Source: an optimization exercise on an open RTL-to-GDS flow (aim: a short achievable clock period and few clock cycles). Production flows keep margins and buffers that such runs may drop.
In this exercise RTL edits were held to simulation tests only and were not proved equivalent to the original.
Power figures rest on the tool's default switching activity, not on a simulated workload.

## flow/run.sh

```bash
#!/bin/bash
# synth_recipe.tcl (not shown) runs the flow's synth.tcl, then flattens the netlist and writes it again
# the make line also repeats each setting of config.mk as NAME=value (left out here)
make -C /OpenROAD-flow-scripts/flow DESIGN_CONFIG=/design/flow/config.mk WORK_HOME=/design/flow/orfs CLKGATE_MAP_FILE= SYNTH_SCRIPT=/design/flow/synth_recipe.tcl finish
```

## flow/config.mk

```make
export PLATFORM = sky130hd
export DESIGN_NAME = cpu
export DESIGN_NICKNAME = cpu
export VERILOG_FILES = /design/flow/design.v
export SDC_FILE = /design/flow/constraint.sdc
export NUM_CORES = 4
export LEC_CHECK = 0
export CAP_MARGIN = 20
export CORE_MARGIN = 2
export CORE_UTILIZATION = 40
export SLEW_MARGIN = 20
```

## flow/constraint.sdc

```tcl
create_clock -name core_clock -period 9.0 [get_ports {clk}]
set_input_delay 1.8000 -clock core_clock [delete_from_list [all_inputs] [get_ports {clk}]]
set_output_delay 1.8000 -clock core_clock [all_outputs]
set_load 0.01 [all_outputs]
```

## flow/design.v

```verilog
module _16bit_reg (
    input clk,
    input rst,
    input enable,
    input [15:0] reg_in,
    output logic [15:0] reg_out
);
always_ff @(posedge clk) begin
    if (rst) begin
        reg_out <= 0; 
    end else if (enable) begin
        reg_out <= reg_in;
    end  
end
endmodule
 module alu (
    input [15:0] in_a,
    input [15:0] in_b,
    input sub,
    output logic [15:0] alu_out,
    output logic z,
    output logic n
);
always_comb begin
    if (sub)
        alu_out = in_a - in_b;
    else
        alu_out = in_a + in_b;
    z = (alu_out == 0);
    n = alu_out[15];
end
endmodule
module alu_mux(
	input [15:0]rf_out_A,
	input [7:0] ir_out_imm8,
	input [10:0] ir_out_imm11,
	input [15:0] rf_out_B,
	input [15:0] pc_out,
	input [1:0] alu_mux_a_sel,
	input [2:0] alu_mux_b_sel,
	output logic [15:0] alu_mux_A_out,
	output logic [15:0] alu_mux_B_out
	);
always_comb begin
	case(alu_mux_a_sel)
		2'd0: alu_mux_A_out = rf_out_A;
		2'd1: alu_mux_A_out = 0;
		2'd2: alu_mux_A_out = ({{5{ir_out_imm11[10]}}, ir_out_imm11} << 1);
		2'd3: alu_mux_A_out = {8'd0, rf_out_A[7:0]};
		default: alu_mux_A_out = rf_out_A;
	endcase
end
always_comb begin
	case(alu_mux_b_sel)
		3'd0: alu_mux_B_out= {{8{ir_out_imm8[7]}},ir_out_imm8};
		3'd1: alu_mux_B_out= rf_out_B;
		3'd2: alu_mux_B_out= pc_out; 
		3'd3: alu_mux_B_out= {ir_out_imm8, 8'd0};
		default: alu_mux_B_out= 16'd0;
	endcase  
end
endmodule  
module branch_predictor(
    input clk,
    input rst,
    input valid_rf_read,
    input valid_execute,
    input [15:0] current_pc,
    input is_pc_jump,
    input jump,
    input [15:0] target_pc,
    output logic prediction,
    output logic [15:0] prediction_pc
);
logic [7:0][33:0] btb;
logic [15:0] current_pc_reg;
logic [15:0] current_pc_btb;
logic is_pc_jump_reg;
logic [2:0] counter;
always_ff @(posedge clk) begin
    if (rst) begin
        current_pc_reg <= 16'd0;
    end
    else begin
        current_pc_reg <= current_pc;
    end
end
always_comb begin
    if (btb[0][0] & (current_pc == btb[0][16:1])) begin
        prediction = btb[0][33];
        prediction_pc = btb[0][32:17];
    end
    else if (btb[1][0] & (current_pc == btb[1][16:1])) begin
        prediction = btb[1][33];
        prediction_pc = btb[1][32:17];
    end
    else if (btb[2][0] & (current_pc == btb[2][16:1])) begin
        prediction = btb[2][33];
        prediction_pc = btb[2][32:17];
    end
    else if (btb[3][0] & (current_pc == btb[3][16:1])) begin
        prediction = btb[3][33];
        prediction_pc = btb[3][32:17];
    end
    else if (btb[4][0] & (current_pc == btb[4][16:1])) begin
        prediction = btb[4][33];
        prediction_pc = btb[4][32:17];
    end
    else if (btb[5][0] & (current_pc == btb[5][16:1])) begin
        prediction = btb[5][33];
        prediction_pc = btb[5][32:17];
    end
    else if (btb[6][0] & (current_pc == btb[6][16:1])) begin
        prediction = btb[6][33];
        prediction_pc = btb[6][32:17];
    end
    else if (btb[7][0] & (current_pc == btb[7][16:1])) begin
        prediction = btb[7][33];
        prediction_pc = btb[7][32:17];
    end
    else begin
        prediction = 1'b0;
        prediction_pc = current_pc + 2;
    end
end
always_ff @(posedge clk) begin
    if (rst) begin
        current_pc_btb <= 16'd0;
        is_pc_jump_reg <= 1'b0;
    end
    else begin
        if (valid_rf_read) begin
            if (is_pc_jump) begin
                current_pc_btb <= current_pc_reg;
            end
            is_pc_jump_reg <= is_pc_jump;
        end
    end
end
always_ff @(posedge clk) begin
    if (rst) begin
        counter <= 3'd0;
        btb[0] <= 0;
        btb[1] <= 0;
        btb[2] <= 0;
        btb[3] <= 0;
        btb[4] <= 0;
        btb[5] <= 0;
        btb[6] <= 0;
        btb[7] <= 0;
    end
    else if (valid_execute & is_pc_jump_reg) begin
        if (btb[0][0] & (current_pc_btb == btb[0][16:1])) begin
            btb[0][33] <= jump;
            btb[0][32:17] <= target_pc;
        end
        else if (btb[1][0] & (current_pc_btb == btb[1][16:1])) begin
            btb[1][33] <= jump;
            btb[1][32:17] <= target_pc;
        end
        else if (btb[2][0] & (current_pc_btb == btb[2][16:1])) begin
            btb[2][33] <= jump;
            btb[2][32:17] <= target_pc;
        end
        else if (btb[3][0] & (current_pc_btb == btb[3][16:1])) begin
            btb[3][33] <= jump;
            btb[3][32:17] <= target_pc;
        end
        else if (btb[4][0] & (current_pc_btb == btb[4][16:1])) begin
            btb[4][33] <= jump;
            btb[4][32:17] <= target_pc;
        end
        else if (btb[5][0] & (current_pc_btb == btb[5][16:1])) begin
            btb[5][33] <= jump;
            btb[5][32:17] <= target_pc;
        end
        else if (btb[6][0] & (current_pc_btb == btb[6][16:1])) begin
            btb[6][33] <= jump;
            btb[6][32:17] <= target_pc;
        end
        else if (btb[7][0] & (current_pc_btb == btb[7][16:1])) begin
            btb[7][33] <= jump;
            btb[7][32:17] <= target_pc;
        end
        else begin
            if (counter == 3'd7) begin
                counter <= 3'd7;
            end
            else begin
                counter <= counter + 1;
                case (counter)
                    0: begin
                        btb[0][0] <= 1'b1;
                        btb[0][16:1] <= current_pc_btb;
                        btb[0][32:17] <= target_pc;
                        btb[0][33] <= jump;
                    end
                    1: begin
                        btb[1][0] <= 1'b1;
                        btb[1][16:1] <= current_pc_btb;
                        btb[1][32:17] <= target_pc;
                        btb[1][33] <= jump;
                    end
                    2: begin
                        btb[2][0] <= 1'b1;
                        btb[2][16:1] <= current_pc_btb;
                        btb[2][32:17] <= target_pc;
                        btb[2][33] <= jump;
                    end
                    3: begin
                        btb[3][0] <= 1'b1;
                        btb[3][16:1] <= current_pc_btb;
                        btb[3][32:17] <= target_pc;
                        btb[3][33] <= jump;
                    end
                    4: begin
                        btb[4][0] <= 1'b1;
                        btb[4][16:1] <= current_pc_btb;
                        btb[4][32:17] <= target_pc;
                        btb[4][33] <= jump;
                    end
                    5: begin
                        btb[5][0] <= 1'b1;
                        btb[5][16:1] <= current_pc_btb;
                        btb[5][32:17] <= target_pc;
                        btb[5][33] <= jump;
                    end
                    6: begin
                        btb[6][0] <= 1'b1;
                        btb[6][16:1] <= current_pc_btb;
                        btb[6][32:17] <= target_pc;
                        btb[6][33] <= jump;
                    end
                    7: begin
                        btb[7][0] <= 1'b1;
                        btb[7][16:1] <= current_pc_btb;
                        btb[7][32:17] <= target_pc;
                        btb[7][33] <= jump;
                    end
                endcase
            end
        end
    end
end
endmodule
module flag (
	input clk,
	input rst,
	input i_z,
	input i_n,
	input z_en,
	input n_en,
	output logic o_z,
	output logic o_n
	);
always_ff @(posedge clk) begin
	if(rst) begin
		o_z <= 0;
		o_n <= 0;
	end else begin
		if(z_en)
		o_z <= i_z;
		if(n_en)
		o_n <= i_n;
	end
end
endmodule  
module ir (
    input clk,
    input rst,
    input ir_enable,
    input [15:0] ir_in,
    output logic [15:0] ir_out
);
always_ff @(posedge clk) begin
    if (rst) begin
        ir_out <= 0; 
    end else if (ir_enable) begin
        ir_out <= ir_in;
    end  
end
endmodule
module pc (
    input clk,
    input rst,
    input [15:0] pc_to_be_jumped,
    input enable,
    input branch_sig,
    output logic [15:0] pc_out
);
always_ff @(posedge clk) begin
    if(rst)
        pc_out <= 16'b0;
    else if(enable)
        pc_out <= pc_to_be_jumped;
end
endmodule
module rf(
	input clk,
	input rst,
	input [2:0]addr, 
	input [15:0] data_in,
	input [2:0]rf_addr_A,
	input [2:0]rf_addr_B,
	input only_high,
	input write_en,
	output [15:0]rf_out_A,
	output [15:0]rf_out_B,
	output [7:0][15:0]rf
	);
logic [7:0]rf_load;
decoder decode_dut(
	.addr(addr),
	.addr_de(rf_load)	
	);
logic [7:0][15:0] regfile;
assign rf = regfile;
genvar i;
generate 
	for (i=0;i<8;i++) begin: regfileloop
		always_ff @(posedge clk) begin
			if(rst) begin
				regfile[i] <= 0;
			end else begin
				if(rf_load[i]&write_en)
					regfile[i]<=only_high? {data_in[15:8],regfile[i][7:0]} : data_in;
			end
		end
	end
endgenerate
inside_rf_mux inside_A(
	.regfile(regfile),
	.rf_addr(rf_addr_A),
	.rf_out(rf_out_A)
	);
inside_rf_mux inside_B(
	.regfile(regfile),
	.rf_addr(rf_addr_B),
	.rf_out(rf_out_B)
	);
endmodule  
module inside_rf_mux(
	input [7:0][15:0]regfile,
	input [2:0]rf_addr,
	output logic [15:0]rf_out
	);
always_comb begin
	case(rf_addr)
		3'd0:rf_out = regfile[0]; 
		3'd1:rf_out = regfile[1];
		3'd2:rf_out = regfile[2];
		3'd3:rf_out = regfile[3];
		3'd4:rf_out = regfile[4];
		3'd5:rf_out = regfile[5];
		3'd6:rf_out = regfile[6];
		3'd7:rf_out = regfile[7];
		default:rf_out = 16'd0;	
	endcase  
end
endmodule
module decoder(
	input [2:0]addr,
	output [7:0] addr_de
	);
assign addr_de[0]=(~addr[0])&(~addr[1])&(~addr[2]);
assign addr_de[1]=(addr[0])&(~addr[1])&(~addr[2]);
assign addr_de[2]=(~addr[0])&(addr[1])&(~addr[2]);
assign addr_de[3]=(addr[0])&(addr[1])&(~addr[2]);
assign addr_de[4]=(~addr[0])&(~addr[1])&(addr[2]);
assign addr_de[5]=(addr[0])&(~addr[1])&(addr[2]);
assign addr_de[6]=(~addr[0])&(addr[1])&(addr[2]);
assign addr_de[7]=(addr[0])&(addr[1])&(addr[2]);
endmodule  
module rf_mux(
	input [15:0]alu_out,
	input [15:0]i_mem_rddata,
	input rf_mux_sel,
	output logic [15:0]rf_mux_out
	);
always_comb begin
	case (rf_mux_sel)
		1'b0: rf_mux_out=alu_out;
		1'b1: rf_mux_out=i_mem_rddata;
		default: rf_mux_out=alu_out;
	endcase
end
endmodule  
module sub_detect(
    input detect_to_be_writeback,
    input [15:0]i_ir_out_in_to_be_corrected_stage,
    input [15:0]i_ir_out_in_writeback_stage,
    output logic [1:0] detect_signal
);
localparam
OP_MV_X  = 4'b0000,
OP_ADD_X = 4'b0001,
OP_SUB_X = 4'b0010,
OP_CMP_X = 4'b0011,
OP_LD    = 4'b0100,
OP_ST    = 4'b0101,
OP_MVHI  = 4'b0110,
OP_J_X   = 4'b1000,
OP_JZ_X  = 4'b1001,
OP_JN_X  = 4'b1010,
OP_CALL_X= 4'b1100;
logic r7_from_call_is_to_be_writen;
assign r7_from_call_is_to_be_writen = (i_ir_out_in_writeback_stage[3:0] == OP_CALL_X);
logic [2:0] prod_dst;
assign prod_dst = r7_from_call_is_to_be_writen ? 3'b111 : i_ir_out_in_writeback_stage[7:5];
always_comb begin
    if(detect_to_be_writeback) begin
        case(i_ir_out_in_to_be_corrected_stage[3:0])
            OP_MV_X: 
                    detect_signal[0] = 0;
            OP_ADD_X:begin
                        if((i_ir_out_in_to_be_corrected_stage[7:5]==prod_dst) 
                        || (r7_from_call_is_to_be_writen && (i_ir_out_in_to_be_corrected_stage[7:5]==3'b111)) )
                            detect_signal[0] = 1'b1;
                        else
                            detect_signal[0] = 0;
                     end
            OP_SUB_X:begin
                        if((i_ir_out_in_to_be_corrected_stage[7:5]==prod_dst)
                        || (r7_from_call_is_to_be_writen && (i_ir_out_in_to_be_corrected_stage[7:5]==3'b111)) )
                            detect_signal[0] = 1'b1;
                        else
                            detect_signal[0] = 0;
                     end
            OP_CMP_X: begin
                        if((i_ir_out_in_to_be_corrected_stage[7:5]==prod_dst)
                        || (r7_from_call_is_to_be_writen && (i_ir_out_in_to_be_corrected_stage[7:5]==3'b111)) )
                            detect_signal[0] = 1'b1;
                        else
                            detect_signal[0] = 0;
                     end
            OP_LD:   
                    detect_signal[0] = 0;
            OP_ST:    begin
                        if( (i_ir_out_in_to_be_corrected_stage[7:5]==prod_dst) 
                        || (r7_from_call_is_to_be_writen && (i_ir_out_in_to_be_corrected_stage[7:5]==3'b111)) )
                            detect_signal[0] = 1'b1;
                        else
                            detect_signal[0] = 0;
                     end
            OP_MVHI: detect_signal[0] = (i_ir_out_in_to_be_corrected_stage[7:5]==prod_dst);
            OP_J_X:   begin
                            if(~(i_ir_out_in_to_be_corrected_stage[4])&& ( (i_ir_out_in_to_be_corrected_stage[7:5]==prod_dst) 
                        || (r7_from_call_is_to_be_writen && (i_ir_out_in_to_be_corrected_stage[7:5]==3'b111)) ) )
                            detect_signal[0] = 1'b1;
                        else
                            detect_signal[0] = 0;
                        end
            OP_JN_X:  begin
                            if(~(i_ir_out_in_to_be_corrected_stage[4])&& ( (i_ir_out_in_to_be_corrected_stage[7:5]==prod_dst) 
                        || (r7_from_call_is_to_be_writen && (i_ir_out_in_to_be_corrected_stage[7:5]==3'b111)) ) )
                            detect_signal[0] = 1'b1;
                        else
                            detect_signal[0] = 0;
                        end 
            OP_JZ_X:  begin
                            if(~(i_ir_out_in_to_be_corrected_stage[4])&&( (i_ir_out_in_to_be_corrected_stage[7:5]==prod_dst) 
                        || (r7_from_call_is_to_be_writen && (i_ir_out_in_to_be_corrected_stage[7:5]==3'b111)) ) )
                            detect_signal[0] = 1'b1;
                        else
                            detect_signal[0] = 0;
                        end
            OP_CALL_X:begin
                            if(~(i_ir_out_in_to_be_corrected_stage[4])&&( (i_ir_out_in_to_be_corrected_stage[7:5]==prod_dst) 
                        || (r7_from_call_is_to_be_writen && (i_ir_out_in_to_be_corrected_stage[7:5]==3'b111)) ) )
                            detect_signal[0] = 1'b1;
                        else
                            detect_signal[0] = 0;
                        end
            default: detect_signal[0] = 0;
        endcase
    end
    else
        detect_signal[0] = 0; 
end
always_comb begin
    if(detect_to_be_writeback) begin
        case(i_ir_out_in_to_be_corrected_stage[3:0])
            OP_MV_X: begin
                        if( (~i_ir_out_in_to_be_corrected_stage[4])&&( (  (i_ir_out_in_to_be_corrected_stage[10:8]==prod_dst) )
                        || (r7_from_call_is_to_be_writen && (i_ir_out_in_to_be_corrected_stage[10:8]==3'b111)) ) )
                            detect_signal[1] = 1'b1;
                        else
                            detect_signal[1] = 0;
                     end
            OP_ADD_X:begin
                        if( (~i_ir_out_in_to_be_corrected_stage[4])&&( ((i_ir_out_in_to_be_corrected_stage[10:8]==prod_dst))
                        || (r7_from_call_is_to_be_writen && (i_ir_out_in_to_be_corrected_stage[10:8]==3'b111)) )  )
                            detect_signal[1] = 1'b1;
                        else
                            detect_signal[1] = 0;
                     end
            OP_SUB_X:begin
                        if((~i_ir_out_in_to_be_corrected_stage[4])&&( ((i_ir_out_in_to_be_corrected_stage[10:8]==prod_dst))
                        || (r7_from_call_is_to_be_writen && (i_ir_out_in_to_be_corrected_stage[10:8]==3'b111)) ) )
                            detect_signal[1] = 1'b1;
                        else
                            detect_signal[1] = 0;
                     end
            OP_CMP_X: begin
                        if((~i_ir_out_in_to_be_corrected_stage[4])&&( ((i_ir_out_in_to_be_corrected_stage[10:8]==prod_dst))
                        || (r7_from_call_is_to_be_writen && (i_ir_out_in_to_be_corrected_stage[10:8]==3'b111)) ) ) 
                            detect_signal[1] = 1'b1;
                        else
                            detect_signal[1] = 0;
                     end
            OP_LD:   begin
                        if( (  i_ir_out_in_to_be_corrected_stage[10:8]==prod_dst )
                        || (r7_from_call_is_to_be_writen && (i_ir_out_in_to_be_corrected_stage[10:8]==3'b111)) ) 
                            detect_signal[1] = 1'b1;
                        else
                            detect_signal[1] = 0;
                     end
            OP_ST:    begin
                        if( (  i_ir_out_in_to_be_corrected_stage[10:8]==prod_dst ) 
                        || (r7_from_call_is_to_be_writen && (i_ir_out_in_to_be_corrected_stage[10:8]==3'b111)) ) 
                            detect_signal[1] = 1'b1;
                        else
                            detect_signal[1] = 0;
                     end
            OP_MVHI: detect_signal[1] = 0;
            default: detect_signal[1] = 0;
        endcase
    end
    else
        detect_signal[1] = 0; 
end
endmodule
module sub_detect_br(
    input detect_to_be_writeback,
    input [15:0]i_ir_out_in_to_be_corrected_stage,
    input [15:0]i_ir_out_in_execute_stage,
    output logic [1:0] detect_signal
);
localparam
OP_MV_X  = 4'b0000,
OP_ADD_X = 4'b0001,
OP_SUB_X = 4'b0010,
OP_CMP_X = 4'b0011,
OP_LD    = 4'b0100,
OP_ST    = 4'b0101,
OP_MVHI  = 4'b0110,
OP_J_X   = 4'b1000,
OP_JZ_X  = 4'b1001,
OP_JN_X  = 4'b1010,
OP_CALL_X= 4'b1100;
logic r7_from_call_is_to_be_writen;
assign r7_from_call_is_to_be_writen = (i_ir_out_in_execute_stage[3:0] == OP_CALL_X);
logic [2:0] prod_dst;
assign prod_dst = r7_from_call_is_to_be_writen ? 3'b111 : i_ir_out_in_execute_stage[7:5];
always_comb begin
    if(detect_to_be_writeback) begin
        case(i_ir_out_in_to_be_corrected_stage[3:0])
            OP_J_X,OP_JN_X,OP_JZ_X,OP_CALL_X : begin
                            if(~(i_ir_out_in_to_be_corrected_stage[4])&& ( (i_ir_out_in_to_be_corrected_stage[7:5]==prod_dst) 
                        || (r7_from_call_is_to_be_writen && (i_ir_out_in_to_be_corrected_stage[7:5]==3'b111)) ) )
                            detect_signal[0] = 1'b1;
                        else
                            detect_signal[0] = 0;
                        end
            default: detect_signal[0] = 0;
        endcase
    end
    else
        detect_signal[0] = 0; 
end
assign detect_signal[1] = 0;  
endmodule
module sub_detect_ld_st(
    input detect_to_be_writeback,
    input [15:0]i_ir_out_in_to_be_corrected_stage,
    input [15:0]i_ir_out_in_execute_stage,
    output logic [1:0] detect_signal
);
localparam
OP_MV_X  = 4'b0000,
OP_ADD_X = 4'b0001,
OP_SUB_X = 4'b0010,
OP_CMP_X = 4'b0011,
OP_LD    = 4'b0100,
OP_ST    = 4'b0101,
OP_MVHI  = 4'b0110,
OP_J_X   = 4'b1000,
OP_JZ_X  = 4'b1001,
OP_JN_X  = 4'b1010,
OP_CALL_X= 4'b1100;
logic r7_from_call_is_to_be_writen;
assign r7_from_call_is_to_be_writen = (i_ir_out_in_execute_stage[3:0] == OP_CALL_X);
logic [2:0] prod_dst;
assign prod_dst = r7_from_call_is_to_be_writen ? 3'b111 : i_ir_out_in_execute_stage[7:5];
always_comb begin
    if(detect_to_be_writeback) begin
        case(i_ir_out_in_to_be_corrected_stage[3:0])
            OP_LD:   
                    detect_signal[0] = 0;
            OP_ST:    begin
                        if( (i_ir_out_in_to_be_corrected_stage[7:5]==prod_dst) 
                        || (r7_from_call_is_to_be_writen && (i_ir_out_in_to_be_corrected_stage[7:5]==3'b111)) )
                            detect_signal[0] = 1'b1;
                        else
                            detect_signal[0] = 0;
                     end
            default: detect_signal[0] = 0;
        endcase
    end
    else
        detect_signal[0] = 0; 
end
always_comb begin
    if(detect_to_be_writeback) begin
        case(i_ir_out_in_to_be_corrected_stage[3:0])
            OP_LD:   begin
                        if( (  i_ir_out_in_to_be_corrected_stage[10:8]==prod_dst )
                        || (r7_from_call_is_to_be_writen && (i_ir_out_in_to_be_corrected_stage[10:8]==3'b111)) ) 
                            detect_signal[1] = 1'b1;
                        else
                            detect_signal[1] = 0;
                     end
            OP_ST:    begin
                        if( (  i_ir_out_in_to_be_corrected_stage[10:8]==prod_dst ) 
                        || (r7_from_call_is_to_be_writen && (i_ir_out_in_to_be_corrected_stage[10:8]==3'b111)) ) 
                            detect_signal[1] = 1'b1;
                        else
                            detect_signal[1] = 0;
                     end
            default: detect_signal[1] = 0;
        endcase
    end
    else
        detect_signal[1] = 0; 
end
endmodule
module sub_detect_not_br(
    input detect_to_be_writeback,
    input [15:0]i_ir_out_in_to_be_corrected_stage,
    input [15:0]i_ir_out_in_writeback_stage,
    output logic [1:0] detect_signal
);
localparam
OP_MV_X  = 4'b0000,
OP_ADD_X = 4'b0001,
OP_SUB_X = 4'b0010,
OP_CMP_X = 4'b0011,
OP_LD    = 4'b0100,
OP_ST    = 4'b0101,
OP_MVHI  = 4'b0110,
OP_J_X   = 4'b1000,
OP_JZ_X  = 4'b1001,
OP_JN_X  = 4'b1010,
OP_CALL_X= 4'b1100;
logic r7_from_call_is_to_be_writen;
assign r7_from_call_is_to_be_writen = (i_ir_out_in_writeback_stage[3:0] == OP_CALL_X);
logic [2:0] prod_dst;
assign prod_dst = r7_from_call_is_to_be_writen ? 3'b111 : i_ir_out_in_writeback_stage[7:5];
always_comb begin
    if(detect_to_be_writeback) begin
        case(i_ir_out_in_to_be_corrected_stage[3:0])
            OP_MV_X: 
                    detect_signal[0] = 0;
            OP_ADD_X:begin
                        if((i_ir_out_in_to_be_corrected_stage[7:5]==prod_dst) 
                        || (r7_from_call_is_to_be_writen && (i_ir_out_in_to_be_corrected_stage[7:5]==3'b111)) )
                            detect_signal[0] = 1'b1;
                        else
                            detect_signal[0] = 0;
                     end
            OP_SUB_X:begin
                        if((i_ir_out_in_to_be_corrected_stage[7:5]==prod_dst)
                        || (r7_from_call_is_to_be_writen && (i_ir_out_in_to_be_corrected_stage[7:5]==3'b111)) )
                            detect_signal[0] = 1'b1;
                        else
                            detect_signal[0] = 0;
                     end
            OP_CMP_X: begin
                        if((i_ir_out_in_to_be_corrected_stage[7:5]==prod_dst)
                        || (r7_from_call_is_to_be_writen && (i_ir_out_in_to_be_corrected_stage[7:5]==3'b111)) )
                            detect_signal[0] = 1'b1;
                        else
                            detect_signal[0] = 0;
                     end
            OP_LD:   
                    detect_signal[0] = 0;
            OP_ST:    begin
                        if( (i_ir_out_in_to_be_corrected_stage[7:5]==prod_dst) 
                        || (r7_from_call_is_to_be_writen && (i_ir_out_in_to_be_corrected_stage[7:5]==3'b111)) )
                            detect_signal[0] = 1'b1;
                        else
                            detect_signal[0] = 0;
                     end
            OP_MVHI: detect_signal[0] = (i_ir_out_in_to_be_corrected_stage[7:5]==prod_dst);
            default: detect_signal[0] = 0;
        endcase
    end
    else
        detect_signal[0] = 0; 
end
always_comb begin
    if(detect_to_be_writeback) begin
        case(i_ir_out_in_to_be_corrected_stage[3:0])
            OP_MV_X: begin
                        if( (~i_ir_out_in_to_be_corrected_stage[4])&&( (  (i_ir_out_in_to_be_corrected_stage[10:8]==prod_dst) )
                        || (r7_from_call_is_to_be_writen && (i_ir_out_in_to_be_corrected_stage[10:8]==3'b111)) ) )
                            detect_signal[1] = 1'b1;
                        else
                            detect_signal[1] = 0;
                     end
            OP_ADD_X:begin
                        if( (~i_ir_out_in_to_be_corrected_stage[4])&&( ((i_ir_out_in_to_be_corrected_stage[10:8]==prod_dst))
                        || (r7_from_call_is_to_be_writen && (i_ir_out_in_to_be_corrected_stage[10:8]==3'b111)) )  )
                            detect_signal[1] = 1'b1;
                        else
                            detect_signal[1] = 0;
                     end
            OP_SUB_X:begin
                        if((~i_ir_out_in_to_be_corrected_stage[4])&&( ((i_ir_out_in_to_be_corrected_stage[10:8]==prod_dst))
                        || (r7_from_call_is_to_be_writen && (i_ir_out_in_to_be_corrected_stage[10:8]==3'b111)) ) )
                            detect_signal[1] = 1'b1;
                        else
                            detect_signal[1] = 0;
                     end
            OP_CMP_X: begin
                        if((~i_ir_out_in_to_be_corrected_stage[4])&&( ((i_ir_out_in_to_be_corrected_stage[10:8]==prod_dst))
                        || (r7_from_call_is_to_be_writen && (i_ir_out_in_to_be_corrected_stage[10:8]==3'b111)) ) ) 
                            detect_signal[1] = 1'b1;
                        else
                            detect_signal[1] = 0;
                     end
            OP_LD:   begin
                        if( (  i_ir_out_in_to_be_corrected_stage[10:8]==prod_dst )
                        || (r7_from_call_is_to_be_writen && (i_ir_out_in_to_be_corrected_stage[10:8]==3'b111)) ) 
                            detect_signal[1] = 1'b1;
                        else
                            detect_signal[1] = 0;
                     end
            OP_ST:    begin
                        if( (  i_ir_out_in_to_be_corrected_stage[10:8]==prod_dst ) 
                        || (r7_from_call_is_to_be_writen && (i_ir_out_in_to_be_corrected_stage[10:8]==3'b111)) ) 
                            detect_signal[1] = 1'b1;
                        else
                            detect_signal[1] = 0;
                     end
            OP_MVHI: detect_signal[1] = 0;
            default: detect_signal[1] = 0;
        endcase
    end
    else
        detect_signal[1] = 0; 
end
endmodule
module seq_detect(
    input clk,
    input rst,
    input i_valid_out_in_rf_read_stage,  
    input i_valid_out_in_execute_stage,
    input i_valid_out_in_writeback_stage,
    input [15:0] o_mem_data_in_rf_read_stage,
    input [15:0] i_ir_out_in_execute_stage, 
    input [15:0] o_ir_out_in_execute_stage,
    input [15:0] i_ir_out_in_writeback_stage,
    input [15:0] i_alu_reg_in_writeback_stage,
    input [15:0] o_alu_out_in_execute_stage, 
    input [15:0] real_i_ir_out_in_execute_stage,
    output logic [1:0]detect_reg_in_rf_read_stage,
    output logic [1:0]detect_reg_in_execute_stage,
    output logic [15:0] i_alu_reg_from_writeback_stage_in_execute_stage,
    output [15:0] i_alu_reg_from_writeback_stage_in_rf_read_stage,
    output logic [1:0] detect_reg_in_rf_read_stage_ld_st,
    output logic [15:0] i_alu_reg_from_writeback_stage_in_rf_read_stage_ld_st
);
localparam
OP_MV_X  = 4'b0000,
OP_ADD_X = 4'b0001,
OP_SUB_X = 4'b0010,
OP_CMP_X = 4'b0011,
OP_LD    = 4'b0100,
OP_ST    = 4'b0101,
OP_MVHI  = 4'b0110,
OP_J_X   = 4'b1000,
OP_JZ_X  = 4'b1001,
OP_JN_X  = 4'b1010,
OP_CALL_X= 4'b1100;
logic [1:0] sub_detect_reg_in_execute_stage;
always_ff @(posedge clk) begin
    if(rst) begin
        i_alu_reg_from_writeback_stage_in_execute_stage <=0;
        detect_reg_in_execute_stage <= 0;     
    end
    else begin
        i_alu_reg_from_writeback_stage_in_execute_stage = (i_ir_out_in_execute_stage[3:0]==OP_MVHI)? {8'd0, o_alu_out_in_execute_stage[7:0]}: o_alu_out_in_execute_stage;
        detect_reg_in_execute_stage<= sub_detect_reg_in_execute_stage & {i_valid_out_in_execute_stage, i_valid_out_in_execute_stage};
    end
end
logic detect_to_be_writeback_for_execute_stage;
always_comb begin
    case(o_ir_out_in_execute_stage[3:0])
        OP_MV_X:  detect_to_be_writeback_for_execute_stage = 1;
        OP_ADD_X: detect_to_be_writeback_for_execute_stage = 1;
        OP_SUB_X: detect_to_be_writeback_for_execute_stage = 1;
        OP_LD:    detect_to_be_writeback_for_execute_stage = 1;
        OP_MVHI:  detect_to_be_writeback_for_execute_stage = 1;
        OP_CALL_X: detect_to_be_writeback_for_execute_stage = 1;
        default: detect_to_be_writeback_for_execute_stage = 0;
    endcase
end
logic detect_to_be_writeback;
always_comb begin
    case(i_ir_out_in_writeback_stage[3:0])
        OP_MV_X:  detect_to_be_writeback = 1;
        OP_ADD_X: detect_to_be_writeback = 1;
        OP_SUB_X: detect_to_be_writeback = 1;
        OP_LD:    detect_to_be_writeback = 1;
        OP_MVHI:  detect_to_be_writeback = 1;
        OP_CALL_X: detect_to_be_writeback = 1;
        default: detect_to_be_writeback = 0;
    endcase
end
logic [1:0]detect_reg_in_rf_read_stage_not_br;
sub_detect u_rf_read(
    .detect_to_be_writeback(detect_to_be_writeback),
    .i_ir_out_in_to_be_corrected_stage(o_mem_data_in_rf_read_stage),
    .i_ir_out_in_writeback_stage(i_ir_out_in_writeback_stage),
    .detect_signal(detect_reg_in_rf_read_stage_not_br)
);
sub_detect_not_br u_execute(
    .detect_to_be_writeback(detect_to_be_writeback_for_execute_stage),
    .i_ir_out_in_to_be_corrected_stage(i_ir_out_in_execute_stage),
    .i_ir_out_in_writeback_stage(o_ir_out_in_execute_stage),
    .detect_signal(sub_detect_reg_in_execute_stage)
);
logic detect_to_be_writeback_br;
always_comb begin
    case(real_i_ir_out_in_execute_stage[3:0])
        OP_MV_X:  detect_to_be_writeback_br = 1;
        OP_ADD_X: detect_to_be_writeback_br = 1;
        OP_SUB_X: detect_to_be_writeback_br = 1;
        OP_LD:    detect_to_be_writeback_br = 1;
        OP_MVHI:  detect_to_be_writeback_br = 1;
        OP_CALL_X: detect_to_be_writeback_br = 1;
        default: detect_to_be_writeback_br = 0;
    endcase
end
logic [1:0] detect_reg_in_rf_read_stage_br;
sub_detect_br u_sub_detect_br(
	.detect_to_be_writeback            (detect_to_be_writeback_br            ),
    .i_ir_out_in_to_be_corrected_stage (o_mem_data_in_rf_read_stage ),
    .i_ir_out_in_execute_stage       (real_i_ir_out_in_execute_stage       ),
    .detect_signal                     (detect_reg_in_rf_read_stage_br                     )
);
assign i_alu_reg_from_writeback_stage_in_rf_read_stage = (detect_reg_in_rf_read_stage_br[0])? o_alu_out_in_execute_stage : i_alu_reg_in_writeback_stage;
assign detect_reg_in_rf_read_stage = (detect_reg_in_rf_read_stage_br[0])? 
    ({i_valid_out_in_execute_stage,i_valid_out_in_execute_stage} & detect_reg_in_rf_read_stage_br )
    : ({i_valid_out_in_writeback_stage,i_valid_out_in_writeback_stage} & detect_reg_in_rf_read_stage_not_br);
logic detect_to_be_writeback_ld_st;
always_comb begin
    case(real_i_ir_out_in_execute_stage[3:0])
        OP_MV_X:  detect_to_be_writeback_ld_st = 1;
        OP_ADD_X: detect_to_be_writeback_ld_st = 1;
        OP_SUB_X: detect_to_be_writeback_ld_st = 1;
        OP_LD:    detect_to_be_writeback_ld_st = 1;
        OP_MVHI:  detect_to_be_writeback_ld_st = 1;
        OP_CALL_X: detect_to_be_writeback_ld_st = 1;
        default: detect_to_be_writeback_ld_st = 0;
    endcase
end
logic [1:0] sub_detect_reg_in_rf_read_stage_ld_st;
sub_detect_ld_st u_sub_detect_ld_st(
	.detect_to_be_writeback            (detect_to_be_writeback_ld_st            ),
    .i_ir_out_in_to_be_corrected_stage (o_mem_data_in_rf_read_stage ),
    .i_ir_out_in_execute_stage       (real_i_ir_out_in_execute_stage       ),
    .detect_signal                     (sub_detect_reg_in_rf_read_stage_ld_st                     )
);
assign detect_reg_in_rf_read_stage_ld_st = sub_detect_reg_in_rf_read_stage_ld_st & {i_valid_out_in_rf_read_stage, i_valid_out_in_rf_read_stage}
    & {i_valid_out_in_execute_stage, i_valid_out_in_execute_stage};
assign i_alu_reg_from_writeback_stage_in_rf_read_stage_ld_st = o_alu_out_in_execute_stage;
endmodule
module stage_execute(
    input valid_in,
	input [15:0]op_out_A,
	input [15:0]op_out_B,
    input [15:0]ir_in_execute,
    input [15:0]rf_forward_data,
    input [1:0]rf_forward_sel,
    output valid_out,
    output [15:0] alu_out,
    input [15:0] mem_rddata,
    output [15:0] mem_reg_datain,
    output wire_z,
    output wire_n,
	output logic z_en,
	output logic n_en,    
    output [15:0]ir_out_execute,
    output alu_result_en,
    output ir_out_execute_en
);
localparam
OP_MV_X  = 4'b0000,
OP_ADD_X = 4'b0001,
OP_SUB_X = 4'b0010,
OP_CMP_X = 4'b0011,
OP_LD    = 4'b0100,
OP_ST    = 4'b0101,
OP_MVHI  = 4'b0110,
OP_J_X   = 4'b1000,
OP_JZ_X  = 4'b1001,
OP_JN_X  = 4'b1010,
OP_CALL_X= 4'b1100;
logic [15:0]rf_A_forward_out;
logic [15:0]rf_B_forward_out;
logic alu_sub;
assign alu_result_en = valid_in;
assign ir_out_execute_en = valid_in;
assign ir_out_execute = ir_in_execute;
assign valid_out = valid_in;
assign alu_sub = ( (ir_in_execute[3:0] == OP_SUB_X) || (ir_in_execute[3:0]==OP_CMP_X) )? 1:0;
assign rf_A_forward_out = rf_forward_sel[0]? rf_forward_data : op_out_A;
assign rf_B_forward_out = rf_forward_sel[1]? rf_forward_data : op_out_B;
logic [15:0] fake_alu_out; 
alu u_alu(
	.in_a    (rf_A_forward_out ),
	.in_b    (rf_B_forward_out ),
	.sub     (alu_sub       ),
	.alu_out (fake_alu_out       ),
	.z       (wire_z        ),
	.n       (wire_n        )
);
assign alu_out = (ir_in_execute[3:0] == OP_LD)? mem_rddata : fake_alu_out;
assign mem_reg_datain = mem_rddata;
always_comb begin
    case(ir_in_execute[3:0])
        OP_ADD_X: begin 
                    z_en=valid_in;
                    n_en=valid_in;
                  end
        OP_SUB_X: begin 
                    z_en=valid_in;
                    n_en=valid_in;
                  end
        OP_CMP_X: begin 
                    z_en=valid_in;
                    n_en=valid_in;
                  end
        default:  begin 
                    z_en=0;
                    n_en=0;
                  end
    endcase
end
endmodule
module stage_fetch(
    input valid_in,
    input [15:0] pc_out,
    input set_invalid_sig_to_fetch,
    output [15:0]o_pc_addr,
    output o_pc_rd,
    output valid_out,
    output pc_fetch_inc,
    output pc_fetch_en
);
assign valid_out = set_invalid_sig_to_fetch? 0 : valid_in;
assign o_pc_rd = valid_in;
assign o_pc_addr[15:1] = pc_out[15:1];
assign o_pc_addr[0] = 0;
assign pc_fetch_en = valid_in;
assign pc_fetch_inc = 1'b1;
endmodule
module stage_rf_read (
    input valid_in,
    input [15:0] mem_data,
    input [15:0] rf_A,
    input [15:0] rf_B,
    input [15:0] i_alu_reg_from_writeback_stage_in_rf_read_stage,
    input [1:0] detect_reg_in_rf_read_stage,
    input set_invalid_sig_to_rf_read,
    input [15:0] pc_in_plus_2,
    input  [1:0] detect_reg_in_rf_read_stage_ld_st,
    input  [15:0] i_alu_reg_from_writeback_stage_in_rf_read_stage_ld_st,
    output logic [15:0] o_ldst_addr,
	output logic o_ldst_rd,
	output logic o_ldst_wr,
    output [15:0] o_ldst_wrdata,
    output valid_out,
    output ir_enable,
    output [15:0] ir,
    output [2:0]rf_sel_A,
    output [2:0]rf_sel_B,
    output reg_A_en,
    output reg_B_en,
    output [15:0] reg_A,
    output [15:0] reg_B,
    output [15:0] rf_A_forward_out 
);
localparam
OP_MV_X  = 4'b0000,
OP_ADD_X = 4'b0001,
OP_SUB_X = 4'b0010,
OP_CMP_X = 4'b0011,
OP_LD    = 4'b0100,
OP_ST    = 4'b0101,
OP_MVHI  = 4'b0110,
OP_J_X   = 4'b1000,
OP_JZ_X  = 4'b1001,
OP_JN_X  = 4'b1010,
OP_CALL_X= 4'b1100;
assign valid_out = set_invalid_sig_to_rf_read? 0 : valid_in;
assign ir_enable = valid_in;
assign ir = mem_data;
assign rf_sel_A = mem_data[7:5];
assign rf_sel_B = mem_data[10:8];
assign reg_A_en = valid_in;
assign reg_B_en = valid_in;
logic [1:0] alu_mux_a_sel;
logic [2:0] alu_mux_b_sel;
logic [15:0]rf_B_forward_out;
always_comb begin
    case(mem_data[3:0])
        OP_MV_X:  alu_mux_a_sel = 1;
        OP_MVHI:  alu_mux_a_sel = 3;
        OP_J_X: begin
                    if(mem_data[4])
                        alu_mux_a_sel = 2;
                    else
                        alu_mux_a_sel = 0;
                end
        OP_JN_X: begin
                    if(mem_data[4])
                        alu_mux_a_sel = 2;
                    else
                        alu_mux_a_sel = 0;
                 end
        OP_JZ_X: begin
                    if(mem_data[4])
                        alu_mux_a_sel = 2;
                    else
                        alu_mux_a_sel = 0;
                 end
        OP_LD: alu_mux_a_sel=1;
        OP_ST: alu_mux_a_sel=1;
        OP_CALL_X:begin
                    alu_mux_a_sel = 1'b1;
                  end  
        default:  begin 
            alu_mux_a_sel = 0;
            end
    endcase
end
always_comb begin
    case(mem_data[3:0])
        OP_MV_X:  alu_mux_b_sel=mem_data[4] ? 0 : 1;
        OP_ADD_X: alu_mux_b_sel=mem_data[4] ? 0 : 1;
        OP_SUB_X: alu_mux_b_sel=mem_data[4] ? 0 : 1;
        OP_CMP_X: alu_mux_b_sel=mem_data[4] ? 0 : 1;
        OP_MVHI:  alu_mux_b_sel=3;
        OP_LD: alu_mux_b_sel=1;
        OP_ST: alu_mux_b_sel=1;
        OP_CALL_X:alu_mux_b_sel=2;
        default: begin 
                    alu_mux_b_sel = 0;
                 end
    endcase
end
assign rf_A_forward_out = detect_reg_in_rf_read_stage[0]?  i_alu_reg_from_writeback_stage_in_rf_read_stage: rf_A;
assign rf_B_forward_out = detect_reg_in_rf_read_stage[1]?  i_alu_reg_from_writeback_stage_in_rf_read_stage: rf_B;
alu_mux u_alu_mux(
	.rf_out_A      (rf_A_forward_out),
	.ir_out_imm8   (mem_data[15:8]  ),
    .ir_out_imm11  (mem_data[15:5]  ),
	.rf_out_B      (rf_B_forward_out),
	.pc_out        (pc_in_plus_2       ),
	.alu_mux_a_sel (alu_mux_a_sel ),
	.alu_mux_b_sel (alu_mux_b_sel ),
	.alu_mux_A_out (reg_A ),
	.alu_mux_B_out (reg_B )
);
assign o_ldst_wrdata = detect_reg_in_rf_read_stage_ld_st[0]? i_alu_reg_from_writeback_stage_in_rf_read_stage_ld_st : rf_A_forward_out;
always_comb begin
    case(mem_data[3:0])
        OP_LD: begin 
                o_ldst_rd = valid_out;
			    o_ldst_wr=0;
                o_ldst_addr [15:1] = detect_reg_in_rf_read_stage_ld_st[1]? i_alu_reg_from_writeback_stage_in_rf_read_stage_ld_st[15:1] : rf_B_forward_out[15:1];
                o_ldst_addr[0] = 0;
               end
        OP_ST: begin
                o_ldst_wr = valid_out;
			    o_ldst_rd=0;
                o_ldst_addr [15:1] = detect_reg_in_rf_read_stage_ld_st[1]? i_alu_reg_from_writeback_stage_in_rf_read_stage_ld_st[15:1] : rf_B_forward_out[15:1];
                o_ldst_addr[0] = 0;
               end
        default: begin
                o_ldst_rd=0;
                o_ldst_wr=0;
                o_ldst_addr = 0;
            end
    endcase
end
endmodule
module stage_writeback (
    input valid,
    input [15:0] ir,
    input [15:0] alu_reg,
    input [15:0] mem_data,
    input z,
    input n,
	output logic rf_write_en,
    output logic only_high,
    output logic [2:0] rf_addr, 
    output [15:0] rf_data,
    output logic pc_enable,
    output [15:0] pc
);
localparam
OP_MV_X  = 4'b0000,
OP_ADD_X = 4'b0001,
OP_SUB_X = 4'b0010,
OP_CMP_X = 4'b0011,
OP_LD    = 4'b0100,
OP_ST    = 4'b0101,
OP_MVHI  = 4'b0110,
OP_J_X   = 4'b1000,
OP_JZ_X  = 4'b1001,
OP_JN_X  = 4'b1010,
OP_CALL_X= 4'b1100;
logic rf_mux_sel;
logic [2:0] pc_mux_sel;
assign pc = alu_reg;
always_comb begin
    rf_write_en = 1'b0;
    only_high = 1'b0;
    rf_mux_sel = 1'b0;
    rf_addr = ir[7:5];
    pc_mux_sel = 2;
    pc_enable = 1'b0;
    case(ir[3:0])
        OP_MV_X: begin
            rf_write_en = valid;
        end
        OP_ADD_X: begin
            rf_write_en = valid;
        end
        OP_SUB_X: begin
            rf_write_en = valid;
        end
        OP_CMP_X: begin
        end
        OP_LD: begin
            rf_write_en = valid;
            rf_mux_sel = 1'b1;
        end
        OP_ST: begin
        end
        OP_MVHI: begin
            only_high = 1'b1;
            rf_write_en = valid;
        end
        OP_J_X: begin
            pc_enable = valid;
            pc_mux_sel = ir[4]? 0 : 1;
        end
        OP_JN_X: begin
            pc_enable = valid;
            if(n)
				pc_mux_sel = ir[4]? 0 : 1;
        end
        OP_JZ_X: begin
            pc_enable = valid;
            if(z)
				pc_mux_sel = ir[4]? 0 : 1;
        end
        OP_CALL_X: begin
            pc_enable = 1'b1;
            pc_mux_sel = ir[4]? 0 : 1;
            rf_write_en = valid;
            rf_addr = 3'd7;
        end
	endcase
end
rf_mux u_rf_mux(
    .alu_out      (alu_reg      ),
    .i_mem_rddata (mem_data     ),
    .rf_mux_sel   (rf_mux_sel   ),
    .rf_mux_out   (rf_data      )
);
endmodule
module valid_bit (
    input clk,
    input rst,
    input enable,
    input valid_in,
    output logic valid_out
);
always_ff @(posedge clk) begin
    if (rst) begin
        valid_out <= 0; 
    end else if (enable) begin
        valid_out <= valid_in;
    end  
end
endmodule
module pc_controller_v3(
    input clk,
    input reset,
    input [15:0] i_pc_out_in_fetch_stage,
    input [15:0] i_ir_out_in_execute_stage,
    input [15:0] i_ir_out_in_writeback_stage,
    input [15:0] real_RA,
    input [15:0] i_alu_out_in_writeback_stage, 
    input valid_in_fetch_stage,
    input valid_in_rf_read_stage,
    input valid_in_execute_stage,
    input valid_in_writeback_stage,
    input [15:0] mem_data,
    input z,
    input n,
    output branch_sig,
    output [15:0] pc_in_br,
    output set_invalid_sig_to_fetch,
    output set_invalid_sig_to_rf_read
);
localparam
OP_MV_X  = 4'b0000,
OP_ADD_X = 4'b0001,
OP_SUB_X = 4'b0010,
OP_CMP_X = 4'b0011,
OP_LD    = 4'b0100,
OP_ST    = 4'b0101,
OP_MVHI  = 4'b0110,
OP_J_X   = 4'b1000,
OP_JZ_X  = 4'b1001,
OP_JN_X  = 4'b1010,
OP_CALL_X= 4'b1100;
logic detect_to_be_writeback_br_new;
always_comb begin
    case(i_ir_out_in_writeback_stage[3:0])
        OP_MV_X:  detect_to_be_writeback_br_new = 1;
        OP_ADD_X: detect_to_be_writeback_br_new = 1;
        OP_SUB_X: detect_to_be_writeback_br_new = 1;
        OP_LD:    detect_to_be_writeback_br_new = 1;
        OP_MVHI:  detect_to_be_writeback_br_new = 1;
        OP_CALL_X: detect_to_be_writeback_br_new = 1;
        default: detect_to_be_writeback_br_new = 0;
    endcase
end
logic [1:0] detect_reg_in_rf_read_stage_br_new;
logic [1:0] detect_reg_in_rf_read_stage_br_raw;
sub_detect_br u_sub_detect_br(
	.detect_to_be_writeback            (detect_to_be_writeback_br_new            ),
    .i_ir_out_in_to_be_corrected_stage (i_ir_out_in_execute_stage ),
    .i_ir_out_in_execute_stage       (i_ir_out_in_writeback_stage       ),
    .detect_signal                     (detect_reg_in_rf_read_stage_br_raw                     )
);
assign detect_reg_in_rf_read_stage_br_new = detect_reg_in_rf_read_stage_br_raw & {valid_in_writeback_stage, valid_in_writeback_stage};
logic [15:0] prediction_pc;
logic prediction_sig;
logic is_branch_instr_or_not_in_rf_read_stage; 
logic is_branch_instr_or_not_reg_in_execute_stage;
logic actual_jump_or_not; 
logic [15:0] original_pc_fetch; 
logic [15:0] pc_in_from_fetch_stage;
logic [15:0] pc_in_reg_from_fetch_stage_to_rf_read_stage;
logic branch_sig_reg_from_fetch_stage_to_rf_read_stage;
logic branch_sig_from_fetch_stage;
assign pc_in_from_fetch_stage = prediction_pc;
assign branch_sig_from_fetch_stage = prediction_sig;
always_ff @( posedge clk ) begin
    if(reset) begin
        branch_sig_reg_from_fetch_stage_to_rf_read_stage <= 0;
        pc_in_reg_from_fetch_stage_to_rf_read_stage <= 0;
        original_pc_fetch <= 0;
    end
    else if(valid_in_fetch_stage) begin
        branch_sig_reg_from_fetch_stage_to_rf_read_stage <= branch_sig_from_fetch_stage;
        pc_in_reg_from_fetch_stage_to_rf_read_stage <= pc_in_from_fetch_stage;
        original_pc_fetch <= i_pc_out_in_fetch_stage;
    end
end
logic [15:0 ]original_pc_rf_read;  
logic branch_sig_reg_from_rf_read_stage_to_execute_stage;
logic correct_branch_sig_from_fetch_stage_checked_in_rf_read_stage;
logic uncondition_br_valid;
logic uncondition_br_valid_reg;
logic [15:0] pc_in_from_rf_read_stage;
always_comb begin
    case(mem_data[3:0])
        OP_J_X: begin
            is_branch_instr_or_not_in_rf_read_stage = 1;
                end
        OP_JN_X:begin
            is_branch_instr_or_not_in_rf_read_stage = 1;
                end
        OP_JZ_X:begin
            is_branch_instr_or_not_in_rf_read_stage = 1;
                end
        OP_CALL_X:begin
            is_branch_instr_or_not_in_rf_read_stage = 1;
                end
        default: is_branch_instr_or_not_in_rf_read_stage = 0;
    endcase  
end
always_comb begin
    case(mem_data[3:0])
        OP_J_X: begin 
                if(mem_data[4]) begin
                    uncondition_br_valid = 1;
                end
                else begin
                    uncondition_br_valid = 0;
                end
                end
        OP_CALL_X:begin 
                if(mem_data[4]) begin
                    uncondition_br_valid = 1;
                end
                else begin
                    uncondition_br_valid = 0;
                end
                end
        default: uncondition_br_valid = 0;
    endcase  
end
assign correct_branch_sig_from_fetch_stage_checked_in_rf_read_stage = (~uncondition_br_valid) || 
    (
    (uncondition_br_valid && branch_sig_reg_from_fetch_stage_to_rf_read_stage)  
    &&(pc_in_reg_from_fetch_stage_to_rf_read_stage == pc_in_from_rf_read_stage)
    );
assign  pc_in_from_rf_read_stage = original_pc_fetch + 2'd2 + ({{5{mem_data[15]}}, mem_data[15:5]} << 1);
logic [15:0] forwarding_reg_A_reg;
logic [15:0] pc_in_from_rf_read_stage_to_execute_stage_for_compare;
logic [15:0] pre_compute_pc;
always_ff @(posedge clk) begin
    if(reset) begin
        original_pc_rf_read <= 0;
        uncondition_br_valid_reg <= 0;
        branch_sig_reg_from_rf_read_stage_to_execute_stage <= 0;
        is_branch_instr_or_not_reg_in_execute_stage <= 0;
        forwarding_reg_A_reg <= 0;
        pc_in_from_rf_read_stage_to_execute_stage_for_compare <= 0;
        pre_compute_pc <= 0;
    end
    else if(valid_in_rf_read_stage) begin
        original_pc_rf_read <= original_pc_fetch;
        uncondition_br_valid_reg <=uncondition_br_valid;
        branch_sig_reg_from_rf_read_stage_to_execute_stage <= branch_sig_reg_from_fetch_stage_to_rf_read_stage;
        is_branch_instr_or_not_reg_in_execute_stage<= is_branch_instr_or_not_in_rf_read_stage;
        forwarding_reg_A_reg <= real_RA;
        pc_in_from_rf_read_stage_to_execute_stage_for_compare <= pc_in_reg_from_fetch_stage_to_rf_read_stage;
        pre_compute_pc <= pc_in_from_rf_read_stage;
    end
end
logic valid_in_cycle_3;
logic correct_branch_sig_from_fetch_stage_checked_in_execute_stage;
logic [15:0] pc_in_from_execute_stage;
assign valid_in_cycle_3 = (~uncondition_br_valid_reg);
always_comb begin
        case(i_ir_out_in_execute_stage[3:0])
            OP_J_X: begin
                        actual_jump_or_not = 1;
                    end
            OP_JN_X: begin
                        if(n) begin
                            actual_jump_or_not = 1;
                        end
                        else begin
                            actual_jump_or_not = 0;
                        end    
                    end
            OP_JZ_X:begin
                        if(z) begin
                            actual_jump_or_not = 1;
                        end
                        else begin
                            actual_jump_or_not = 0;
                        end    
                    end
            OP_CALL_X:begin
                        actual_jump_or_not = 1;
                      end
            default:actual_jump_or_not = 0;
        endcase  
end
assign correct_branch_sig_from_fetch_stage_checked_in_execute_stage = (~(actual_jump_or_not ^ branch_sig_reg_from_rf_read_stage_to_execute_stage))
    &&
    (pc_in_from_rf_read_stage_to_execute_stage_for_compare == pc_in_from_execute_stage);
always_comb begin
    case(i_ir_out_in_execute_stage[3:0])
        OP_J_X: begin
                    if(i_ir_out_in_execute_stage[4]) begin
                        pc_in_from_execute_stage = pre_compute_pc;
                    end
                    else 
                    pc_in_from_execute_stage = detect_reg_in_rf_read_stage_br_new[0]? i_alu_out_in_writeback_stage :forwarding_reg_A_reg;
                end
        OP_JN_X:begin
                    if(i_ir_out_in_execute_stage[4]) begin
                        if(n)
                        pc_in_from_execute_stage = pre_compute_pc;
                        else
                        pc_in_from_execute_stage = original_pc_rf_read + 2'd2;
                    end
                    else begin
                    if(n)
                    pc_in_from_execute_stage = detect_reg_in_rf_read_stage_br_new[0]? i_alu_out_in_writeback_stage :forwarding_reg_A_reg;
                    else
                    pc_in_from_execute_stage = original_pc_rf_read + 2'd2;
                    end
                end
        OP_JZ_X:begin
                    if(i_ir_out_in_execute_stage[4]) begin
                        if(z)
                        pc_in_from_execute_stage = pre_compute_pc;
                        else
                        pc_in_from_execute_stage = original_pc_rf_read + 2'd2;
                    end
                    else begin
                    if(z)
                    pc_in_from_execute_stage = detect_reg_in_rf_read_stage_br_new[0]? i_alu_out_in_writeback_stage :forwarding_reg_A_reg;
                    else
                    pc_in_from_execute_stage = original_pc_rf_read + 2'd2;
                    end
                end
        OP_CALL_X:begin
                    if(i_ir_out_in_execute_stage[4]) begin
                        pc_in_from_execute_stage = pre_compute_pc;
                    end
                    else 
                    pc_in_from_execute_stage = detect_reg_in_rf_read_stage_br_new[0]? i_alu_out_in_writeback_stage :forwarding_reg_A_reg;
                end
        default: pc_in_from_execute_stage = original_pc_rf_read + 2'd2;
    endcase  
end
branch_predictor u_branch_predictor(
	.clk           (clk           ),
    .rst           (reset           ),
    .valid_rf_read (valid_in_rf_read_stage ),
    .valid_execute (valid_in_execute_stage ),
    .current_pc    (i_pc_out_in_fetch_stage    ),
    .is_pc_jump    (is_branch_instr_or_not_in_rf_read_stage   ),
    .jump          (actual_jump_or_not          ),
    .target_pc     (pc_in_from_execute_stage     ),
    .prediction    (prediction_sig    ),
    .prediction_pc (prediction_pc )
);
br_sel_controller u_br_sel_controller(
    .valid_in_rf_read_stage(valid_in_rf_read_stage),
    .valid_in_execute_stage(valid_in_execute_stage),
    .is_branch_instr_or_not_in_rf_read_stage(is_branch_instr_or_not_in_rf_read_stage),
    .is_branch_instr_or_not_reg_in_execute_stage (is_branch_instr_or_not_reg_in_execute_stage),
	.branch_sig_from_fetch_stage                                  (branch_sig_from_fetch_stage                                  ),
    .pc_in_from_fetch_stage                                       (pc_in_from_fetch_stage                                       ),
    .correct_branch_sig_from_fetch_stage_checked_in_rf_read_stage (correct_branch_sig_from_fetch_stage_checked_in_rf_read_stage ),
    .uncondition_br_valid                                         (uncondition_br_valid                                         ),
    .pc_in_from_rf_read_stage                                     (pc_in_from_rf_read_stage                                     ),
    .valid_in_cycle_3                                             (valid_in_cycle_3                                             ),
    .correct_branch_sig_from_fetch_stage_checked_in_execute_stage (correct_branch_sig_from_fetch_stage_checked_in_execute_stage ),
    .pc_in_from_execute_stage                                     (pc_in_from_execute_stage                                     ),
    .actual_jump_or_not                                           (actual_jump_or_not                                           ),
    .branch_sig                                                   (branch_sig                                                   ),
    .pc_in_br                                                     (pc_in_br                                                     ),
    .set_invalid_sig_to_fetch                                     (set_invalid_sig_to_fetch                                     ),
    .set_invalid_sig_to_rf_read                                   (set_invalid_sig_to_rf_read                                   )
);
endmodule
module br_sel_controller(
    input valid_in_rf_read_stage,
    input valid_in_execute_stage,
    input is_branch_instr_or_not_in_rf_read_stage,
    input is_branch_instr_or_not_reg_in_execute_stage,
    input branch_sig_from_fetch_stage,
    input [15:0] pc_in_from_fetch_stage,
    input correct_branch_sig_from_fetch_stage_checked_in_rf_read_stage,
    input uncondition_br_valid, 
    input [15:0] pc_in_from_rf_read_stage,
    input valid_in_cycle_3,
    input correct_branch_sig_from_fetch_stage_checked_in_execute_stage,
    input [15:0] pc_in_from_execute_stage,
    input actual_jump_or_not, 
    output logic branch_sig,
    output logic [15:0] pc_in_br,
    output logic set_invalid_sig_to_fetch,
    output logic set_invalid_sig_to_rf_read
);
localparam
OP_MV_X  = 4'b0000,
OP_ADD_X = 4'b0001,
OP_SUB_X = 4'b0010,
OP_CMP_X = 4'b0011,
OP_LD    = 4'b0100,
OP_ST    = 4'b0101,
OP_MVHI  = 4'b0110,
OP_J_X   = 4'b1000,
OP_JZ_X  = 4'b1001,
OP_JN_X  = 4'b1010,
OP_CALL_X= 4'b1100;
always_comb begin
    if(valid_in_cycle_3 & (~correct_branch_sig_from_fetch_stage_checked_in_execute_stage) & valid_in_execute_stage &is_branch_instr_or_not_reg_in_execute_stage) begin
        branch_sig = actual_jump_or_not;
        pc_in_br = pc_in_from_execute_stage;
        set_invalid_sig_to_fetch = 1;
        set_invalid_sig_to_rf_read = 1;
    end
    else if( (~correct_branch_sig_from_fetch_stage_checked_in_rf_read_stage) & valid_in_rf_read_stage &is_branch_instr_or_not_in_rf_read_stage) begin
        branch_sig = uncondition_br_valid;
        pc_in_br = pc_in_from_rf_read_stage;
        set_invalid_sig_to_fetch = 1;
        set_invalid_sig_to_rf_read = 0;
    end
    else begin
        branch_sig = branch_sig_from_fetch_stage;
        pc_in_br = pc_in_from_fetch_stage;
        set_invalid_sig_to_fetch = 0;
        set_invalid_sig_to_rf_read = 0;
    end    
end
endmodule
module cpu
    (
        input clk,
        input reset,
        output [15:0] o_pc_addr,
        output o_pc_rd,
        input [15:0] i_pc_rddata,
        output [15:0] o_ldst_addr,
        output o_ldst_rd,
        output o_ldst_wr,
        input [15:0] i_ldst_rddata,
        output [15:0] o_ldst_wrdata
    );
logic [15:0] o_pc_mux_out_in_writeback_stage;
logic o_pc_enable_in_writeback_stage;
logic [2:0] o_rf_addr_in_writeback_stage;
logic [15:0] o_rf_data_in_in_writeback_stage;
logic o_only_high_in_writeback_stage;
logic o_write_en_in_writeback_stage;
logic o_pc_inc_in_fetch_stage;
logic [15:0] i_pc_out_in_fetch_stage;
logic o_valid_out_in_fetch_stage;
logic [15:0] o_reg_A;
logic [15:0] o_reg_B;
logic o_pc_fetch_enable_in_fetch_stage;
logic [15:0] i_ir_out_in_writeback_stage;
logic [15:0] i_ir_out_in_execute_stage;
logic [15:0] i_alu_reg_in_writeback_stage;
logic [1:0]detect_reg_in_rf_read_stage;
logic [1:0]detect_reg_in_execute_stage;
logic [15:0] i_alu_reg_from_writeback_stage_in_execute_stage;
logic [15:0] i_alu_reg_from_writeback_stage_in_rf_read_stage;
logic [15:0] o_alu_out_in_execute_stage;
logic [15:0] o_ir_out_in_execute_stage;
logic i_valid_out_in_rf_read_stage;
logic i_valid_out_in_execute_stage;
logic i_valid_out_in_writeback_stage;
logic [1:0] detect_reg_in_rf_read_stage_ld_st;
logic [15:0] i_alu_reg_from_writeback_stage_in_rf_read_stage_ld_st;
seq_detect u_seq_detect(
    .clk(clk),
    .rst(reset),
    .i_valid_out_in_rf_read_stage(i_valid_out_in_rf_read_stage),
    .i_valid_out_in_execute_stage(i_valid_out_in_execute_stage),
    .i_valid_out_in_writeback_stage(i_valid_out_in_writeback_stage),
	.o_mem_data_in_rf_read_stage                     (i_pc_rddata                     ),
    .i_ir_out_in_execute_stage                       (i_pc_rddata                        ),
    .o_ir_out_in_execute_stage                       (o_ir_out_in_execute_stage), 
    .i_ir_out_in_writeback_stage                     (i_ir_out_in_writeback_stage                     ),
    .i_alu_reg_in_writeback_stage                    (o_rf_data_in_in_writeback_stage ),
    .o_alu_out_in_execute_stage                      (o_alu_out_in_execute_stage),
    .real_i_ir_out_in_execute_stage                  (i_ir_out_in_execute_stage),
    .detect_reg_in_rf_read_stage                     (detect_reg_in_rf_read_stage                     ),
    .detect_reg_in_execute_stage                     (detect_reg_in_execute_stage                     ),
    .i_alu_reg_from_writeback_stage_in_execute_stage (i_alu_reg_from_writeback_stage_in_execute_stage ),
    .i_alu_reg_from_writeback_stage_in_rf_read_stage (i_alu_reg_from_writeback_stage_in_rf_read_stage ),
    .detect_reg_in_rf_read_stage_ld_st               (detect_reg_in_rf_read_stage_ld_st               ),
    .i_alu_reg_from_writeback_stage_in_rf_read_stage_ld_st(i_alu_reg_from_writeback_stage_in_rf_read_stage_ld_st)
);
logic [15:0] pc_to_be_jumped;
logic branch_sig;
logic set_invalid_sig_to_fetch;
logic set_invalid_sig_to_rf_read;
logic [15:0] i_pc_out_in_rf_read_stage;
_16bit_reg u__16bit_reg_pc_rf_read(
	.clk     (clk     ),
    .rst     (reset     ),
    .enable  (1'b1  ),
    .reg_in  (i_pc_out_in_fetch_stage  ),
    .reg_out (i_pc_out_in_rf_read_stage )
);
stage_fetch u_stage_fetch(
	.valid_in    (1'b1    ),
    .pc_out      (i_pc_out_in_fetch_stage),
    .set_invalid_sig_to_fetch  (set_invalid_sig_to_fetch),
    .o_pc_addr   (o_pc_addr   ),
    .o_pc_rd     (o_pc_rd     ),
    .valid_out   (o_valid_out_in_fetch_stage   ),
    .pc_fetch_inc (o_pc_inc_in_fetch_stage),
    .pc_fetch_en (o_pc_fetch_enable_in_fetch_stage)
);
pc u_pc_writeback(
    .clk           (clk           ),
    .rst           (reset           ),
    .pc_to_be_jumped(pc_to_be_jumped),
    .branch_sig     (branch_sig),
    .enable        (  o_pc_fetch_enable_in_fetch_stage       ),
    .pc_out        (i_pc_out_in_fetch_stage        )
);
logic [2:0] o_rf_sel_A_in_rf_read_stage;
logic [2:0] o_rf_sel_B_in_rf_read_stage;
logic [15:0] i_rf_out_A_to_rf_read;
logic [15:0] i_rf_out_B_to_rf_read;
rf u_rf_rf_read_writeback(
    .clk       (clk       ),
    .rst       (reset       ),
    .addr      (o_rf_addr_in_writeback_stage      ),
    .data_in   (o_rf_data_in_in_writeback_stage   ),
    .rf_addr_A (o_rf_sel_A_in_rf_read_stage ),
    .rf_addr_B (o_rf_sel_B_in_rf_read_stage ),
    .only_high (o_only_high_in_writeback_stage ),
    .write_en  (o_write_en_in_writeback_stage  ),
    .rf_out_A  (i_rf_out_A_to_rf_read),
    .rf_out_B  (i_rf_out_B_to_rf_read),
    .rf        ( )
);
logic o_valid_out_in_rf_read_stage;
logic o_ir_enable_in_rf_read_stage;
logic [15:0] o_ir_in_rf_read_stage;
logic o_reg_A_en_in_rf_read_stage;
logic o_reg_B_en_in_rf_read_stage;
logic o_wire_z_in_execute_stage;
logic o_wire_n_in_execute_stage;
logic i_z_in_writeback_stage;
logic i_n_in_writeback_stage;
logic [15:0] rf_A_forward_out; 
stage_rf_read u_stage_rf_read(
	.valid_in  (i_valid_out_in_rf_read_stage  ),
    .mem_data  (i_pc_rddata  ),
    .rf_A (i_rf_out_A_to_rf_read),
    .rf_B (i_rf_out_B_to_rf_read),
    .i_alu_reg_from_writeback_stage_in_rf_read_stage(i_alu_reg_from_writeback_stage_in_rf_read_stage),
    .detect_reg_in_rf_read_stage(detect_reg_in_rf_read_stage),
    .set_invalid_sig_to_rf_read(set_invalid_sig_to_rf_read),
    .pc_in_plus_2 (i_pc_out_in_rf_read_stage + 2'd2),
    .detect_reg_in_rf_read_stage_ld_st(detect_reg_in_rf_read_stage_ld_st),
    .i_alu_reg_from_writeback_stage_in_rf_read_stage_ld_st(i_alu_reg_from_writeback_stage_in_rf_read_stage_ld_st),
    .o_ldst_addr(o_ldst_addr),
	.o_ldst_rd(o_ldst_rd),
	.o_ldst_wr(o_ldst_wr),
    .o_ldst_wrdata(o_ldst_wrdata),
    .valid_out (o_valid_out_in_rf_read_stage ),
    .ir_enable (o_ir_enable_in_rf_read_stage ),
    .ir        (o_ir_in_rf_read_stage        ),
    .rf_sel_A  (o_rf_sel_A_in_rf_read_stage  ),
    .rf_sel_B  (o_rf_sel_B_in_rf_read_stage  ),
    .reg_A_en  (o_reg_A_en_in_rf_read_stage),
    .reg_B_en  (o_reg_B_en_in_rf_read_stage),
    .reg_A (o_reg_A),
    .reg_B (o_reg_B),
    .rf_A_forward_out(rf_A_forward_out)
);
valid_bit u_valid_bit_fetch(
	.clk       (clk       ),
    .rst       (reset       ),
    .enable    (1'b1    ), 
    .valid_in  (o_valid_out_in_fetch_stage  ),
    .valid_out (i_valid_out_in_rf_read_stage )
);
logic o_valid_out_in_execute_stage;
logic o_z_en_in_execute_stage;
logic o_n_en_in_execute_stage;
logic o_alu_result_en_in_execute_stage;
logic o_ir_enable_in_execute_stage;
logic [15:0] i_rf_reg_out_A_in_execute_stage;
logic [15:0] i_rf_reg_out_B_in_execute_stage;
logic [15:0] o_ldst_mem_data_reg_in_execute_stage;
logic [15:0] i_ldst_mem_data_reg_in_writeback_stage;
stage_execute u_stage_execute(
	.valid_in          (i_valid_out_in_execute_stage          ),
    .op_out_A          (i_rf_reg_out_A_in_execute_stage          ),
    .op_out_B          (i_rf_reg_out_B_in_execute_stage          ),
    .ir_in_execute     (i_ir_out_in_execute_stage     ),
    .rf_forward_data(i_alu_reg_from_writeback_stage_in_execute_stage),
    .rf_forward_sel(detect_reg_in_execute_stage),
    .valid_out         (o_valid_out_in_execute_stage         ),
    .alu_out           (o_alu_out_in_execute_stage           ),
    .mem_rddata (i_ldst_rddata),
    .mem_reg_datain (o_ldst_mem_data_reg_in_execute_stage),
    .wire_z            (o_wire_z_in_execute_stage            ),
    .wire_n            (o_wire_n_in_execute_stage            ),
    .z_en              (o_z_en_in_execute_stage              ),
    .n_en              (o_n_en_in_execute_stage              ),
    .ir_out_execute    (o_ir_out_in_execute_stage    ),
    .alu_result_en     (o_alu_result_en_in_execute_stage     ),
    .ir_out_execute_en (o_ir_enable_in_execute_stage )
);
valid_bit u_valid_bit_rf_read(
	.clk       (clk       ),
    .rst       (reset       ),
    .enable    (1'b1    ),
    .valid_in  (o_valid_out_in_rf_read_stage  ),
    .valid_out (i_valid_out_in_execute_stage )
);
ir u_ir_rf_read(
    .clk       (clk       ),
    .rst       (reset       ),
    .ir_enable (o_ir_enable_in_rf_read_stage ),
    .ir_in     (o_ir_in_rf_read_stage     ),
    .ir_out    (i_ir_out_in_execute_stage    )
);
_16bit_reg u_op_A(
	.clk     (clk     ),
    .rst     (reset     ),
    .enable  (o_reg_A_en_in_rf_read_stage  ),
    .reg_in  (o_reg_A  ),
    .reg_out (i_rf_reg_out_A_in_execute_stage )
);
_16bit_reg u_op_B(
	.clk     (clk     ),
    .rst     (reset     ),
    .enable  (o_reg_B_en_in_rf_read_stage  ),
    .reg_in  (o_reg_B  ),
    .reg_out (i_rf_reg_out_B_in_execute_stage )
);
stage_writeback u_stage_writeback(
	.valid       (i_valid_out_in_writeback_stage       ),
    .ir          (  i_ir_out_in_writeback_stage       ),
    .alu_reg     (i_alu_reg_in_writeback_stage     ),
    .mem_data    (i_ldst_mem_data_reg_in_writeback_stage    ), 
    .z           (i_z_in_writeback_stage           ),
    .n           (i_n_in_writeback_stage         ),
    .rf_write_en (o_write_en_in_writeback_stage ),
    .only_high   (o_only_high_in_writeback_stage   ),
    .rf_addr     (o_rf_addr_in_writeback_stage     ),
    .rf_data     ( o_rf_data_in_in_writeback_stage    ),
    .pc_enable   (o_pc_enable_in_writeback_stage   ),
    .pc          (o_pc_mux_out_in_writeback_stage          )
);
ir u_ir_execute(
    .clk       (clk       ),
    .rst       (reset       ),
    .ir_enable (o_ir_enable_in_execute_stage ),
    .ir_in     (o_ir_out_in_execute_stage     ),
    .ir_out    ( i_ir_out_in_writeback_stage   )
);
_16bit_reg u_alu_result_reg(
	.clk     (clk     ),
    .rst     (reset     ),
    .enable  (o_alu_result_en_in_execute_stage  ),
    .reg_in  (o_alu_out_in_execute_stage  ),
    .reg_out (i_alu_reg_in_writeback_stage )
);
_16bit_reg u_mem_reg(
	.clk     (clk     ),
    .rst     (reset     ),
    .enable  (o_valid_out_in_execute_stage  ), 
    .reg_in  (o_ldst_mem_data_reg_in_execute_stage  ),
    .reg_out (i_ldst_mem_data_reg_in_writeback_stage )
);
flag u_flag_execute(
    .clk  (clk  ),
    .rst  (reset  ),
    .i_z  (o_wire_z_in_execute_stage  ),
    .i_n  (o_wire_n_in_execute_stage  ),
    .z_en (o_z_en_in_execute_stage ),
    .n_en (o_n_en_in_execute_stage ),
    .o_z  (i_z_in_writeback_stage  ),
    .o_n  (i_n_in_writeback_stage  )
);
valid_bit u_valid_bit_execute(
	.clk       (clk       ),
    .rst       (reset       ),
    .enable    (1'b1    ),
    .valid_in  (o_valid_out_in_execute_stage  ),
    .valid_out (i_valid_out_in_writeback_stage )
);
pc_controller_v3 u_pc_controller_v3(
	.clk                          (clk                          ),
    .reset                        (reset                        ),
    .i_pc_out_in_fetch_stage      (i_pc_out_in_fetch_stage      ),
    .i_ir_out_in_execute_stage    (i_ir_out_in_execute_stage    ),
    .i_ir_out_in_writeback_stage  (i_ir_out_in_writeback_stage),
    .real_RA             (rf_A_forward_out                  ),
    .i_alu_out_in_writeback_stage (i_alu_reg_in_writeback_stage ),
    .valid_in_fetch_stage         (1'b1         ),
    .valid_in_rf_read_stage       (i_valid_out_in_rf_read_stage       ),
    .valid_in_execute_stage       (i_valid_out_in_execute_stage       ),
    .valid_in_writeback_stage     (i_valid_out_in_writeback_stage     ),
    .mem_data                     (i_pc_rddata                     ),
    .z                            (i_z_in_writeback_stage                           ),
    .n                            (i_n_in_writeback_stage                            ),
    .branch_sig                   (branch_sig                   ),
    .pc_in_br                     (pc_to_be_jumped              ),
    .set_invalid_sig_to_fetch     (set_invalid_sig_to_fetch     ),
    .set_invalid_sig_to_rf_read   (set_invalid_sig_to_rf_read   )
);
endmodule
```

==> results.json <==
{
  "powerComb_uw": 1060,
  "grt_pass1_wl_mm": 179,
  "path_class": "reg2out",
  "post-cts-setup-buffers": 0,
  "buffers": 191,
  "combPwrFrac": 0.156,
  "stdcell_area_um2": 38000,
  "synth_seq_area_share": 0.355,
  "yosys-top-cells-area": "dfxtp_1 36%, mux2i_1 12%, nor2_1 7.9%, xnor2_1 5.7%, a211oi_1 4.3%",
  "status": "no timing/DRC/antenna violations",
  "rr_worst_depth": 17,
  "die-area_um2": 87100,
  "port_buffers": 81,
  "cts_buffers": 70,
  "grt-ovfl-total": 0,
  "internal_power_uw": 4810,
  "dpl.hpwl_mm": 84.6,
  "grt-busiest-layer": "met2",
  "r2r_slack_ns": 2.85,
  "synth_compound_area_frac": 0.158,
  "leakage_uw": 0.0144,
  "antenna_found_initial": 4,
  "drv_cap": 0,
  "multiInputGateArea_um2": 20300,
  "initial_utilization": 0.405,
  "globalRouteMet2Util": 0.430,
  "critPathMaxStageDelay_ns": 0.93,
  "yosysTopAreaCellShare": 0.355,
  "via_count": 29900,
  "path_cells": "nor4bb_1 -> nor2b_1 -> nor2_1 -> a31oi_1 -> xnor2_1 -> o2111ai_1 -> or4_1 -> and2_4 -> nor4_1 -> clkdlybuf4s50_1",
  "clkbuf_count": 93,
  "grt_max_degree": 177,
  "fin_nets": 4033,
  "cp_num_buf_inv": 1,
  "grt_util_met1": 0.363,
  "buf_share": 0.0437,
  "r2r-start": "u_pc_controller_v3.original_pc_fetch[1]$_SDFF_PP0_",
  "post_drt_via_cell_ratio": 5.80,
  "largest_class": "multi-input gates",
  "power_leader": "clock",
  "regArea_um2": 12100,
  "cp.arrival_ns": 6.26,
  "placed_cells": 5019,
  "nMultiInputCombCells": 3021,
  "min_period_ns": 8.06,
  "synth-simple-area-share": 0.185
}
Testbench counts, summed over its fixed seeds: cycles 96,256.
-- logic make-up (layout without fill, tap and decap cells) --
| logic type | count (synthesis) | count (layout) |
|---|---|---|
| compound gates | 786 | 786 |
| other cells | 2 | 8 |
| simple gates | 1382 | 1382 |
| buf+inv | 421 | 385 |
| fa+ha+maj | 40 | 40 |
| mux | 476 | 476 |
| flops | 602 | 602 |
| xor+xnor | 334 | 334 |
-- per-stage QoR --
step,power [uW],util
floorplan,3510,-
global placement,3910,0.426
detailed placement,3910,0.426
CTS,6810,0.453
global route,7000,0.454
finish,6800,0.454
-- synthesized netlist by cell type (9+ instances only) --
cell type and count:
nor2_1 715, dfxtp_1 602, mux2i_1 423, clkbuf_1 271, xnor2_1 220, nand2_1 219
a211oi_1 194, o21ai_0 150, a21oi_1 136, xor2_1 111, nand3_1 79, inv_1 72
nor3_1 71, nand4_1 55, nor4_1 51, buf_1 47, nor2b_1 41, o211ai_1 41
ha_1 37, mux2_2 35, a31oi_1 26, nand2b_1 23, or3_1 22, a21o_1 21
o21a_1 21, buf_4 20, a22oi_1 18, mux4_2 18, and2_1 17, and3_1 17
o22ai_1 17, a21boi_0 16, nor3b_1 15, o31ai_1 14, o31a_1 13, a311oi_1 12
o221ai_1 12, a221o_1 11, a221oi_1 11, or4_1 11, or2_2 9
-- placed cells by master (no fill, tap or decap), types with 72 or more instances in the layout --
| cell type | count |
|---|---|
| a211oi_1 | 194 |
| a21oi_1 | 135 |
| buf_4 | 104 |
| clkdlybuf4s50_1 | 75 |
| dfxtp_1 | 600 |
| inv_1 | 72 |
| mux2i_1 | 421 |
| nand2_1 | 219 |
| nand3_1 | 79 |
| nor2_1 | 711 |
| o21ai_0 | 148 |
| xnor2_1 | 220 |
| xor2_1 | 111 |
-- worst max-delay path by stage --
stage	depth (start not counted)	start	slack [ns]	end
final	10	u_ir_rf_read.ir_out[3]$_SDFFE_PP0P_	0.94	o_ldst_rd
after global routing	10	u_ir_rf_read.ir_out[3]$_SDFFE_PP0P_	0.65	o_ldst_rd
after CTS	10	u_ir_rf_read.ir_out[3]$_SDFFE_PP0P_	0.99	o_ldst_rd
after detailed placement	8	i_pc_rddata[3]	1.67	o_ldst_addr[5]
after global placement	8	i_pc_rddata[3]	1.70	o_ldst_addr[12]
after floorplan	21	u_seq_detect.detect_reg_in_execute_stage[1]$_SDFF_PP0_	2.35	o_ldst_wrdata[11]
**PDN straps and rails**

Scale: 1.5 px per um. Pins as bars on the die edge. Tap cells in grey.
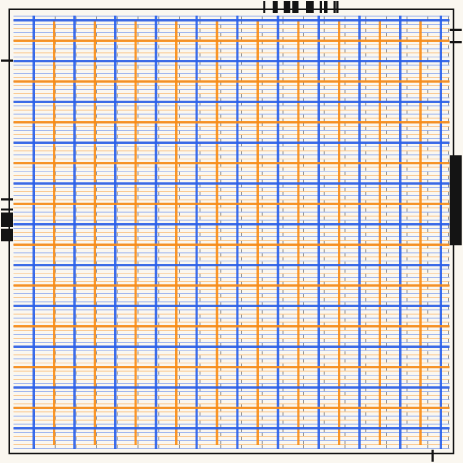
orange -> VDD
blue -> VSS
signal pins = 85
rows = 106
met5 straps = 21
maximum VDD drop: 0.141 mV
DIE HEIGHT: 295 um

**Placed cells, one colour a class**

Scale: 2 px per um.
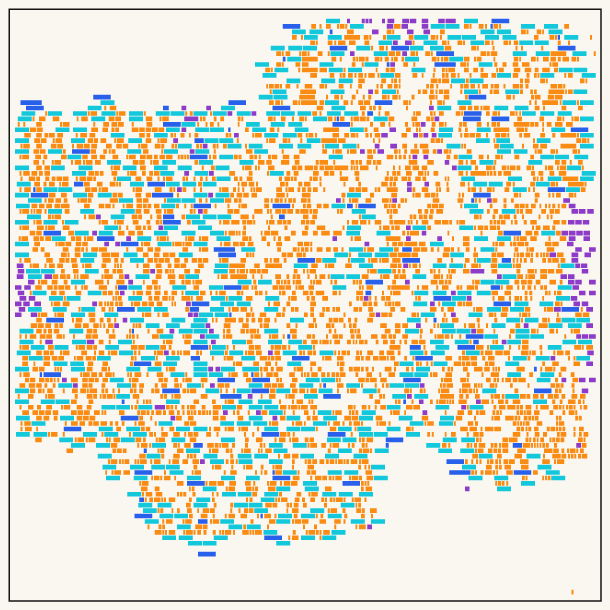
orange -> remaining logic cells  # cells 3095, share of their area 56%
purple -> remaining buffers and delay cells  # cells 191, share of their area 4.5%
cyan -> registers  # cells 602, share of their area 33%
blue -> clock drivers and dummy loads  # cells 120, share of their area 6.3%
FP Rows: 106
core area: 83800 um^2
fin util: 0.454
fraction of area in registers: 0.317

**Clock wires, drivers and flops**

Scale: 2 px per um.
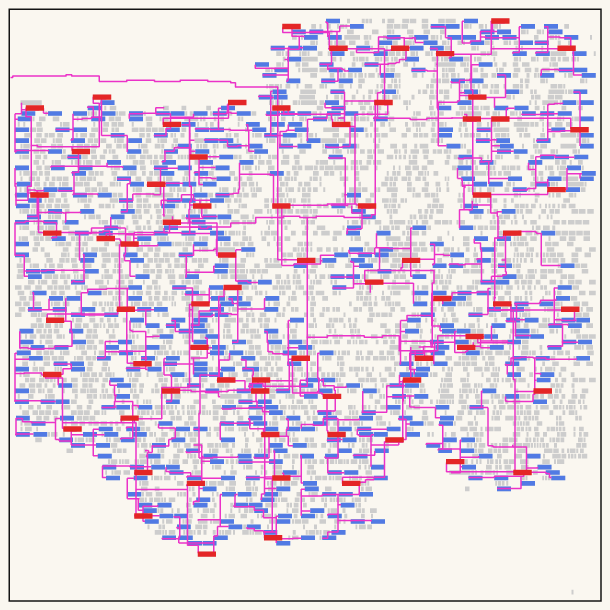
red -> clock-net drivers  # count 70
magenta -> clock wires  # length 8470 um
blue -> flip-flops  # count 602
routed clock nets = 71
Clock Power Share: 0.429
clock latency on the worst-skew pair: 0.63 ns
Clk power: 2920 uW
Setup Skew: 0.0294 ns

**Wiring by layer**

Scale: 2 px per um.
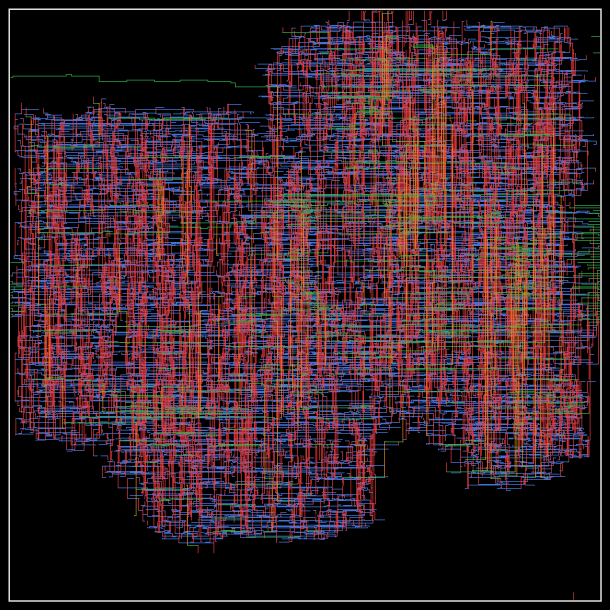
blue -> M1  # wire length 52.5 mm
red -> M2  # wire length 54.9 mm
green -> M3  # wire length 7770 um
orange -> M4  # wire length 5670 um
WL/cell: 23.5 um
final WL: 121 mm

**Cell outlines without signal wires**

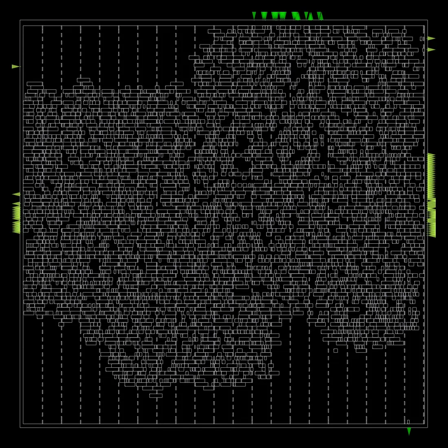
Fill cells: 8328
Non-Filler Instances: 5147
num sequential: 602

==> re-timing with driven ports <==
How much do the figures lean on ideal ports? The routed layout below was timed once more, with nothing changed but the port constraints. Step 1: set_driving_cell puts a clkbuf_16 on clk and a buf_2 on each other input, an assumption about the parent block. Step 2 also shifts input and output timing later by t, the mid clock arrival at the registers, as if the neighbouring blocks saw the same clock. Slacks: ideal / step 1 / step 2; pairs: ideal / step 1.
shift t [ns]: 0.675
setup slack, ns: 0.938 / 0.878 / 1.524
worst setup path after step 2: input to output
worst register clock-pin slew, ns: 0.07 / 0.07
pins driven straight from the clock port: 1
After both steps setup and hold are still met in this run. The setup slack of this run moves by -0.060 ns with the drivers and by +0.586 ns with both steps.
